What follows belongs to an exercise in optimizing a design on an open flow for a short achievable clock period and few clock cycles; a production flow would make more cautious choices.
In this exercise RTL edits were held to simulation tests only and were not proved equivalent to the original.
Not every run is shown, and edits may drop behaviour that the tests do not exercise.
Power figures rest on the tool's default switching activity, not on a simulated workload.

===== flow/config.mk =====
export PLATFORM = sky130hd
export DESIGN_NAME = CombinedCUnDP
export DESIGN_NICKNAME = CombinedCUnDP
export VERILOG_FILES = /design/flow/design.v
export SDC_FILE = /design/flow/constraint.sdc
export NUM_CORES = 4
export LEC_CHECK = 0
export CAP_MARGIN = 20
export CORE_MARGIN = 2
export CORE_UTILIZATION = 40
export PLACE_DENSITY = 0.6
export SLEW_MARGIN = 20

===== flow/constraint.sdc =====
create_clock -name core_clock -period 6.5 [get_ports {clock}]
set_input_delay 1.3000 -clock core_clock [delete_from_list [all_inputs] [get_ports {clock}]]
set_output_delay 1.3000 -clock core_clock [all_outputs]
set_load 0.01 [all_outputs]

===== flow/design.v =====
module DFF_reg	#(parameter size = 1)(Q, load, clear, clock, D);
	output reg [size -1 :0]Q;
	input clock, load, clear;
	input [size -1 :0]D;
always @ (posedge clock, negedge clear)
	 if(~clear)
		Q <= 0;
	 else if(load)	
		Q <= D;
	 else
		Q <= Q;
endmodule
module	mux2to1 #(parameter size = 2)(input S0, input[size - 1 :0] i1, i0, output [size - 1 :0] out);
	assign out = (S0 == 0)? i0 :i1 ;	
endmodule		
module mux4to1 #(parameter size = 4)(input S0, S1, input [size - 1 : 0] i0, i1, i2, i3, output [size - 1 : 0] out);
assign out = (({S1, S0} == 2'b00) ? i0 :
			  ({S1, S0} == 2'b01) ? i1 :
			  ({S1, S0} == 2'b10) ? i2 :
			  i3);
endmodule
module addSubstractor(sub,A, B, out);
	input sub;
	input [7:0] A, B;
	output reg [8:0] out;
	always @(sub or A or B)
	begin
		if(sub)
			out = A - B;
		else
			out = A + B;
	end
endmodule	
module RAM #(parameter RAM_LOCATIONS = 32, 	parameter RAM_BITS = 8)(input [RAM_BITS - 1:0] DATA_IN, input [4:0] ADDR, input WRITE, clk,
	input LOAD_WE, input [4:0] LOAD_ADDR, input [RAM_BITS - 1:0] LOAD_DATA,
	output reg[RAM_BITS - 1:0] DATA_OUT);
	reg [RAM_BITS - 1: 0] RAM [RAM_LOCATIONS - 1:0];
	always@(posedge clk)
	    if(LOAD_WE)
			RAM[LOAD_ADDR] <= LOAD_DATA;
	    else if(WRITE)
			RAM[ADDR] <= DATA_IN;
		else
			DATA_OUT <= RAM[ADDR];
endmodule
module CU(
	output reg IRload, JMPmux, PCload, Meminst, MemWr, Aload, Sub, Halt,
	output reg [1:0] Asel,
	input clock, reset, Enter, Aeq0, Apos,
	input [2:0] IR
);
reg [3:0] state, nextState;
parameter start = 4'b0000, fetch = 4'b0001, decode = 4'b0010, 
		  load = 4'b1000, store = 4'b1001, add = 4'b1010, sub = 4'b1011,
		  Input = 4'b1100, jz = 4'b1101, jpos = 4'b1110, halt = 4'b1111;
always @(posedge clock, negedge reset)
begin
	if(~reset)
	state <= start;	 
	else
	state <= nextState;	 
end
always @(*)	 
	case (state)
	start	: begin
			  {IRload, JMPmux, PCload, Meminst, MemWr, Aload, Sub} = 7'b0000000;			  
			  Asel[1:0] = 2'b00;
			  Halt = 1'b0;
			  nextState = fetch;
			  end
	fetch	: begin
			  {IRload, JMPmux, PCload, Meminst, MemWr, Aload, Sub} = 7'b1010000;
			  Asel[1:0] = 2'b00;
			  Halt = 1'b0;	
			  nextState = decode;
			  end
	decode	:begin
			{IRload, JMPmux, PCload, Meminst, MemWr, Aload, Sub} = 7'b0001000; 
			Asel[1:0] = 2'b00;
			Halt = 1'b0;
				case (IR)
					3'b000 :	nextState = load;	
					3'b001 :	nextState = store;	
					3'b010 :	nextState = add;				
					3'b011 :	nextState = sub;		
					3'b100 :	nextState = Input;								
					3'b101 :	nextState = jz;					
					3'b110 :	nextState = jpos;
					3'b111 :	nextState = halt;			
					default :	nextState = decode;							
				endcase
			end
	load	: begin
			  Halt = 1'b0;
			  Asel[1:0] = 2'b10;
			  {IRload, JMPmux, PCload, Meminst, MemWr, Aload, Sub} = 7'b0000010;
			  nextState = fetch;	 
			  end		
	store	: begin
			  Halt = 1'b0;
			  Asel[1:0] = 2'b00;
			  {IRload, JMPmux, PCload, Meminst, MemWr, Aload, Sub} = 7'b0001100;
			  nextState = start;
			  end	
	add		: begin
			  Halt = 1'b0;
			  Asel[1:0] = 2'b00;
			  {IRload, JMPmux, PCload, Meminst, MemWr, Aload, Sub} = 7'b0000010;
			  nextState = fetch;	 
			  end	
	sub		: begin
			  Halt = 1'b0;
			  Asel[1:0] = 2'b00;
			  {IRload, JMPmux, PCload, Meminst, MemWr, Aload, Sub} = 7'b0000011;
			  nextState = fetch;	 
			  end	
	Input	: begin
			  Halt = 1'b0;
			  Asel[1:0] = 2'b01;
			  {IRload, JMPmux, PCload, Meminst, MemWr, Aload, Sub} = 7'b0000010;
			  if(~Enter)
				nextState = Input;
			  else
				nextState = fetch;	 
			  end
	jz		: begin
			  Halt = 1'b0;
			  Asel[1:0] = 2'b00;
			  {IRload, JMPmux, Meminst, MemWr, Aload, Sub} = 6'b010000;
			  PCload = Aeq0;
			  nextState = start;
			  end	
	jpos	: begin
			  Halt = 1'b0;
			  Asel[1:0] = 2'b00;
			  {IRload, JMPmux, Meminst, MemWr, Aload, Sub} = 6'b010000;
			  PCload = Apos;
			  nextState = start;
			  end	
	halt	: begin
			  Halt = 1'b1;
			  Asel[1:0] = 2'b00;
			  {IRload, JMPmux, PCload, Meminst, MemWr, Aload, Sub} = 7'b0000000;
			  nextState = halt;
			  end		  
	default	: begin
			  {IRload, JMPmux, PCload, Meminst, MemWr, Aload, Sub} = 7'b0000000;
			  Asel[1:0] = 2'b00;
			  Halt = 1'b0;
			  nextState = fetch;
			  end
	endcase
endmodule
module DP(
	input IRload, JMPmux, PCload, Meminst, MemWr, Aload, Reset, Clock , Sub, 
	input [1:0] Asel, 
	input [7:0] INPUT,
	input LoadWe,
	input [4:0] LoadAddr,
	input [7:0] LoadData,
	output [7:0] OUTPUT,
	output [2:0] IR, 
	output Aeq0, Apos
);
	wire [7:0] qIR, qA;
	wire [4:0] qPC;
	wire [7:0] qRAM;
	wire [7:0] dIR, dA, dRAM;
	wire [4:0] dPC; 
	wire [1:0] wireNOR;
	wire [4:0] wireJMP;
	wire [7:0] wireAddSubRslt;
	wire [7:0] wireMux4to1;
	wire [1:0] wireAsel;
	wire [4:0] address;
	wire [8:0] resultAddSub;
	wire [4:0] increment5bits;
	wire [7:0] Z;
	assign Z = 8'b00000000;	 
	assign  increment5bits = qPC[4:0] + 5'b00001;
	assign  wireAddSubRslt = resultAddSub;
	assign  IR[2:0] = qIR[7:5];
	assign  wireAsel = Asel;
	assign  OUTPUT = qA;
	or (wireNOR[0], qA[0], qA[1], qA[2], qA[3]);
	or (wireNOR[1], qA[4], qA[5], qA[6], qA[7]);
	nor (Aeq0, wireNOR[0], wireNOR[1]);
	not	(Apos, qA[7]);
	mux2to1	#(5)		muxJMP     (JMPmux, qIR[4:0], increment5bits, dPC);
	mux2to1	#(5)		muxMeminst (Meminst, qIR[4:0], qPC, address);
	mux4to1	#(8)		mux1    (Asel[0], Asel[1], wireAddSubRslt, INPUT, qRAM, Z, wireMux4to1);
	DFF_reg #(8)		IRreg   (qIR, IRload, Reset, Clock, qRAM);
	DFF_reg #(5)		PCreg   (qPC, PCload, Reset, Clock, dPC);
	DFF_reg #(8)		Areg    (qA , Aload , Reset, Clock, wireMux4to1);
	RAM		#(32, 8)	RAM32x8 (qA, address, MemWr, Clock, LoadWe, LoadAddr, LoadData, qRAM);
	addSubstractor 		addSub1 (Sub, qA, qRAM, resultAddSub);
endmodule 
module CombinedCUnDP(input [7:0]dataIn, input clock, input reset, input enter,
		  input progWe, input [4:0]progAddr, input [7:0]progData,
		  output [7:0]dataOut, output Halt, output wire [2:0]IR);
wire IRload, JMPmux, PCload, Meminst, MemWr, Aload, Sub, Aeq0, Apos;
wire [1:0] Asel;
CU controlUnit(IRload, JMPmux, PCload, Meminst, MemWr, Aload, Sub, Halt, Asel,
		  clock, reset, enter, Aeq0, Apos,
		  IR
		  );
DP dataPath(IRload, JMPmux, PCload, Meminst, MemWr, Aload, reset, clock , Sub, 
		  Asel, dataIn, progWe, progAddr, progData, dataOut ,IR, Aeq0, Apos);
endmodule

===== flow/run.sh =====
#!/bin/bash
# synth_recipe.tcl (not shown) runs the flow's synth.tcl, then flattens the netlist and writes it again
# the make line also repeats each setting of config.mk as NAME=value (left out here)
make -C /OpenROAD-flow-scripts/flow DESIGN_CONFIG=/design/flow/config.mk WORK_HOME=/design/flow/orfs CLKGATE_MAP_FILE= SYNTH_SCRIPT=/design/flow/synth_recipe.tcl finish

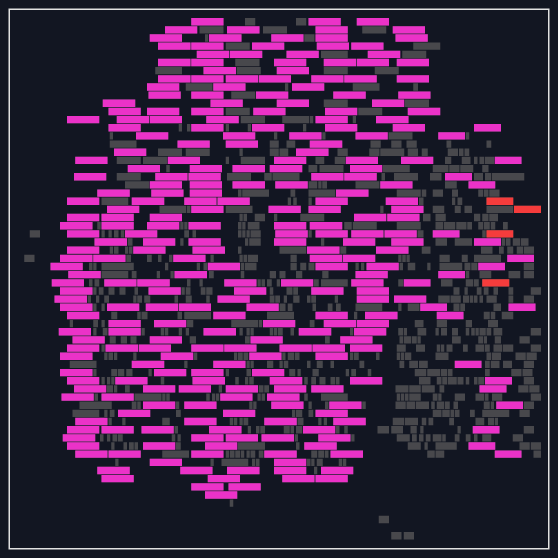
Figure 1: run 1, flops by top-level scope.
Drawn at 3 px/um.
`controlUnit`: marked red, flops 4, where east. `dataPath`: marked magenta, flops 285.
final core utilization: 0.458
count of non-filler cells in the finished layout: 1309
DIE AREA: 0.0322 mm^2

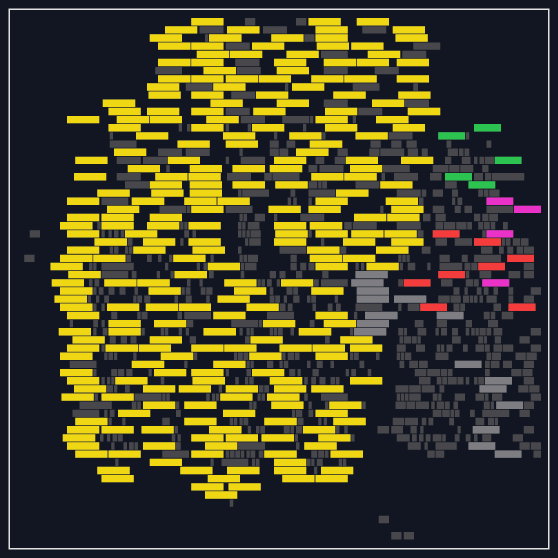
Figure 2: run 1, sequential cells colored by netlist name.
Drawn at 3 px/um.
`dataPath.RAM32x8.RAM`: marked yellow, flops 256. `dataPath.PCreg.Q`: marked green, flops 5, where north-east. `dataPath.IRreg.Q`: marked red, flops 8, where east. `controlUnit.state`: marked magenta, flops 4, where east.
Another 16 sequential cells are not colored.
sequential share of cell area: 0.614
sequential cell area: 0.00855 mm^2
sequential cell power: 2.44 mW

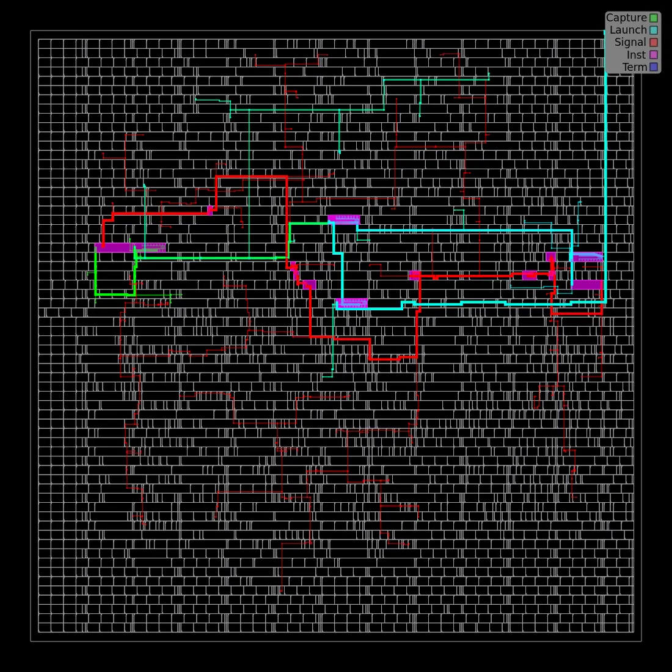
Figure 3: run 1, worst path highlighted.
minimum setup slack in the final design: 2500 ps
total negative slack for setup checks: 0 ps
post-route minimum period: 4000 ps

==> summary.txt, run 1 <==
The TritonCTS clock tree is built. STA classifies the critical path endpoint as a flip-flop. The routed design uses 2440 um of met3 wire.

The number of cell instances on the worst register-to-register path is 8. The flip-flop and latch count after synthesis is 289. The run finished with no timing, DRC or antenna violations.

The critical path class is flip-flop to flip-flop. The number of vias per cell came out at 5.66. The critical path startpoint category is a flip-flop. The number of design rule violations left after detail routing came out at 0. For this design the total switching power over the nets is 2.66 mW.

For the pin with the worst max-slew slack, the measured transition is 1120 ps. The net count after synthesis is 900. The number of placement rows is 64. The compound-gate portion of the synthesized area came to 0.0552.

The number of buffers on the longest clock path came out at 3. Of the total power, the clock network draws 0.238. The critical path starts at controlUnit.state[3]$_DFF_PN0_. The buffer count from post-CTS setup fixing came out at 0. The overall overflow remaining after global route came out at 0. The part of the total power dissipated in combinational logic came out at 0.413.

The floorplan core area is 0.0304 mm^2. The data arrival time of the critical path is 4170 ps. The number of failing setup endpoints in the final timing report came out at 0. After clock tree synthesis, the clock-pin slew on the worst setup and hold paths is 60 ps. The distinct cell type count after synthesis came out at 51. The wire length of the first global-routing pass came out at 45000 um.

The largest net degree at the start of global routing is 67. Measured against its own limit, the worst slew margin works out to 0.248. The mapped netlist covers 0.0123 mm^2.

The sum of internal, switching and leakage power is 7.00 mW. After clock tree synthesis, the flow added hold-fix buffers numbering 0. Among all cell types in the netlist, the one instantiated most often is edfxtp_1. Counting instances, the worst hold path has a depth of 1.

The portion of synthesized area spent on multiplexers is 0.0880. The number of inserted diodes is 0. The total wire length came out at 29400 um. The number of sinks handled by clock tree synthesis came out at 289. The async set-reset flop share out of synthesis is 0.0865. The count of yosys warnings during synthesis came out at 5. The wire length on met2 is 13400 um. The via count of the first global-routing pass was 7226. Clock tree synthesis selected as its root buffer the cell clkbuf_16. Across every metal layer, demand over resource in global routing totals 0.188.
Testbench counts for the RTL of run 1, summed over its fixed seeds: cycles 86,395.
run 1: layer usage:
metal  track usage  up-vias
li1              -     3345
met1         0.271     3685
met2         0.288      331
met3        0.0388       50
met4        0.0585        0
met5             0        -
run 1: worst min path at each step:
stage,from,end
after floorplan,dataPath.IRreg.Q[7]$_DFFE_PN0P_,dataPath.IRreg.Q[7]$_DFFE_PN0P_
after global placement,dataPath.IRreg.Q[5]$_DFFE_PN0P_,dataPath.IRreg.Q[5]$_DFFE_PN0P_
after detailed placement,dataPath.IRreg.Q[7]$_DFFE_PN0P_,dataPath.IRreg.Q[7]$_DFFE_PN0P_
after CTS,dataPath.IRreg.Q[7]$_DFFE_PN0P_,dataPath.IRreg.Q[7]$_DFFE_PN0P_
after global routing,dataPath.IRreg.Q[7]$_DFFE_PN0P_,dataPath.IRreg.Q[7]$_DFFE_PN0P_
final,dataPath.IRreg.Q[6]$_DFFE_PN0P_,dataPath.IRreg.Q[6]$_DFFE_PN0P_
run 1: logic make-up (layout without fill, tap and decap cells):
family                   count (synthesis)  in the layout
buffers and inverters                   56            104
multiplexers                            65             65
AO/OA/AOI/OAI                          101            101
XOR/XNOR                                10             10
AND/OR/NAND/NOR                        334            334
flip-flops                             289            289
adder cells (fa/ha/maj)                 10             10
run 1: worst max-delay path, cell delays in order, from the launching register on:
cell	delay (ps)
dfrtp_1	790
a21oi_1	150
o21bai_1	240
and3_4	550
buf_4	670
mux2i_1	200
nor2_1	180
nand2_1	190
nor2_1	650
run 1: layout make-up:
| cell class | count | area, um^2 | share of cell area |
|---|---|---|---|
| Tap cell | 396 | 495 | 0.0356 |
| Sequential cell | 289 | 8550 | 0.614 |
| Multi-Input combinational cell | 520 | 3490 | 0.251 |
| Clock inverter | 17 | 161 | 0.0116 |
| Timing Repair Buffer | 41 | 398 | 0.0286 |
| Inverter | 10 | 37.5 | 0.00269 |
| Clock buffer | 36 | 795 | 0.0570 |
run 1: per-stage QoR:
stage,cells,utilization,setup WS (ps),hold slack (ps)
after CTS,1309,0.458,2490,546
after global placement,1256,0.426,2220,519
after floorplan,865,-,3360,497
after global routing,1309,0.458,2190,561
final,1309,0.458,2500,543
after detailed placement,1256,0.426,2130,532
run 1: cell usage in the layout (no fill, tap or decap), types with 6 or more instances in the layout:
cell,instances
a221oi_1,7
mux4_2,32
nand4_1,19
a31oi_1,28
nand2_1,155
xnor2_1,9
nor2_1,55
clkinv_1,6
inv_1,10
dfrtp_1,25
a21oi_1,16
edfxtp_1,264
nand3_1,57
clkbuf_16,31
nor3_1,12
a32o_1,7
clkdlybuf4s50_1,36
mux2i_1,11
o22a_1,6
ha_1,9
mux2_2,21
o21ai_0,22
run 1: state kept, by name, summed over array words and instances, names as in the netlist:
| signal | flops |
|---|---|
| dataPath.RAM32x8.RAM | 256 |
| dataPath.Areg.Q | 8 |
| dataPath.IRreg.Q | 8 |
| dataPath.RAM32x8.DATA_OUT | 8 |
| dataPath.PCreg.Q | 5 |
| controlUnit.state | 4 |
run 1: power by group through the flow:
stage / combinational, mW / clock (mW) / sequential, mW
after floorplan: 2.17 / 0 / 2.37
after global placement: 2.86 / 0 / 2.48
after detailed placement: 2.88 / 0 / 2.48
after CTS: 2.89 / 1.69 / 2.44
after global routing: 3.18 / 1.76 / 2.47
final: 2.89 / 1.67 / 2.44
==> inputs of run 2 (changes only) <==
==> flow/design.v (replaced) <==
module CombinedCUnDP(input [7:0]dataIn, input clock, input reset, input enter,
		  input progWe, input [4:0]progAddr, input [7:0]progData,
		  output [7:0]dataOut, output Halt, output wire [2:0]IR);
	reg [7:0] M [0:31];
	reg [7:0] A;
	reg [4:0] PC;
	reg [7:0] ir;
	reg       halt_q;
	reg       primed;	 
	reg       rs;		 
	wire [2:0] op = ir[7:5];
	wire [4:0] ad = ir[4:0];
	wire valid = primed | ~rs;
	wire isLoad  = op == 3'd0;
	wire isStore = op == 3'd1;
	wire isAdd   = op == 3'd2;
	wire isSub   = op == 3'd3;
	wire isIn    = op == 3'd4;
	wire isJz    = op == 3'd5;
	wire isJpos  = op == 3'd6;
	wire isHalt  = op == 3'd7;
	wire [7:0] opnd = M[ad];
	wire [7:0] seqw = M[PC];
	wire taken = valid & ((isJz & (A == 8'd0)) | (isJpos & ~A[7]));
	wire stall = valid & (isHalt | (isIn & ~enter));
	wire store = valid & isStore & reset;
	wire fwd   = valid & isStore & (ad == PC);
	wire [7:0] fetched = taken ? opnd : (fwd ? A : seqw);
	wire [4:0] nextPC  = taken ? ad + 5'd1 : PC + 5'd1;
	wire [7:0] irRun   = stall ? ir : fetched;
	wire [7:0] word0   = (progWe && progAddr == 5'd0) ? progData : M[0];
	always @(posedge clock) begin
		rs <= reset;
		if (~reset | ~valid)
			ir <= word0;
		else
			ir <= irRun;
	end
	always @(posedge clock, negedge reset)
		if (~reset) begin
			A <= 8'd0;
			PC <= 5'd1;
			halt_q <= 1'b0;
			primed <= 1'b0;
		end else begin
			primed <= 1'b1;
			halt_q <= irRun[7:5] == 3'd7;
			if (valid & ~stall)
				PC <= nextPC;
			if (valid) begin
				if (isLoad)
					A <= opnd;
				else if (isAdd)
					A <= A + opnd;
				else if (isSub)
					A <= A - opnd;
				else if (isIn & enter)
					A <= dataIn;
			end
		end
	integer i;
	always @(posedge clock)
		for (i = 0; i < 32; i = i + 1)
			if (progWe && progAddr == i)
				M[i] <= progData;
			else if (store && ad == i)
				M[i] <= A;
	assign dataOut = A;
	assign Halt = halt_q;
	assign IR = op;
endmodule
--- a/flow/config.mk
+++ b/flow/config.mk
@@ -7,6 +7,8 @@
 export LEC_CHECK = 0
+export ABC_CLOCK_PERIOD_IN_PS = 1500
 export CAP_MARGIN = 20
 export CORE_MARGIN = 2
-export CORE_UTILIZATION = 40
-export PLACE_DENSITY = 0.6
+export CORE_UTILIZATION = 30
+export PLACE_DENSITY = 0.5
+export SETUP_SLACK_MARGIN = 4.0
 export SLEW_MARGIN = 20
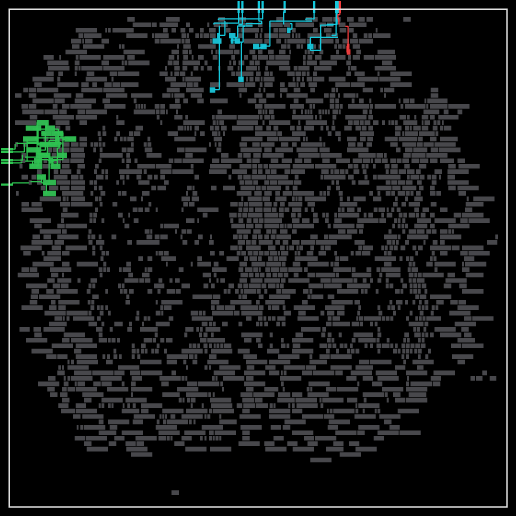
Figure 4: run 2, wires at chosen ports, followed through buffers.
Drawn at 2 px/um.
`dataIn`: marked cyan, direction input, end cells 12, wire 301 um. `progAddr`: marked green, direction input, end cells 23, wire 311 um. `enter`: marked red, direction input, end cells 2, wire 23.2 um.
Port-buffer cells: 36
Top-Level Pins: 37

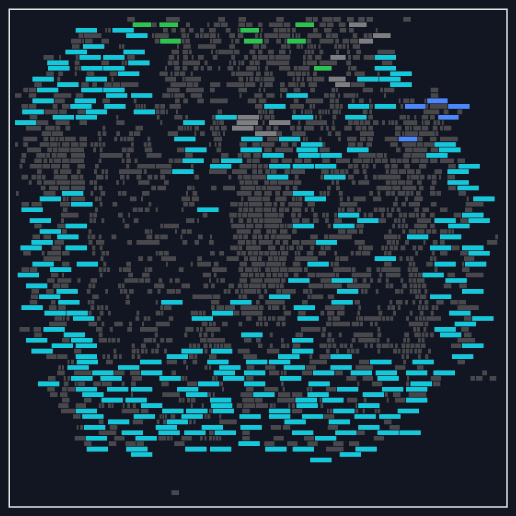
Figure 5: run 2, sequential cells colored by netlist name.
Drawn at 2 px/um.
`A`: marked green, flops 8, where north. `PC`: marked blue, flops 5, where north-east. `M`: marked cyan, flops 256, where widely spread.
sequential share of cell area: 0.335
final core utilization: 0.421
sequential cell power: 2.54 mW
sequential cell area: 0.00833 mm^2

==> run 2 against run 1 <==
Against the previous run:
- first-iteration DRC count grew to 4.0 times the previous value
- worst hold slack gained 160 ps
- highest routed layer unchanged
- largest cell class is now multi-input combinational cells
- global-route usage grew 14 points
- area after synthesis grew 45%
- clock power grew about 20%
- largest power group unchanged
==> summary.txt, run 2 <==
The number of vias per cell came out at 6.57 (+16%). The largest clock skew in the final design is 23.7 ps. The number of design rule violations left after detail routing came to 0 (unchanged). The number of cells in the finished layout apart from fillers is 2755 (+110%).

The number of cell instances on the worst register-to-register path is 18 (+10). Walking the worst path, the cells encountered are buf_6, or3b_4, buf_6, nor2_4, a22oi_2, and4_1, nand4_1, o32a_4, ha_4, a21oi_4, o211ai_1, o41ai_2, buf_4, nor2_1, or3_1, a21oi_2, nor3_2, a31oi_1. The data arrival time of the critical path is 4450 ps (+280 ps). The hold buffer count at CTS is 0 (unchanged).

The flip-flop and latch count after synthesis came out at 280 (-3.1%). In the layout the commonest cells are 264 x nand3_1, 261 x edfxtp_1, 191 x buf_4. The startpoint identified for the worst hold timing path is ir[7]$_DFF_P_. Counting flops per register, the top entry is M. The total negative slack is 0 ps (unchanged). The initial DRC count came out at 2845.

The highest achievable clock rate is 253 MHz. The net count after synthesis came out at 1819 (+100%). The distinct cell type count after synthesis is 79 (+55%). The part of the total power dissipated in combinational logic came to 0.646 (+0.233). The cell with the most instances on the worst path is buf_6. In this run the critical register-to-register path is captured at A[7]$_DFFE_PN0P_. The floorplan core area is 0.0590 mm^2 (+94%).

The cell count after placement is 2461 (+96%). The net switching power is 5.63 mW (+110%). The cell depth of the worst hold path is 2 (+1). The overall track demand over capacity in global routing came out at 0.326 (+0.139).

Leaving out fill and tap cells, the most frequent cell in the layout is nand3_1. The largest registers in the layout are M (256), A (8), ir (8). The critical path is of the flip-flop to flip-flop type. The via count of the first global-routing pass came to 17000 (+130%). The number of sinks handled by clock tree synthesis came out at 280 (-3.1%).

The slew of the pin with the lowest slew margin is 767 ps (-356 ps). The time the final worst path needs with I/O delays and setup was 3960 ps (-46.7 ps). In the post-synthesis netlist, the cell with the most instances is nand3_1. The number of buffers on the longest clock path is 3 (unchanged). The area of the die came to 0.0616 mm^2 (+91%). Clock tree synthesis selected as its root buffer the cell clkbuf_16. The clock transition at the registers of the reported paths is 60 ps (about the same). The wire length of the first global-routing pass came out at 139000 um (+210%). The clock network fraction of total power is 0.156 (-0.082). For this run, the register share of the synthesized area comes to 0.464. The static leakage is 8.81 nW. The overall overflow remaining after global route came out at 0 (unchanged). The worst hold path terminates at A[3]$_DFFE_PN0P_. TritonCTS built the clock tree.

The run finished with no timing, DRC or antenna violations. The flip-flop count of the largest register, all copies and words added is 256 (unchanged). The area of the mapped netlist was 0.0179 mm^2 (+45%). The maximum cell stage delay along the critical path is 480 ps (-310 ps). The number of placement rows is 89 (+39%). The worst setup path is captured at a flip-flop. The total wire length came out at 102000 um (+250%). The critical path startpoint category is a flip-flop.

The number of failing setup endpoints in the final timing report was 0 (unchanged). The largest net degree at the start of global routing came out at 57 (-15%). The biggest fanout along the worst timing path came out at 7.
Testbench counts for the RTL of run 2, summed over its fixed seeds: cycles 33,193.
==> run 2: cell families after synthesis <==
family | after synthesis | share of synthesized area
fa+ha+maj | 17 | 0.0127
mux | 219 | 0.137
compound gates | 303 | 0.119
buf+inv | 199 | 0.0482
flops | 280 | 0.464
other cells | 1 | 0.000210
simple gates | 746 | 0.213
xor+xnor | 12 | 0.00588
==> run 2: worst max path at each step <==
stage | from | end | slack, ps | depth (start not counted)
2_1_floorplan | ir[0]$_DFFE_PP_ | A[7]$_DFFE_PN0P_ | 3080 | 17
3_3_place_gp | ir[4]$_DFFE_PP_ | A[7]$_DFFE_PN0P_ | 1440 | 15
3_5_place_dp | ir[4]$_DFFE_PP_ | A[7]$_DFFE_PN0P_ | 1390 | 14
4_1_cts | ir[1]$_DFFE_PP_ | A[7]$_DFFE_PN0P_ | 2630 | 20
5_1_grt | ir[1]$_DFFE_PP_ | A[7]$_DFFE_PN0P_ | 2480 | 18
6_report | ir[1]$_DFFE_PP_ | A[7]$_DFFE_PN0P_ | 2540 | 18
==> run 2: what timing repair did <==
action | CTS | global route
gates cloned | 12 | 2
resized for setup | 306 | 103
setup buffers | 175 | 43
setup endpoints to repair | 551 | 163
pin swaps | 109 | 85
==> run 2: power by group through the flow <==
stage	combinational (mW)	clock (mW)	sequential, mW
finish	8.29	2.00	2.54
global route	8.56	2.06	2.55
CTS	7.28	2.00	2.54
detailed placement	5.31	0	2.65
global placement	5.31	0	2.65
floorplan	3.80	0	2.47
==> run 2: metrics by stage <==
stage / total power [mW] / hold WS, ps / cell area, um^2 / setup slack [ps]
floorplan: 6.27 / 613 / 19200 / 3080
detailed placement: 7.96 / 669 / 19900 / 1390
CTS: 11.8 / 683 / 24000 / 2630
global placement: 7.96 / 628 / 19800 / 1440
finish: 12.8 / 703 / 24800 / 2540
global route: 13.2 / 723 / 24800 / 2480
==> run 2: worst max-delay path: cells and delay by family (launching register included) <==
family,cells,cell delay [ps]
flops,1,480
fa+ha+maj,1,250
simple gates,7,1120
compound gates,7,1480
buf+inv,3,530
==> run 2: routing by layer <==
metal / GRT usage / wire length [um] / vias to the layer above / part of all wire
met5: 0 / 0 / - / 0
met1: 0.433 / 39900 / 9163 / 0.39
met3: 0.0742 / 11300 / 334 / 0.11
li1: - / - / 7200 / -
met2: 0.494 / 44000 / 1414 / 0.43
met4: 0.174 / 7080 / 0 / 0.069
==> run 2: area by class of cell <==
class	count	area [um^2]
multi-input cells	1299	10900
diodes	1	2.50
repair buffers	322	3500
well taps	773	967
flip-flops and latches	280	8330
clock buffers	39	912
inverters	19	75.1
clock inverters	22	199
fillers	5640	34200
==> inputs of run 3 (changes only) <==
--- a/flow/config.mk
+++ b/flow/config.mk
@@ -7,8 +7,6 @@
 export LEC_CHECK = 0
-export ABC_CLOCK_PERIOD_IN_PS = 1500
 export CAP_MARGIN = 20
 export CORE_MARGIN = 2
-export CORE_UTILIZATION = 30
-export PLACE_DENSITY = 0.5
-export SETUP_SLACK_MARGIN = 4.0
+export CORE_UTILIZATION = 40
+export PLACE_DENSITY = 0.6
 export SLEW_MARGIN = 20
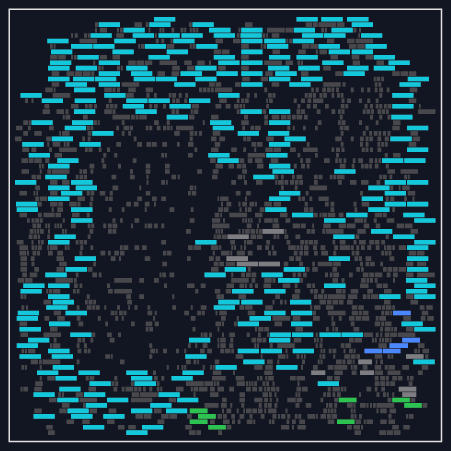
Figure 6: run 3, sequential cells colored by netlist name.
Drawn at 2 px/um.
sequential share of cell area: 0.414
sequential cell power: 2.56 mW

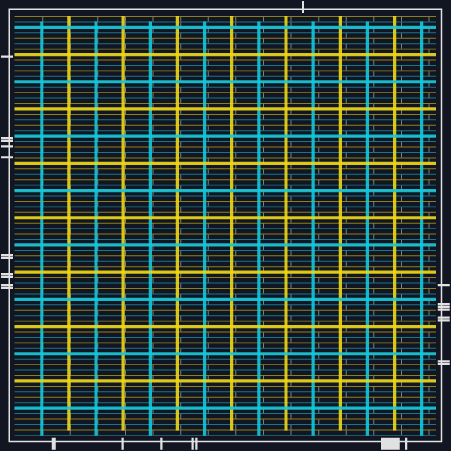
Figure 7: run 3, floorplan with the power grid.
Drawn at 2 px/um. Pins as bars on the die edge. Tap cells in gray.
VSS: marked cyan. VDD: marked yellow.
15 straps on met5. 37 signal pins sit on the boundary. 78 met1 rails follow the rows.
worst vdd ir: 304 uV
placeable core region: 0.0441 mm^2
overall die height: 215 um
Chip Width: 215 um

==> run 3 against run 2 <==
Against the previous run:
- design area shrank 19%
- setup slack worse by 1100 ps
- sequential share of layout area rose by 7.9 points
- final cell count is 14% lower
- still clean on timing, DRC and antenna
- highest routed layer unchanged
- die area decreased by 25%
- power is 24% lower
- area after synthesis is the same
- non-clock buffer count shrank 201
- first-iteration DRC count down 11%
- clock power decreased by 5%
- via count down 7.1%
- combinational power decreased by 36%
==> summary.txt, run 3 <==
The run finished with no timing, DRC or antenna violations. The critical path is of the flip-flop to flip-flop type. Once detail routing completed, the nets flagged for antenna violations numbered 0. The design area is 0.0200 mm^2 (-19%).

The number of inserted diodes came out at 0 (-1). The largest net degree at the start of global routing is 41 (-28%). The clock network fraction of total power is 0.194 (+0.038).

Ranked by flip-flop count, first place goes to M. The tightest min-delay check is of the flip-flop to flip-flop type. The overall overflow remaining after global route came out at 0 (unchanged).

The met3 routing resource usage after global routing came out at 0.0796 (+0.00540). The initial DRC count is 2534 (-11%). The biggest fanout along the worst timing path came out at 16 (+9).

The placement-stage cell area is 0.0189 mm^2 (-4.7%). The worst setup path is captured at a flip-flop. Max-cap violations in this run came to 0. On the critical path, the stage with the largest delay is an instance of fa_1. The number of cell instances on the worst register-to-register path came to 17 (-1). The highest achievable clock rate is 196 MHz (-22%). The post-cts resize count came out at 0 (-100%). The worst max-slew margin expressed relative to the limit came out at 0.176. The iteration count of the initial detailed-routing pass is 6. The switching share of power came out at 0.460. The critical path goes through buf_4, nand2b_1, nor2_1, a22oi_1, nand2_1, nor4_1, a21oi_1, ha_1, fa_1, a21o_1, a21oi_1, nor2_1, a2111oi_0, a31oi_1, xnor2_1, o221ai_1, o21ai_0. The critical path startpoint category is a flip-flop. Of the post-synthesis cell area, the dominant cell type holds 0.438. The mean instance size in the synthesized netlist is 10.1 um^2. The met2 routing resource usage after global routing came out at 0.593 (+0.0992). The area of the die was 0.0464 mm^2 (-25%).

The via count of the first global-routing pass is 15900 (-6.5%). The clock transition at the registers of the reported paths is 60 ps (about the same). In the layout the commonest cells are 282 x nand3_1, 261 x edfxtp_1, 205 x mux2_2. The part of the total power dissipated in combinational logic was 0.545 (-0.101). The number of flops mapped to enable cells by yosys is 261. Tracing the worst setup path back leads to its startpoint at ir[3]$_DFFE_PP_.

The initial utilization of the core area, before any placement, comes to 0.405. The overall track demand over capacity in global routing is 0.396 (+0.0692). Setup repair after global routing left no endpoint under its margin. The number of sinks handled by clock tree synthesis came out at 280 (unchanged). The number of vias per cell came out at 7.10 (+8.0%). The net switching power is 4.51 mW (-20%). The library cell with the largest summed area after synthesis is edfxtp_1. The register area share after synthesis is 0.464 (unchanged). Clock latency on the worst-skew pair, taken at its later pin, is 560 ps. The synthesized netlist cell count is 1777. By area the synthesized netlist is led by edfxtp_1 44%, mux2_2 13%, nand3_1 7.9%. The number of failing setup endpoints in the final timing report is 0 (unchanged). The H-tree generated during clock tree synthesis spans 2 levels. The wire length of the first global-routing pass is 128000 um (-7.9%). The buffer count from post-CTS setup fixing came out at 0 (-100%). Once detailed placement completed, the half-perimeter wirelength came to 66500 um. The final layout contains 1797 nets. The time the final worst path needs with I/O delays and setup is 5100 ps (+1140 ps). The library cell used most frequently in the layout, excluding fill and tap cells, is nand3_1. The sequential share of power came out at 0.261. The startpoint identified for the worst register-to-register timing path is ir[3]$_DFFE_PP_. The worst endpoint required time is 6970 ps. The number of antenna violations at the first check in global routing is 0. The number of input and output port buffers inserted came out at 36 (unchanged). The maximum cell stage delay along the critical path came to 450 ps (-30 ps). The count of yosys warnings during synthesis came out at 2. Counting instances in the post-synthesis netlist gives the leading cell types as 282 x nand3_1, 261 x edfxtp_1, 205 x mux2_2.

The data arrival time of the critical path is 5570 ps (+1120 ps). The internal power of the cells totals 5.30 mW. The number of buffers on the longest clock path came out at 3 (unchanged).

The total negative slack is 0 ps (unchanged). The share of the clock period used by the worst path after layout is 0.785. The met1 routing resource usage after global routing came to 0.524 (+0.0904).

The top-level I/O count came out at 37 (unchanged). The slew of the pin with the lowest slew margin is 1230 ps (+464 ps). The hold buffer count at CTS came out at 0 (unchanged). The area of the mapped netlist came out at 0.0179 mm^2 (unchanged).

In the final layout, the registers with the most flip-flops are M (256), A (8), ir (8). The net count after synthesis is 1819 (unchanged). The total wire length came out at 93000 um (-9.0%). The total via count in the routed design came out at 16800.

The flip-flop count of the largest register, all copies and words added came to 256 (unchanged). The proportion of layout cells with a drive suffix above 1 came out at 0.222. The number of design rule violations left after detail routing came out at 0 (unchanged).

The cell with the most instances after synthesis is nand3_1. The congestion estimate from routability-driven global placement came to 1.07. The flip-flop and latch count after synthesis came out at 280 (unchanged).

The static leakage was 6.81 nW (-23%). The number of placement rows came out at 77 (-13%). The async set-reset flop share out of synthesis is 0.0536. The tree is rooted in a clkbuf_16. The number of max-slew violations in the final report is 0.

The largest clock skew in the final design was 18.8 ps (-4.87 ps). The capture point of the worst reg-to-reg path is A[6]$_DFFE_PN0P_. The area added between synthesis and finish came out at 12.0%. In this run the worst setup path terminates at A[6]$_DFFE_PN0P_. The number of failing hold endpoints at the final stage is 0. The average wire length per cell after detail routing came out at 39.3 um. The distinct cell type count after synthesis is 79 (unchanged). The setup slack of the worst register-to-register path is 1400 ps. The TritonCTS clock tree is built. Power spread over the standard cell area amounts to 490 mW/mm^2. Among all flip-flop cells after synthesis, the most frequent one is edfxtp_1.

The layer flagged by global routing as most heavily used is met2. The number of buffers added by the clock tree synthesis step is 35.
==> run 3: how the worst min path moves through the flow <==
| stage | end | from | slack [ps] | cells past startpoint |
|---|---|---|---|---|
| final | PC[0]$_DFFE_PN1P_ | PC[0]$_DFFE_PN1P_ | 660 | 2 |
| after global routing | A[0]$_DFFE_PN0P_ | A[0]$_DFFE_PN0P_ | 700 | 2 |
| after CTS | PC[0]$_DFFE_PN1P_ | PC[0]$_DFFE_PN1P_ | 650 | 2 |
| after detailed placement | A[0]$_DFFE_PN0P_ | A[0]$_DFFE_PN0P_ | 630 | 2 |
| after global placement | A[0]$_DFFE_PN0P_ | A[0]$_DFFE_PN0P_ | 630 | 2 |
| after floorplan | ir[5]$_DFF_P_ | M[0][5]$_DFFE_PP_ | 620 | 3 |
==> run 3: power groups by stage <==
stage	logic (mW)	clock network [mW]	registers (mW)
2_1_floorplan	3.45	0	2.47
3_3_place_gp	5.10	0	2.58
3_5_place_dp	5.12	0	2.58
4_1_cts	5.14	1.91	2.55
5_1_grt	5.58	1.98	2.57
6_report	5.34	1.90	2.56
==> run 3: kinds of logic after synthesis <==
group | after synthesis | share of synthesized area
xor+xnor | 12 | 0.00588
buf+inv | 199 | 0.0482
simple gates | 746 | 0.213
other cells | 1 | 0.000210
compound gates | 303 | 0.119
mux | 219 | 0.137
fa+ha+maj | 17 | 0.0127
flops | 280 | 0.464
==> run 3: worst max-delay path, delay by kind of cell, from the launching register on <==
kind	cells	cell delay, ps
AO/OA/AOI/OAI	8	1890
adder cells (fa/ha/maj)	2	750
XOR/XNOR	1	240
AND/OR/NAND/NOR	5	1460
flip-flops	1	440
buffers and inverters	1	230
==> run 3: layout make-up <==
type | count | area, um^2
repair buffers | 121 | 995
flip-flops and latches | 280 | 8290
fillers | 4308 | 24100
clock inverters | 11 | 87.6
clock buffers | 49 | 991
inverters | 19 | 71.3
well taps | 592 | 741
multi-input cells | 1298 | 8840
==> run 3: metrics by stage <==
step | worst slack [ps] | total power, mW | utilization | instances | hold WS [ps]
after floorplan | 2810 | 5.91 | - | 1777 | 617
final | 1400 | 9.80 | 0.454 | 2370 | 661
after detailed placement | 1650 | 7.70 | 0.429 | 2310 | 625
after CTS | 1600 | 9.60 | 0.454 | 2370 | 650
after global placement | 1510 | 7.69 | 0.428 | 2307 | 633
after global routing | 1210 | 10.1 | 0.454 | 2370 | 701
==> run 3: layer usage <==
metal	routed length, um	part of all wire	vias up
li1	-	-	6781
met1	36000	0.39	8417
met2	40400	0.43	1305
met3	9620	0.10	318
met4	7030	0.076	0
met5	0	0	-
==> inputs of run 4 (changes only) <==
==> flow/design.v (replaced) <==
module CombinedCUnDP(input [7:0]dataIn, input clock, input reset, input enter,
		  input progWe, input [4:0]progAddr, input [7:0]progData,
		  output [7:0]dataOut, output Halt, output wire [2:0]IR);
	reg [7:0] M [0:31];
	reg [7:0] A;
	reg [4:0] P;
	reg [7:0] i0, i1;
	reg       halt_q;
	reg       primed;	 
	reg       rs;		 
	wire valid = primed | ~rs;
	wire [2:0] op0 = i0[7:5];
	wire [4:0] a0  = i0[4:0];
	wire [2:0] op1 = i1[7:5];
	wire [4:0] a1  = i1[4:0];
	wire [4:0] P1  = P + 5'd1;
	wire [4:0] P2  = P + 5'd2;
	wire [4:0] P3  = P + 5'd3;
	localparam LOAD = 3'd0, STORE = 3'd1, ADD = 3'd2, SUB = 3'd3,
	           IN = 3'd4, JZ = 3'd5, JPOS = 3'd6, HALT = 3'd7;
	wire [7:0] m_a0  = M[a0];
	wire [7:0] m_a0n = M[a0 + 5'd1];
	wire [7:0] m_a1  = M[a1];
	wire [7:0] m_a1n = M[a1 + 5'd1];
	wire [7:0] m_p2  = M[P2];
	wire [7:0] m_p3  = M[P3];
	wire Az = A == 8'd0;
	wire Ap = ~A[7];
	wire c0 = (op0 == JZ & Az) | (op0 == JPOS & Ap);
	wire c1 = (op1 == JZ & Az) | (op1 == JPOS & Ap);
	wire br0 = op0 == JZ | op0 == JPOS;
	wire br1 = op1 == JZ | op1 == JPOS;
	wire rd1 = op1 == LOAD | op1 == ADD | op1 == SUB;
	wire take0 = valid & c0;
	wire stall = valid & (op0 == HALT | (op0 == IN & ~enter));
	wire pairOK =
		(op0 == STORE & a0 != P1 & ((rd1 & a1 != a0) | op1 == STORE | br1)) |
		(br0 & ~c0 & (rd1 | op1 == STORE | br1)) |
		(op0 == LOAD & rd1);
	wire dual  = valid & pairOK;
	wire take1 = dual & c1;
	wire st0 = valid & reset & op0 == STORE;
	wire st1 = dual & reset & op1 == STORE;
	wire f0 = op0 == STORE;
	wire f1 = dual & op1 == STORE;
	function [7:0] fw(input [7:0] w, input [4:0] wa);
		fw = ((f0 & a0 == wa) | (f1 & a1 == wa)) ? A : w;
	endfunction
	reg [7:0] n0, n1;
	reg [4:0] nP;
	always @(*) begin
		if (take0) begin
			n0 = m_a0; n1 = m_a0n; nP = a0;
		end else if (take1) begin
			n0 = fw(m_a1, a1); n1 = fw(m_a1n, a1 + 5'd1); nP = a1;
		end else if (dual) begin
			n0 = fw(m_p2, P2); n1 = fw(m_p3, P3); nP = P2;
		end else begin
			n0 = fw(i1, P1); n1 = fw(m_p2, P2); nP = P1;
		end
	end
	wire [7:0] r0run = stall ? i0 : n0;
	wire [7:0] r1run = stall ? i1 : n1;
	wire [7:0] w0 = (progWe && progAddr == 5'd0) ? progData : M[0];
	wire [7:0] w1 = (progWe && progAddr == 5'd1) ? progData : M[1];
	always @(posedge clock) begin
		rs <= reset;
		if (~reset | ~valid) begin
			i0 <= w0;
			i1 <= w1;
		end else begin
			i0 <= r0run;
			i1 <= r1run;
		end
	end
	reg       ldA;
	reg [7:0] nA;
	always @(*) begin
		ldA = 1'b1;
		nA = A;
		if (dual & rd1) begin
			if (op0 == LOAD)
				nA = op1 == LOAD ? m_a1 : op1 == ADD ? m_a0 + m_a1 : m_a0 - m_a1;
			else
				nA = op1 == LOAD ? m_a1 : op1 == ADD ? A + m_a1 : A - m_a1;
		end else if (~dual) begin
			case (op0)
				LOAD: nA = m_a0;
				ADD:  nA = A + m_a0;
				SUB:  nA = A - m_a0;
				IN:   nA = dataIn;
				default: ldA = 1'b0;
			endcase
			if (op0 == IN & ~enter)
				ldA = 1'b0;
		end else
			ldA = 1'b0;
	end
	always @(posedge clock, negedge reset)
		if (~reset) begin
			A <= 8'd0;
			P <= 5'd0;
			halt_q <= 1'b0;
			primed <= 1'b0;
		end else begin
			primed <= 1'b1;
			halt_q <= r0run[7:5] == HALT;
			if (valid & ~stall)
				P <= nP;
			if (valid & ldA)
				A <= nA;
		end
	integer i;
	always @(posedge clock)
		for (i = 0; i < 32; i = i + 1)
			if (progWe && progAddr == i)
				M[i] <= progData;
			else if ((st0 && a0 == i) || (st1 && a1 == i))
				M[i] <= A;
	assign dataOut = A;
	assign Halt = halt_q;
	assign IR = op0;
endmodule
--- a/flow/config.mk
+++ b/flow/config.mk
@@ -7,2 +7,3 @@
 export LEC_CHECK = 0
+export ABC_CLOCK_PERIOD_IN_PS = 1500
 export CAP_MARGIN = 20
@@ -11,2 +12,3 @@
 export PLACE_DENSITY = 0.6
+export SETUP_SLACK_MARGIN = 4.0
 export SLEW_MARGIN = 20
==> run 4 against run 3 <==
Against the previous run:
- the flow now stops in global routing (5_1_grt)
- area after synthesis grew 59%
- synthesized cell count grew 84%
==> summary.txt, run 4 <==
The number of sinks handled by clock tree synthesis is 288 (+2.9%). Summed over all layers, the global routing overflow is 1. The distinct cell type count after synthesis is 119 (+51%). The mean instance size in the synthesized netlist was 8.72 um^2 (-13%). The flow did not finish. The number of input and output port buffers inserted came out at 36 (unchanged). The post-place setup slack is 824 ps (-826 ps). Among all flip-flop cells after synthesis, the most frequent one is edfxtp_1. The master cell of the clock root buffer is clkbuf_16. The overall track demand over capacity in global routing is 0.775. The register area share after synthesis is 0.300 (-0.164).

The placed wire-length estimate after detailed placement came out at 165000 um (+150%). The synthesized netlist cell count is 3268 (+84%). The die height is 271 um (+26%). By count the netlist is led by 351 x nand2_1, 269 x edfxtp_1, 195 x mux2_2. The cell with the most instances after synthesis is nand2_1. The horizontal die dimension came out at 271 um (+26%). The depth of the CTS H-tree is 2 (unchanged). The count of yosys warnings during synthesis came out at 2 (unchanged). The initial core utilization is 0.405 (about the same). In the post-synthesis netlist, the biggest area contributors are edfxtp_1 28%, mux2_2 7.7%, a22oi_1 5.1%. Summed over all instances, the cell type with the most area after synthesis is edfxtp_1. The net count after synthesis came to 3334 (+83%). The number of buffers added by the clock tree synthesis step is 37 (+5.7%). The number of buffers on the longest clock path is 3 (unchanged). The top-level I/O count is 37 (unchanged). The final weighted congestion in routability-driven placement is 1.33 (+24%). The tool reported: "[ERROR GRT-0232] Routing congestion too high. Check the congestion heatmap in the GUI".

The async set-reset flop share out of synthesis came out at 0.0521 (-0.00149). The flip-flop and latch count after synthesis came out at 288 (+2.9%). The largest net degree at the start of global routing is 86. The share of the synthesized area in the top cell type came out at 0.284 (-0.155). It got as far as global routing (5_1_grt) and failed there. The number of flops mapped to enable cells by yosys came out at 269 (+3.1%). The placement-stage cell area is 0.0323 mm^2 (+71%). The number of placement rows came to 97 (+26%). The area of the mapped netlist is 0.0285 mm^2 (+59%).
Testbench counts for the RTL of run 4, summed over its fixed seeds: cycles 24,042.
[run 4: worst max path at each step]
stage	start	endpoint	cells past startpoint
4_1_cts	i1[0]$_DFFE_PP_	A[7]$_DFFE_PN0P_	23
3_5_place_dp	i1[1]$_DFFE_PP_	A[7]$_DFFE_PN0P_	21
3_3_place_gp	i1[1]$_DFFE_PP_	A[7]$_DFFE_PN0P_	23
2_1_floorplan	i1[1]$_DFFE_PP_	A[7]$_DFFE_PN0P_	28
[run 4: kinds of logic after synthesis]
group	share of synthesized area
other cells	0.000132
fa+ha+maj	0.0193
buf+inv	0.0529
compound gates	0.301
simple gates	0.188
mux	0.113
flops	0.300
xor+xnor	0.0252
[run 4: power groups by stage]
stage | sequential, mW | combinational [mW] | clock (mW)
after detailed placement | 2.75 | 15.5 | 0
after CTS | 2.69 | 18.7 | 2.04
after floorplan | 2.59 | 10.5 | 0
after global placement | 2.74 | 15.1 | 0
[run 4: repair_timing]
action / CTS
pin swaps: 89
gates cloned: 16
gates resized for setup: 350
endpoints found under the setup margin: 567
hold buffers: 0
buffers inserted: 182
[run 4: per-stage QoR]
step / util / hold WS (ps) / cells / power, mW
floorplan: - / 619 / 3268 / 13.1
global placement: 0.460 / 766 / 4259 / 17.9
detailed placement: 0.460 / 786 / 4260 / 18.3
CTS: 0.524 / 781 / 4526 / 23.4
[run 4: layer usage]
metal,GRT overflow,global-route usage
met1,1,0.780
met2,0,0.883
met3,0,0.693
met5,0,0.491
met4,0,0.723
==> inputs of run 5 (changes only) <==
--- a/flow/config.mk
+++ b/flow/config.mk
@@ -7,3 +7,2 @@
 export LEC_CHECK = 0
-export ABC_CLOCK_PERIOD_IN_PS = 1500
 export CAP_MARGIN = 20
@@ -12,3 +11,2 @@
 export PLACE_DENSITY = 0.6
-export SETUP_SLACK_MARGIN = 4.0
 export SLEW_MARGIN = 20
==> run 5 against run 4 <==
Against the previous run:
- the flow again stops in global routing (5_1_grt)
- area after synthesis did not move
- synthesized cell count stayed put
==> summary.txt, run 5 <==
The via count of the first global-routing pass is 38900. The share of the synthesized area in the top cell type is 0.284 (unchanged). The distinct cell type count after synthesis was 119 (unchanged). The buffer count from post-CTS setup fixing is 0 (-100%). The overall track demand over capacity in global routing came out at 0.769.

The depth of the CTS H-tree is 2 (unchanged). The synthesized netlist cell count is 3268 (unchanged). The async set-reset flop share out of synthesis is 0.0521 (unchanged). The hold buffer count at CTS came out at 0 (unchanged). The most used flip-flop cell after synthesis is edfxtp_1. The flip-flop and latch count after synthesis came to 288 (unchanged). The cell count after placement came to 4360 (+2.3%). Ranked by instance count, the synthesized netlist is headed by 351 x nand2_1, 269 x edfxtp_1, 195 x mux2_2. The placement-stage cell area is 0.0320 mm^2 (-0.95%). The die height came out at 271 um (unchanged). The mean instance size in the synthesized netlist was 8.72 um^2 (unchanged). The flow stopped in global routing (5_1_grt). After synthesis, the cell types taking the most area are edfxtp_1 28%, mux2_2 7.7%, a22oi_1 5.1%. The tool reported: "[ERROR GRT-0116] Global routing finished with congestion. Check the congestion regions in the DRC Viewer". The register area share after synthesis is 0.300 (unchanged). The number of placement rows was 97 (unchanged).

The horizontal die dimension is 271 um (unchanged). The number of buffers on the longest clock path came out at 3 (unchanged). The area of the mapped netlist came out at 0.0285 mm^2 (unchanged). The initial core utilization came out at 0.405 (unchanged).

The post-cts resize count is 0 (-100%). The count of yosys warnings during synthesis is 2 (unchanged). By instance count, the leading cell after synthesis is nand2_1. The number of buffers added by the clock tree synthesis step is 36 (-2.7%). The top-level I/O count came out at 37 (unchanged). The wire length of the first global-routing pass is 382000 um. The number of sinks handled by clock tree synthesis is 288 (unchanged). The placed wire-length estimate after detailed placement is 190000 um (+15%). The net count after synthesis came to 3334 (unchanged). The master cell of the clock root buffer is clkbuf_16. The number of input and output port buffers inserted came out at 36 (unchanged). The number of flops mapped to enable cells by yosys is 269 (unchanged).

Of all cell types, the one taking the most synthesized area is edfxtp_1. The final weighted congestion in routability-driven placement was 1.42 (+6.8%). The overall overflow remaining after global route came out at 3. The run stopped with a tool error. The largest net degree at the start of global routing came out at 66.
## run 5: cell counts after synthesis
No cell type changed its count.
## run 5: per-stage QoR
step / util / power (mW) / setup WS (ps) / hold slack (ps)
floorplan: - / 12.4 / 694 / 627
CTS: 0.473 / 20.7 / 694 / 730
global placement: 0.455 / 18.4 / 729 / 694
detailed placement: 0.455 / 18.5 / 708 / 718
## run 5: per-layer routing
metal,GRT overflow,GRT usage
met1,0,0.788
met2,1,0.878
met3,0,0.691
met4,2,0.681
met5,0,0.458
## run 5: kinds of logic after synthesis
group / after synthesis / synth area share
XOR/XNOR: 78 / 0.0252
buffers and inverters: 334 / 0.0529
multiplexers: 289 / 0.113
adder cells (fa/ha/maj): 43 / 0.0193
AND/OR/NAND/NOR: 1082 / 0.188
other: 1 / 0.000132
flip-flops: 288 / 0.300
AO/OA/AOI/OAI: 1153 / 0.301
## run 5: worst max-delay path by stage
stage | start | cells past startpoint | slack [ps] | to
4_1_cts | i1[0]$_DFFE_PP_ | 23 | 690 | A[7]$_DFFE_PN0P_
3_5_place_dp | i1[0]$_DFFE_PP_ | 23 | 710 | A[7]$_DFFE_PN0P_
3_3_place_gp | i1[0]$_DFFE_PP_ | 22 | 730 | A[7]$_DFFE_PN0P_
2_1_floorplan | i1[0]$_DFFE_PP_ | 27 | 690 | A[7]$_DFFE_PN0P_
## run 5: power groups by stage
stage	sequential, mW	clock [mW]	combinational (mW)
detailed placement	2.73	0	15.8
CTS	2.69	2.17	15.9
global placement	2.72	0	15.7
floorplan	2.58	0	9.78
## Run 6: files that changed since run 5, shown whole
==> flow/design.v <==
module CombinedCUnDP(input [7:0]dataIn, input clock, input reset, input enter,
		  input progWe, input [4:0]progAddr, input [7:0]progData,
		  output [7:0]dataOut, output Halt, output wire [2:0]IR);
	localparam LOAD = 3'd0, STORE = 3'd1, ADD = 3'd2, SUB = 3'd3,
	           IN = 3'd4, JZ = 3'd5, JPOS = 3'd6, HALT = 3'd7;
	reg [255:0] mem;	 
	reg [7:0] A;
	reg [4:0] P;
	reg [7:0] i0, i1;
	reg       halt_q;
	reg       primed;	 
	reg       rs;		 
	wire valid = primed | ~rs;
	wire [2:0] op0 = i0[7:5];
	wire [4:0] a0  = i0[4:0];
	wire [2:0] op1 = i1[7:5];
	wire [4:0] a1  = i1[4:0];
	wire [4:0] P1  = P + 5'd1;
	wire [4:0] P2  = P + 5'd2;
	wire [4:0] P3  = P + 5'd3;
	wire [255:0] mem1 = {mem[7:0], mem[255:8]};
	wire [255:0] mem2 = {mem[15:0], mem[255:16]};
	wire [255:0] mem3 = {mem[23:0], mem[255:24]};
	function [7:0] rd(input [255:0] m, input [4:0] a);
		rd = m[8*a +: 8];
	endfunction
	function [7:0] add8(input [7:0] x, input [7:0] y, input ci);
		reg [7:0] g, p, gg, pp, gn, pn;
		reg [8:0] c;
		integer k, d;
		begin
			g = x & y;
			p = x ^ y;
			gg = g;
			pp = p;
			for (d = 1; d < 8; d = d * 2) begin
				gn = gg;
				pn = pp;
				for (k = d; k < 8; k = k + 1) begin
					gn[k] = gg[k] | (pp[k] & gg[k-d]);
					pn[k] = pp[k] & pp[k-d];
				end
				gg = gn;
				pp = pn;
			end
			c[0] = ci;
			for (k = 0; k < 8; k = k + 1)
				c[k+1] = gg[k] | (pp[k] & ci);
			add8 = p ^ c[7:0];
		end
	endfunction
	wire [7:0] m_a0  = rd(mem,  a0);
	wire [7:0] m_a0n = rd(mem1, a0);
	wire [7:0] m_a1  = rd(mem,  a1);
	wire [7:0] m_a1n = rd(mem1, a1);
	wire [7:0] m_p2  = rd(mem2, P);
	wire [7:0] m_p3  = rd(mem3, P);
	wire Az = A == 8'd0;
	wire Ap = ~A[7];
	wire c0 = (op0 == JZ & Az) | (op0 == JPOS & Ap);
	wire c1 = (op1 == JZ & Az) | (op1 == JPOS & Ap);
	wire br0 = op0 == JZ | op0 == JPOS;
	wire br1 = op1 == JZ | op1 == JPOS;
	wire rd1 = op1 == LOAD | op1 == ADD | op1 == SUB;
	wire hold0 = op0 == STORE & ~primed;
	wire take0 = valid & c0;
	wire stall = valid & (op0 == HALT | (op0 == IN & ~enter) | hold0);
	wire pairOK =
		(op0 == STORE & primed & a0 != P1 & ((rd1 & a1 != a0) | op1 == STORE | br1)) |
		(br0 & ~c0 & (rd1 | op1 == STORE | br1)) |
		(op0 == LOAD & rd1);
	wire dual  = valid & pairOK;
	wire take1 = dual & c1;
	wire st0 = valid & primed & op0 == STORE;
	wire st1 = dual & op1 == STORE;
	function [7:0] fw(input [7:0] w, input [4:0] wa);
		fw = ((st0 & a0 == wa) | (st1 & a1 == wa)) ? A : w;
	endfunction
	reg [7:0] n0, n1;
	reg [4:0] nP;
	always @(*) begin
		if (take0) begin
			n0 = m_a0; n1 = m_a0n; nP = a0;
		end else if (take1) begin
			n0 = fw(m_a1, a1); n1 = fw(m_a1n, a1 + 5'd1); nP = a1;
		end else if (dual) begin
			n0 = fw(m_p2, P2); n1 = fw(m_p3, P3); nP = P2;
		end else begin
			n0 = fw(i1, P1); n1 = fw(m_p2, P2); nP = P1;
		end
	end
	wire [7:0] r0run = stall ? i0 : n0;
	wire [7:0] r1run = stall ? i1 : n1;
	wire [7:0] w0 = (progWe && progAddr == 5'd0) ? progData : mem[7:0];
	wire [7:0] w1 = (progWe && progAddr == 5'd1) ? progData : mem[15:8];
	always @(posedge clock) begin
		rs <= reset;
		if (~reset | ~valid) begin
			i0 <= w0;
			i1 <= w1;
		end else begin
			i0 <= r0run;
			i1 <= r1run;
		end
	end
	wire sgl = ~dual;
	wire [7:0] nA =
		({8{sgl & op0 == LOAD}} & m_a0) |
		({8{sgl & op0 == ADD}} & add8(A, m_a0, 1'b0)) |
		({8{sgl & op0 == SUB}} & add8(A, ~m_a0, 1'b1)) |
		({8{sgl & op0 == IN}} & dataIn) |
		({8{dual & op1 == LOAD}} & m_a1) |
		({8{dual & op0 != LOAD & op1 == ADD}} & add8(A, m_a1, 1'b0)) |
		({8{dual & op0 != LOAD & op1 == SUB}} & add8(A, ~m_a1, 1'b1)) |
		({8{dual & op0 == LOAD & op1 == ADD}} & add8(m_a0, m_a1, 1'b0)) |
		({8{dual & op0 == LOAD & op1 == SUB}} & add8(m_a0, ~m_a1, 1'b1));
	wire ldA = valid & (sgl ? (op0 == LOAD | op0 == ADD | op0 == SUB | (op0 == IN & enter)) : rd1);
	always @(posedge clock, negedge reset)
		if (~reset) begin
			A <= 8'd0;
			P <= 5'd0;
			halt_q <= 1'b0;
			primed <= 1'b0;
		end else begin
			primed <= 1'b1;
			halt_q <= r0run[7:5] == HALT;
			if (valid & ~stall)
				P <= nP;
			if (ldA)
				A <= nA;
		end
	integer i;
	always @(posedge clock)
		for (i = 0; i < 32; i = i + 1)
			if (progWe && progAddr == i)
				mem[8*i +: 8] <= progData;
			else if ((st0 && a0 == i) || (st1 && a1 == i))
				mem[8*i +: 8] <= A;
	assign dataOut = A;
	assign Halt = halt_q;
	assign IR = op0;
endmodule
==> flow/config.mk <==
export PLATFORM = sky130hd
export DESIGN_NAME = CombinedCUnDP
export DESIGN_NICKNAME = CombinedCUnDP
export VERILOG_FILES = /design/flow/design.v
export SDC_FILE = /design/flow/constraint.sdc
export NUM_CORES = 4
export LEC_CHECK = 0
export ABC_CLOCK_PERIOD_IN_PS = 1500
export CAP_MARGIN = 20
export CORE_MARGIN = 2
export CORE_UTILIZATION = 25
export PLACE_DENSITY = 0.45
export SETUP_SLACK_MARGIN = 4.0
export SLEW_MARGIN = 20
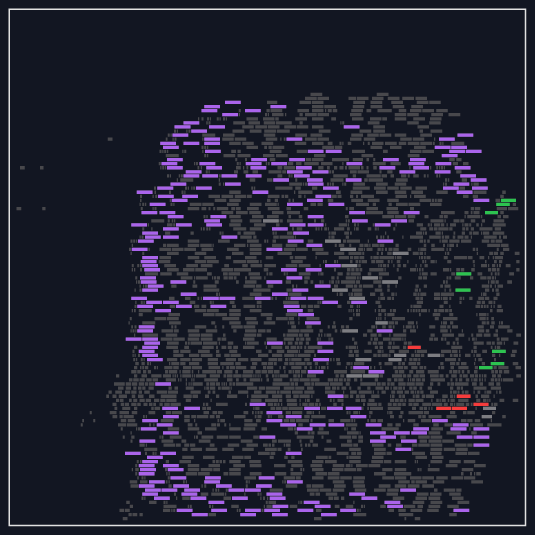
Figure 8: run 6, sequential cells colored by netlist name.
Drawn at 1.5 px/um.
`A`: marked green, flops 8, where east. `P`: marked red, flops 5, where south-east. `mem`: marked purple, flops 256.
Another 19 sequential cells are not colored.
sequential cell power: 2.73 mW
sequential cell area: 0.00857 mm^2
final core utilization: 0.333

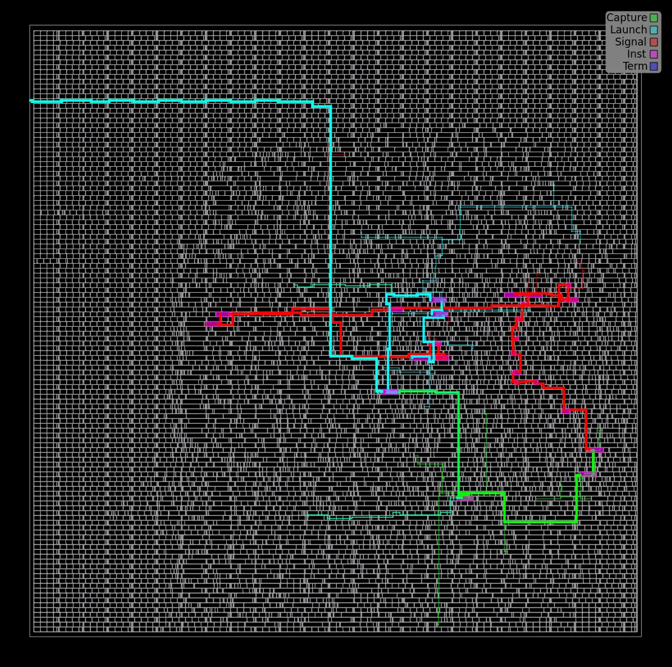
Figure 9: run 6, worst path highlighted.
post-route minimum period: 4120 ps
count of non-filler cells in the finished layout: 4186
minimum setup slack in the final design: 2380 ps

==> run 6 against run 5 <==
Against the previous run:
- the run now finishes clean
- area after synthesis up 0.96%
- synthesized cell count is 26% lower
==> summary.txt, run 6 <==
The tree is rooted in a clkbuf_16. The area of the mapped netlist came to 0.0288 mm^2 (+0.96%). The critical path startpoint category is a flip-flop. By count the netlist is led by 420 x mux4_2, 281 x nand2_1, 269 x edfxtp_1. The critical path class is flip-flop to flip-flop. The net count of the finished layout came out at 2726. The largest net degree at the start of global routing came out at 46. The number of placement rows is 124 (+28%). The synthesized netlist cell count is 2425 (-26%). The initial core utilization came to 0.252 (-0.154). The total via count in the routed design came out at 26600. More flip-flops sit in one register than any other, and that register is mem.

The placement-stage cell area is 0.0314 mm^2 (-1.9%). The number of input and output port buffers inserted is 36 (unchanged). The net count after synthesis is 2510 (-25%). Leaving out fill and tap cells, the most frequent cell in the layout is mux4_2. The number of flops mapped to enable cells by yosys is 269 (unchanged). The final weighted congestion in routability-driven placement is 0.918 (-35%).

The flip-flop and latch count after synthesis came out at 288 (unchanged). The via count of the first global-routing pass came out at 25100. The flow ran to the end and the layout has no timing, DRC or antenna violations. The die height is 343 um (+27%). The proportion of layout cells with a drive suffix above 1 came out at 0.468. The design area is 0.0380 mm^2. The largest individual stage delay along the critical path comes from the cell mux4_2. The placed wire-length estimate after detailed placement is 95100 um (-50%).

The number of failing hold endpoints at the final stage was 0. The die covers 0.118 mm^2. The wire length of the first global-routing pass is 206000 um. The async set-reset flop share out of synthesis is 0.0521 (unchanged). The number of filler instances in the final layout is 11200. The path class of the tightest hold or removal check is flip-flop to flip-flop.

The highest achievable clock rate is 243 MHz. The depth of the CTS H-tree was 2 (unchanged). The share of the synthesized area in the top cell type is 0.329 (+0.0453). For this run, the leading register cell type out of synthesis is edfxtp_1.

The library cell with the largest summed area after synthesis is mux4_2. The post-place setup slack came out at 1700 ps (+995 ps). The number of buffers on the longest clock path came out at 3 (unchanged). In the global route stage, overall resource usage came out at 0.247.

The share of the clock period used by the worst path after layout is 0.634. By instance count, the leading cell after synthesis is mux4_2. The horizontal die dimension is 343 um (+27%).

The worst pin sits at a relative slew slack of 0.274. The number of antenna violations at the first check in global routing was 8. The distinct cell type count after synthesis is 84 (-29%). Sorting the synthesized cells by area gives the leading types as mux4_2 33%, edfxtp_1 28%, mux2_2 4.4%. The top-level I/O count came to 37 (unchanged).

The number of max-slew violations in the final report came to 0. The number of failing setup endpoints in the final timing report is 0. The mean instance size in the synthesized netlist is 11.9 um^2 (+36%). The count of yosys warnings during synthesis came out at 1 (-1). The critical path goes through buf_12, buf_12, mux4_2, mux4_2, mux2i_4, inv_4, buf_12, ha_4, fa_2, nand2b_1, a21oi_1, nor2_1, o21bai_1, a211oi_2, nor3_1, nand3b_1, a31oi_2.

The number of buffers added by the clock tree synthesis step is 39 (+8.3%). The sum of internal, switching and leakage power came out at 21.0 mW. The area added between synthesis and finish came out at 32.1%. The register area share after synthesis came out at 0.297 (-0.00284).

After global routing the overflow that remains totals 0. The cell with the most instances on the worst path is buf_12. The number of sinks handled by clock tree synthesis came to 288 (unchanged).

Clock-pin slew was measured on the worst setup and hold paths at 70 ps.
Testbench counts for the RTL of run 6, summed over its fixed seeds: cycles 24,098.
-- run 6: cell types whose count changed after synthesis, moves of 70 or more --
cell,change
mux4_2,+413
a22oi_1,-182
a221oi_1,-125
nand3_1,-119
a22o_1,-108
mux2_2,-82
clkbuf_1,-72
nand2_1,-70
-- run 6: where the power goes --
group          total (mW)  internal [mW]  switching [mW]
registers            2.73           2.46           0.267
logic                15.9           7.55            8.38
clock network        2.34           1.35           0.994
-- run 6: kinds of logic after synthesis --
group                    count (synthesis)  share of synthesized area
buffers and inverters                  288                     0.0473
AND/OR/NAND/NOR                        583                     0.0907
XOR/XNOR                                61                     0.0198
multiplexers                           627                      0.406
other                                    1                   0.000130
adder cells (fa/ha/maj)                 60                     0.0269
flip-flops                             288                      0.297
AO/OA/AOI/OAI                          517                      0.113
-- run 6: metrics by stage --
stage | utilization | std cells | hold slack [ps]
2_1_floorplan | - | 2425 | 685
3_3_place_gp | 0.275 | 3813 | 774
3_5_place_dp | 0.275 | 3813 | 770
4_1_cts | 0.324 | 4128 | 708
5_1_grt | 0.333 | 4183 | 743
6_report | 0.333 | 4186 | 713
-- run 6: worst max-delay path, delay by kind of cell (launching register included) --
family | cells | cell delay (ps)
fa+ha+maj | 2 | 540
mux | 3 | 1410
buf+inv | 4 | 530
compound gates | 4 | 630
flops | 1 | 420
simple gates | 4 | 450
-- run 6: layer usage --
metal  share of wire  track usage  up-vias
met5         0.00075            0        -
met4           0.062        0.121       12
met3            0.14       0.0847      486
met2            0.43        0.364     2299
met1            0.37        0.323    13500
li1                -            -    10300
-- run 6: worst paths after layout --
check	start	end	depth (start not counted)
worst min register to register	P[3]$_DFFE_PN0P_	P[3]$_DFFE_PN0P_	2
max in group asynchronous	reset	A[2]$_DFFE_PN0P_	2
min in group asynchronous	reset	primed$_DFF_PN0_	2
worst min-delay path	P[3]$_DFFE_PN0P_	P[3]$_DFFE_PN0P_	2
worst max register to register	i1[0]$_DFFE_PP_	A[6]$_DFFE_PN0P_	17
worst max-delay path	i1[0]$_DFFE_PP_	A[6]$_DFFE_PN0P_	17
-- run 6: repair_timing --
action | CTS | global route
gates cloned | 21 | 10
resized for setup | 365 | 98
setup endpoints to repair | 567 | 416
hold buffers | 0 | 0
setup buffers | 224 | 43
pin swaps | 84 | 47
-- run 6: cell type report --
class / count / share of cell area
Timing Repair Buffer: 409 / 0.137
Clock inverter: 25 / 0.00833
Antenna cell: 4 / 0.000264
Clock buffer: 45 / 0.0263
Inverter: 52 / 0.00632
Tap cell: 1512 / 0.0498
Multi-Input combinational cell: 1851 / 0.546
Sequential cell: 288 / 0.226
## Run 7: files that changed since run 6, shown whole
==> flow/design.v <==
module CombinedCUnDP(input [7:0]dataIn, input clock, input reset, input enter,
		  input progWe, input [4:0]progAddr, input [7:0]progData,
		  output [7:0]dataOut, output Halt, output wire [2:0]IR);
	localparam LOAD = 3'd0, STORE = 3'd1, ADD = 3'd2, SUB = 3'd3,
	           IN = 3'd4, JZ = 3'd5, JPOS = 3'd6, HALT = 3'd7;
	reg [255:0] mem;	 
	reg [255:0] opm;	 
	reg [7:0] A;
	reg [4:0] P, P1, P2, P3;	 
	reg [7:0] i0, i1, o0, o1;
	reg       ls0, ls1;
	reg [4:0] la0, la1;
	reg [7:0] lv;
	reg       halt_q;
	reg       run;		 
	reg       rs;		 
	reg       w01;		 
	reg       pf_valid;	 
	reg [4:0] pf_addr;	 
	reg [7:0] pd;		 
	wire [2:0] op0 = i0[7:5];
	wire [4:0] a0  = i0[4:0];
	wire [2:0] op1 = i1[7:5];
	wire [4:0] a1  = i1[4:0];
	wire [4:0] a0n = a0 + 5'd1;
	wire [4:0] a1n = a1 + 5'd1;
	function [7:0] rd(input [255:0] m, input [4:0] a);
		rd = m[8*a +: 8];
	endfunction
	function [7:0] add8(input [7:0] x, input [7:0] y, input ci);
		reg [7:0] g, p, gg, pp, gn, pn;
		reg [8:0] c;
		integer k, d;
		begin
			g = x & y;
			p = x ^ y;
			gg = g;
			pp = p;
			for (d = 1; d < 8; d = d * 2) begin
				gn = gg;
				pn = pp;
				for (k = d; k < 8; k = k + 1) begin
					gn[k] = gg[k] | (pp[k] & gg[k-d]);
					pn[k] = pp[k] & pp[k-d];
				end
				gg = gn;
				pp = pn;
			end
			c[0] = ci;
			for (k = 0; k < 8; k = k + 1)
				c[k+1] = gg[k] | (pp[k] & ci);
			add8 = p ^ c[7:0];
		end
	endfunction
	function fixhit(input [4:0] x);
		fixhit = (ls0 & la0 == x) | (ls1 & la1 == x);
	endfunction
	wire [7:0] e0 = fixhit(a0) ? lv : o0;
	wire [7:0] e1 = fixhit(a1) ? lv : o1;
	wire Az = A == 8'd0;
	wire Ap = ~A[7];
	wire c0 = (op0 == JZ & Az) | (op0 == JPOS & Ap);
	wire c1 = (op1 == JZ & Az) | (op1 == JPOS & Ap);
	wire br0 = op0 == JZ | op0 == JPOS;
	wire br1 = op1 == JZ | op1 == JPOS;
	wire rd1 = op1 == LOAD | op1 == ADD | op1 == SUB;
	wire refetch = ~run & (rs | w01);
	wire go = run | ~refetch;	 
	wire take0 = go & c0;
	wire hold0 = ~run & op0 == STORE;
	wire stall = go & (op0 == HALT | (op0 == IN & ~enter) | hold0);
	wire pairOK =
		(op0 == STORE & run & a0 != P1 & ((rd1 & a1 != a0) | op1 == STORE | br1)) |
		(br0 & ~c0 & (rd1 | op1 == STORE | br1)) |
		(op0 == LOAD & rd1);
	wire dual  = go & pairOK;
	wire sgl   = go & ~pairOK;
	wire take1 = dual & c1;
	wire st0 = run & op0 == STORE;
	wire st1 = dual & op1 == STORE;
	wire f0 = fixhit(a0);
	wire f1 = fixhit(a1);
	wire sLd0  = sgl & op0 == LOAD;
	wire sAdd0 = sgl & op0 == ADD;
	wire sSub0 = sgl & op0 == SUB;
	wire sIn   = sgl & op0 == IN;
	wire sLd1  = dual & op1 == LOAD;
	wire sAddA = dual & op0 != LOAD & op1 == ADD;
	wire sSubA = dual & op0 != LOAD & op1 == SUB;
	wire sAdd2 = dual & op0 == LOAD & op1 == ADD;
	wire sSub2 = dual & op0 == LOAD & op1 == SUB;
	wire [7:0] nA =
		({8{sLd0}} & e0) |
		({8{sAdd0 & ~f0}} & add8(A, o0, 1'b0)) |
		({8{sAdd0 &  f0}} & add8(A, lv, 1'b0)) |
		({8{sSub0 & ~f0}} & add8(A, ~o0, 1'b1)) |
		({8{sSub0 &  f0}} & add8(A, ~lv, 1'b1)) |
		({8{sIn}} & dataIn) |
		({8{sLd1}} & e1) |
		({8{sAddA & ~f1}} & add8(A, o1, 1'b0)) |
		({8{sAddA &  f1}} & add8(A, lv, 1'b0)) |
		({8{sSubA & ~f1}} & add8(A, ~o1, 1'b1)) |
		({8{sSubA &  f1}} & add8(A, ~lv, 1'b1)) |
		({8{sAdd2 & ~f0 & ~f1}} & add8(o0, o1, 1'b0)) |
		({8{sAdd2 & ~f0 &  f1}} & add8(o0, lv, 1'b0)) |
		({8{sAdd2 &  f0 & ~f1}} & add8(lv, o1, 1'b0)) |
		({8{sAdd2 &  f0 &  f1}} & add8(lv, lv, 1'b0)) |
		({8{sSub2 & ~f0 & ~f1}} & add8(o0, ~o1, 1'b1)) |
		({8{sSub2 & ~f0 &  f1}} & add8(o0, ~lv, 1'b1)) |
		({8{sSub2 &  f0 & ~f1}} & add8(lv, ~o1, 1'b1));
	wire ldA = sgl & (op0 == LOAD | op0 == ADD | op0 == SUB | (op0 == IN & enter)) |
	           dual & rd1;
	function sthit(input [4:0] x);
		sthit = (st0 & a0 == x) | (st1 & a1 == x);
	endfunction
	wire [7:0] RA = sthit(A[4:0]) ? A : rd(mem, A[4:0]);
	wire [7:0] RPr = rd(mem, pd[4:0]);
	wire [7:0] RP = (progWe && progAddr == pd[4:0]) ? progData : RPr;
	reg [255:0] opp;
	integer i;
	always @(*)
		for (i = 0; i < 32; i = i + 1)
			opp[8*i +: 8] = sthit(mem[8*i +: 5]) ? A : opm[8*i +: 8];
	reg [255:0] memn, opmn;
	always @(*)
		for (i = 0; i < 32; i = i + 1) begin
			if (progWe && progAddr == i)
				memn[8*i +: 8] = progData;
			else if (sthit(i))
				memn[8*i +: 8] = A;
			else
				memn[8*i +: 8] = mem[8*i +: 8];
			if (progWe && progAddr == i)
				opmn[8*i +: 8] = opm[8*i +: 8];
			else if (sthit(i))
				opmn[8*i +: 8] = RA;
			else if (pf_valid && pf_addr == i)
				opmn[8*i +: 8] = RP;
			else if (progWe && progAddr == mem[8*i +: 5])
				opmn[8*i +: 8] = progData;
			else
				opmn[8*i +: 8] = opp[8*i +: 8];
		end
	always @(posedge clock) begin
		pf_valid <= progWe;
		pf_addr <= progAddr;
		pd <= progData;
		rs <= reset;
		w01 <= progWe && (progAddr[4:1] == 4'd0 ||
		                  progAddr == mem[4:0] || progAddr == mem[12:8]);
		mem <= memn;
		opm <= opmn;
	end
	function [7:0] rdm(input [255:0] m, input [4:0] r, input [4:0] x);
		rdm = sthit(x) ? A : rd(m, r);
	endfunction
	function [7:0] rdo(input [255:0] m, input [4:0] r, input [4:0] x);
		rdo = sthit(x) ? RA : (pf_valid & pf_addr == x) ? RPr : rd(m, r);
	endfunction
	wire [255:0] mem1 = {mem[7:0], mem[255:8]};	 
	wire [255:0] opm1 = {opm[7:0], opm[255:8]};
	wire cW  = ~reset | refetch;	 
	wire cT0 = ~cW & take0;		 
	wire cT1 = ~cW & take1;		 
	wire cD  = ~cW & dual & ~c1;	 
	wire cS  = ~cW & ~take0 & ~dual;	 
	function [7:0] sel(input c, input [7:0] v);
		sel = {8{c}} & v;
	endfunction
	wire [7:0] w0 = mem[7:0];
	wire [7:0] q0 = (pf_valid & pf_addr == 5'd0) ? RPr : opm[7:0];
	wire [7:0] w1 = mem[15:8];
	wire [7:0] q1 = (pf_valid & pf_addr == 5'd1) ? RPr : opm[15:8];
	wire [7:0] n0 = sel(cW, w0) | sel(cT0, e0) | sel(cT1, sthit(a1) ? A : e1) |
	                sel(cD, rdm(mem, P2, P2)) | sel(cS, sthit(P1) ? A : i1);
	wire [7:0] m0 = sel(cW, q0) | sel(cT0, rdo(opm, a0, a0)) | sel(cT1, rdo(opm, a1, a1)) |
	                sel(cD, rdo(opm, P2, P2)) | sel(cS, sthit(P1) ? RA : e1);
	wire [7:0] n1 = sel(cW, w1) | sel(cT0, rdm(mem1, a0, a0n)) | sel(cT1, rdm(mem1, a1, a1n)) |
	                sel(cD, rdm(mem, P3, P3)) | sel(cS, rdm(mem, P2, P2));
	wire [7:0] m1 = sel(cW, q1) | sel(cT0, rdo(opm1, a0, a0n)) | sel(cT1, rdo(opm1, a1, a1n)) |
	                sel(cD, rdo(opm, P3, P3)) | sel(cS, rdo(opm, P2, P2));
	wire [4:0] nP = ({5{cT0}} & a0) | ({5{cT1}} & a1) | ({5{cD}} & P2) | ({5{cS}} & P1);
	wire [7:0] n0s = stall ? i0 : n0;
	always @(posedge clock) begin
		if (~stall | ~reset) begin
			i0 <= n0;
			o0 <= m0;
			i1 <= n1;
			o1 <= m1;
		end else begin
			o0 <= e0;
			o1 <= e1;
		end
		ls0 <= st0;
		ls1 <= st1;
		la0 <= a0;
		la1 <= a1;
		lv <= A;
	end
	always @(posedge clock, negedge reset)
		if (~reset) begin
			A <= 8'd0;
			P <= 5'd0;
			P1 <= 5'd1;
			P2 <= 5'd2;
			P3 <= 5'd3;
			halt_q <= 1'b0;
			run <= 1'b0;
		end else begin
			run <= 1'b1;
			halt_q <= n0s[7:5] == HALT;
			if (~stall) begin
				P <= nP;
				P1 <= nP + 5'd1;
				P2 <= nP + 5'd2;
				P3 <= nP + 5'd3;
			end
			if (ldA)
				A <= nA;
		end
	assign dataOut = A;
	assign Halt = halt_q;
	assign IR = op0;
endmodule
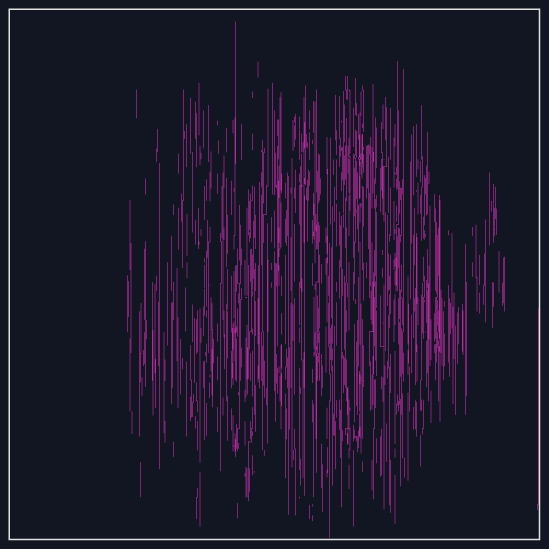
Figure 10: run 7, M4 wires.
Drawn at 1 px/um.
The layer holds 7.9% of the routed length. 487 nets have wire on it. The longest straight run is 339 um.
Via Count: 68500
total wire length: 432000 um

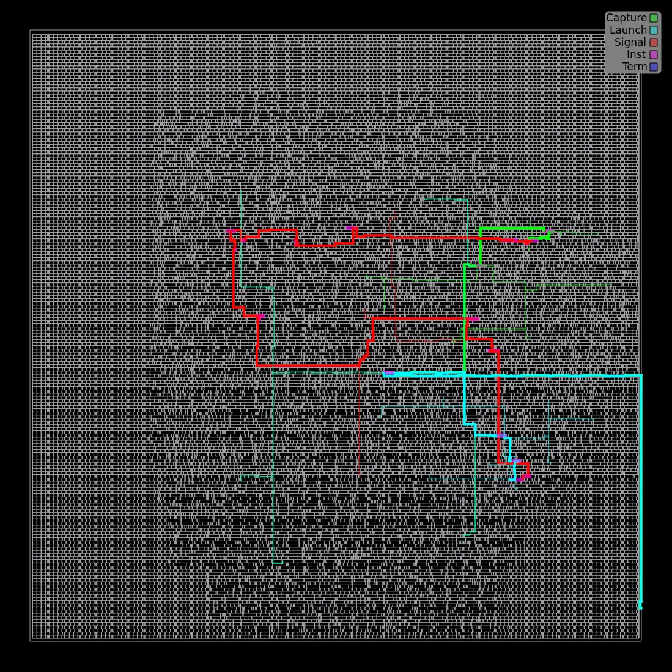
Figure 11: run 7, worst path highlighted.
final core utilization: 0.341
post-route minimum period: 3490 ps
count of non-filler cells in the finished layout: 10500
minimum setup slack in the final design: 3010 ps

==> run 7 against run 6 <==
Against the previous run:
- final cell count increased to 2.5 times the previous value
- setup slack improved by 630 ps
- flip-flop and latch count increased by 313
- global-route usage increased by 4.7 points
- clock power increased by 110%
- power increased by 140%
- critical path type unchanged
- critical endpoint is now o0[7]$_DFF_P_
- largest cell class unchanged
==> summary.txt, run 7 <==
The most used flip-flop cell after synthesis is edfxtp_1. The mean instance size in the synthesized netlist was 10.6 um^2 (-11%). The net count of the finished layout came out at 6936 (+150%).

The placement-stage cell area came out at 0.0739 mm^2 (+140%). The number of failing setup endpoints in the final timing report is 0 (unchanged). The worst hold path belongs to the class flip-flop to flip-flop. TritonCTS built the clock tree. The number of antenna violations at the first check in global routing came out at 26 (+18). The die height came out at 529 um (+54%). The area of the die came out at 0.280 mm^2 (+140%). The placed wire-length estimate after detailed placement is 258000 um (+170%). The share of the clock period used by the worst path after layout came out at 0.537 (-0.0972).

The sequential cell area in the final layout is 0.0175 mm^2 (+100%). The number of buffers on the longest clock path came out at 3 (unchanged). The number of max-slew violations in the final report is 0 (unchanged).

The final weighted congestion in routability-driven placement is 0.967 (+5.3%). The register area share after synthesis came out at 0.253 (-0.0434). The startpoint identified for the worst hold timing path is i0[2]$_DFFE_PN_.

The tree is rooted in a clkbuf_16. Data on the critical path arrives at its endpoint at 4140 ps. The depth of the CTS H-tree is 3 (+1). The area added between synthesis and finish came out at 35.7%. The cell count after placement came to 9480 (+150%). The number of failing hold endpoints at the final stage is 0 (unchanged). Tracing the worst setup path back leads to its startpoint at i1[0]$_DFFE_PN_.

The initial core utilization came out at 0.251 (-0.000442). The async set-reset flop share out of synthesis is 0.0399 (-0.0121). The number of placement rows is 192 (+55%). The number of input and output port buffers inserted came out at 36 (unchanged).

The flip-flop and latch count after synthesis came out at 601 (+110%). The number of sinks handled by clock tree synthesis came to 601 (+110%). The worst max-slew margin expressed relative to the limit is 0.266 (-0.00849). The largest voltage drop on the vdd net is 295 uV. In the final layout, the registers with the most flip-flops are mem (256), opm (256). The critical path class is flip-flop to flip-flop. STA classifies the critical path startpoint as a flip-flop. Leaving out fill and tap cells, the most frequent cell in the layout is mux4_2. The largest clock skew in the final design is 59.7 ps. The overall overflow remaining after global route was 0 (unchanged). The wire length of the first global-routing pass is 567000 um (+180%).

At the pin with the least slew margin, the transition time is 1100 ps. The static leakage is 32.4 nW. The setup slack of the worst register-to-register path came out at 3010 ps.

The highest achievable clock rate is 286 MHz (+18%). The worst register-to-register path begins at i1[0]$_DFFE_PN_. The top-level I/O count was 37 (unchanged). In the synthesized netlist, the cells that appear most often are 917 x mux4_2, 789 x nand2_1, 568 x o21ai_0. The synthesized netlist cell count is 6499 (+170%). The design area came out at 0.0934 mm^2 (+150%). The number of flops mapped to enable cells by yosys is 528 (+96%). The net count after synthesis came out at 6636 (+160%).

The share of the synthesized area in the top cell type is 0.300 (-0.0290). The number of buffers added by the clock tree synthesis step came to 84 (+120%). The number of nets still failing antenna checks after routing came out at 0. The largest net degree at the start of global routing is 65 (+41%). The clock transition at the registers of the reported paths came out at 60 ps (about the same). The horizontal die dimension was 529 um (+54%). The count of yosys warnings during synthesis came out at 1 (unchanged). The critical path capture point type is a flip-flop. The largest total area in the synthesized netlist belongs to mux4_2. The area of the mapped netlist came out at 0.0689 mm^2 (+140%). The overall track demand over capacity in global routing was 0.294 (+0.0469). The flow ran to the end and the layout has no timing, DRC or antenna violations.

The proportion of layout cells with a drive suffix above 1 is 0.465 (-0.00305). Yosys instantiated no cell more often than mux4_2. Ranked by total cell area, the synthesized netlist is headed by mux4_2 30%, edfxtp_1 23%, xor2_1 4.7%. The via count of the first global-routing pass came out at 63200 (+150%).

The clock latency on the worst-skew pair is 780 ps. The distinct cell type count after synthesis came out at 99 (+18%). The hold buffer count at CTS is 0 (unchanged). The iteration count of the initial detailed-routing pass is 10.

The number of filler instances in the final layout is 26800 (+140%). The footprint of the multi-input gates is 0.0537 mm^2.
Testbench counts for the RTL of run 7, summed over its fixed seeds: cycles 24,113.
run 7: cell count changes after synthesis, sizes merged, moves of 211 or more:
cell	previous run	this run
nand2	281	789
mux4	420	917
o21ai	228	602
xor2	21	366
clkbuf	109	438
buf	127	414
edfxtp	269	528
xnor2	38	274
mux2i	93	304
run 7: cell type report:
type / count / area share
repair buffers: 1033 / 0.155
multi-input cells: 4996 / 0.575
clock inverters: 38 / 0.00426
diodes: 11 / 0.000295
repair inverters: 2 / 0.000348
inverters: 81 / 0.00398
clock buffers: 114 / 0.0258
well taps: 3589 / 0.0481
flip-flops and latches: 601 / 0.188
run 7: cell families after synthesis:
family                   after synthesis  synth area share
multiplexers                        1418             0.377
AO/OA/AOI/OAI                       1285             0.113
AND/OR/NAND/NOR                     1509            0.0975
adder cells (fa/ha/maj)              112            0.0210
flip-flops                           601             0.253
other                                  1         0.0000545
buffers and inverters                933            0.0565
XOR/XNOR                             640            0.0814
run 7: worst max-delay path, cell delays in order, from the launching register on:
cell and delay [ps]:
edfxtp_1 410, buf_12 170, buf_16 160, buf_16 180
buf_4 150, buf_12 120, buf_4 140, mux4_2 420
mux2i_1 330, a21oi_1 130, a21o_1 280, a31oi_4 330
a211oi_1 140, nor4bb_4 290, a32oi_1 130
run 7: final timing paths:
check	cells after the start	to
max	14	o0[7]$_DFF_P_
min	1	la0[2]$_DFF_P_
max reg2reg	14	o0[7]$_DFF_P_
min reg2reg	1	la0[2]$_DFF_P_
max in group asynchronous	2	P3[0]$_DFFE_PN1N_
min in group asynchronous	2	A[2]$_DFFE_PN0P_
run 7: through the flow:
step / setup WS [ps] / hold slack (ps) / power (mW) / util
after global placement: 1860 / 628 / 31.6 / 0.270
after detailed placement: 1830 / 620 / 31.7 / 0.270
after CTS: 3140 / 541 / 45.8 / 0.328
after global routing: 3020 / 586 / 51.3 / 0.341
final: 3010 / 542 / 50.9 / 0.341
after floorplan: 3230 / 343 / 23.9 / -
run 7: layer usage:
layer | share of wire | vias to the layer above | track usage
li1 | - | 25700 | -
met1 | 0.35 | 34500 | 0.357
met2 | 0.41 | 6663 | 0.422
met3 | 0.17 | 1568 | 0.136
met4 | 0.079 | 26 | 0.178
met5 | 0.00091 | - | 0.00277
run 7: power breakdown:
| group | switching [mW] | leakage, nW | internal, mW |
|---|---|---|---|
| Clock | 2.16 | 1.37 | 2.88 |
| Sequential | 0.942 | 5.47 | 5.17 |
| Combinational | 22.5 | 25.5 | 17.2 |
run 7: timing repair:
item                                    in CTS  in global routing
pin swaps                                  234                211
resized for setup                         1123                594
setup buffers                              543                139
endpoints found under the setup margin    1104                948
gates cloned                               118                 22

==> gallery <==
M4 wires.
image #1
Drawn at 1.5 px/um.
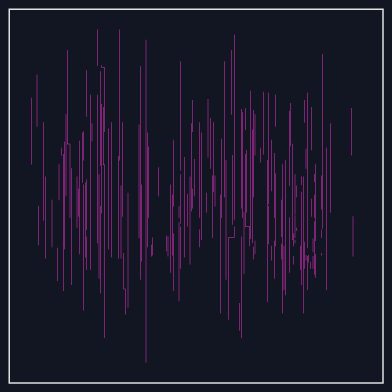
image #2
Drawn at 1.5 px/um.
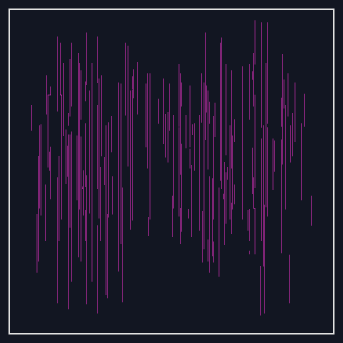
image #3
Drawn at 1 px/um.
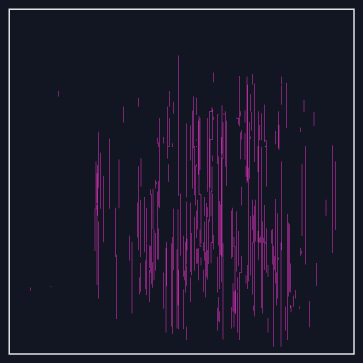
- image #2 = run 3
- image #1 = run 2
- image #3 = run 6

Key to image #1:
The longest straight run is 215 um. The layer carries 7080 um of wire. The layer holds 6.9% of the routed length. 131 nets have wire on it.


==> screenshots <==
Wires at chosen ports, followed through buffers.
picture 1
Drawn at 1.5 px/um.
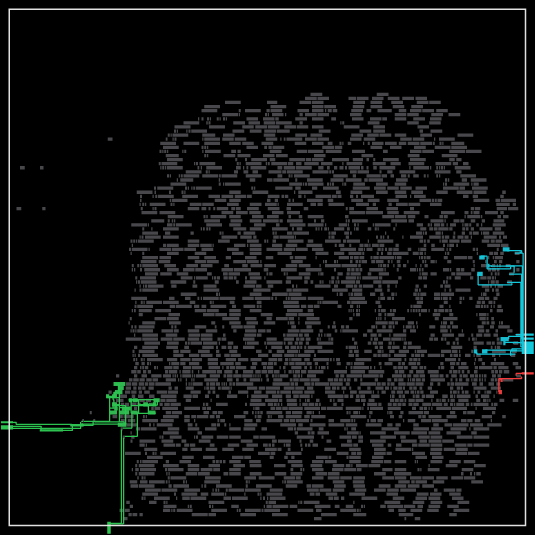
picture 2
Drawn at 1 px/um.
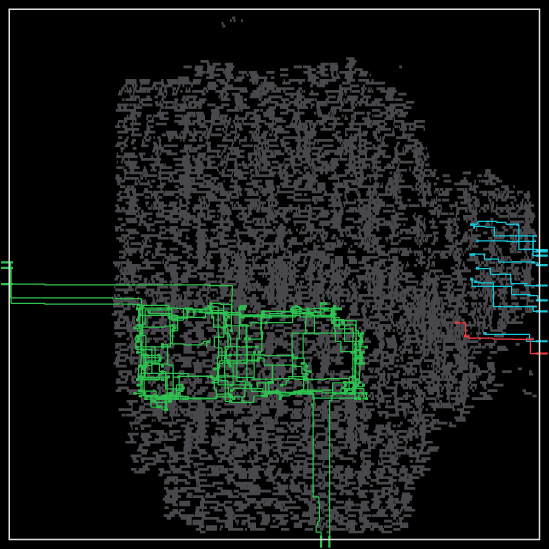
picture 3
Drawn at 2 px/um.
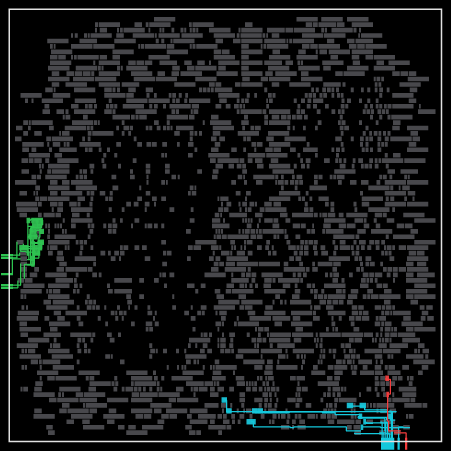
picture 4
Drawn at 3 px/um.
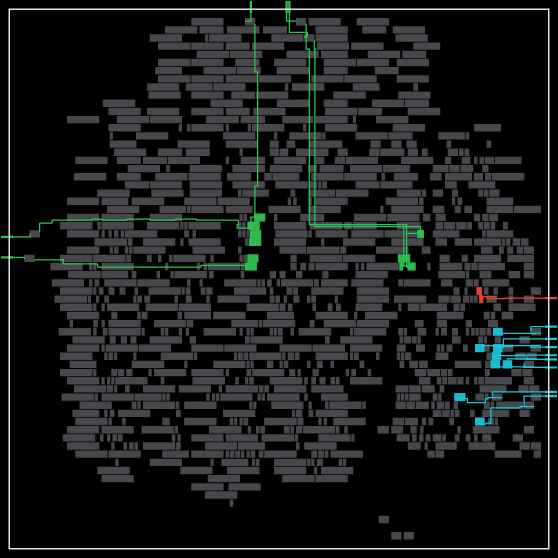
- picture 1 = run 6
- picture 3 = run 3
- picture 4 = run 1
- picture 2 = run 7
Of these, largest die: picture 2
Of these, fewest cells: picture 4

-- re-timing with driven ports --
The results above use ideal ports. As a check the final layouts listed here were re-extracted and re-timed, cells and wires unchanged.
Step 1 sets driving cells, clkbuf_16 on the clock port and buf_2 on the other inputs (assumed; they add their load-dependent delay and slew).
Step 2 moves the port delays by t, midway between the first and last clock arrival at a register: inputs arrive t later, outputs are due t later. That takes back most of the time a late clock gives input paths.
a / b / c = no drivers / after step 1 / after step 2; a / b = the first two.
run | t, ns | slack for setup (ns) | worst hold slack (ns) | latest minus earliest clock arrival (ns)
run 1 | 0.586 | 2.497 / 2.497 / 2.068 | 0.543 / 0.543 / 0.543 | 0.016 / 0.016
run 2 | 0.633 | 2.544 / 2.544 / 2.544 | 0.703 / 0.703 / 0.703 | 0.024 / 0.023
run 3 | 0.613 | 1.399 / 1.399 / 1.399 | 0.661 / 0.661 / 0.661 | 0.019 / 0.019
run 6 | 0.688 | 2.378 / 2.378 / 2.378 | 0.713 / 0.713 / 0.713 | 0.026 / 0.026
run 7 | 0.844 | 3.009 / 3.009 / 2.457 | 0.542 / 0.542 / 0.542 | 0.062 / 0.062
After both steps setup and hold are still met in every run listed. The setup slack of run 7, which loses most, moves by 0.000 ns with the drivers and by -0.552 ns with both steps.
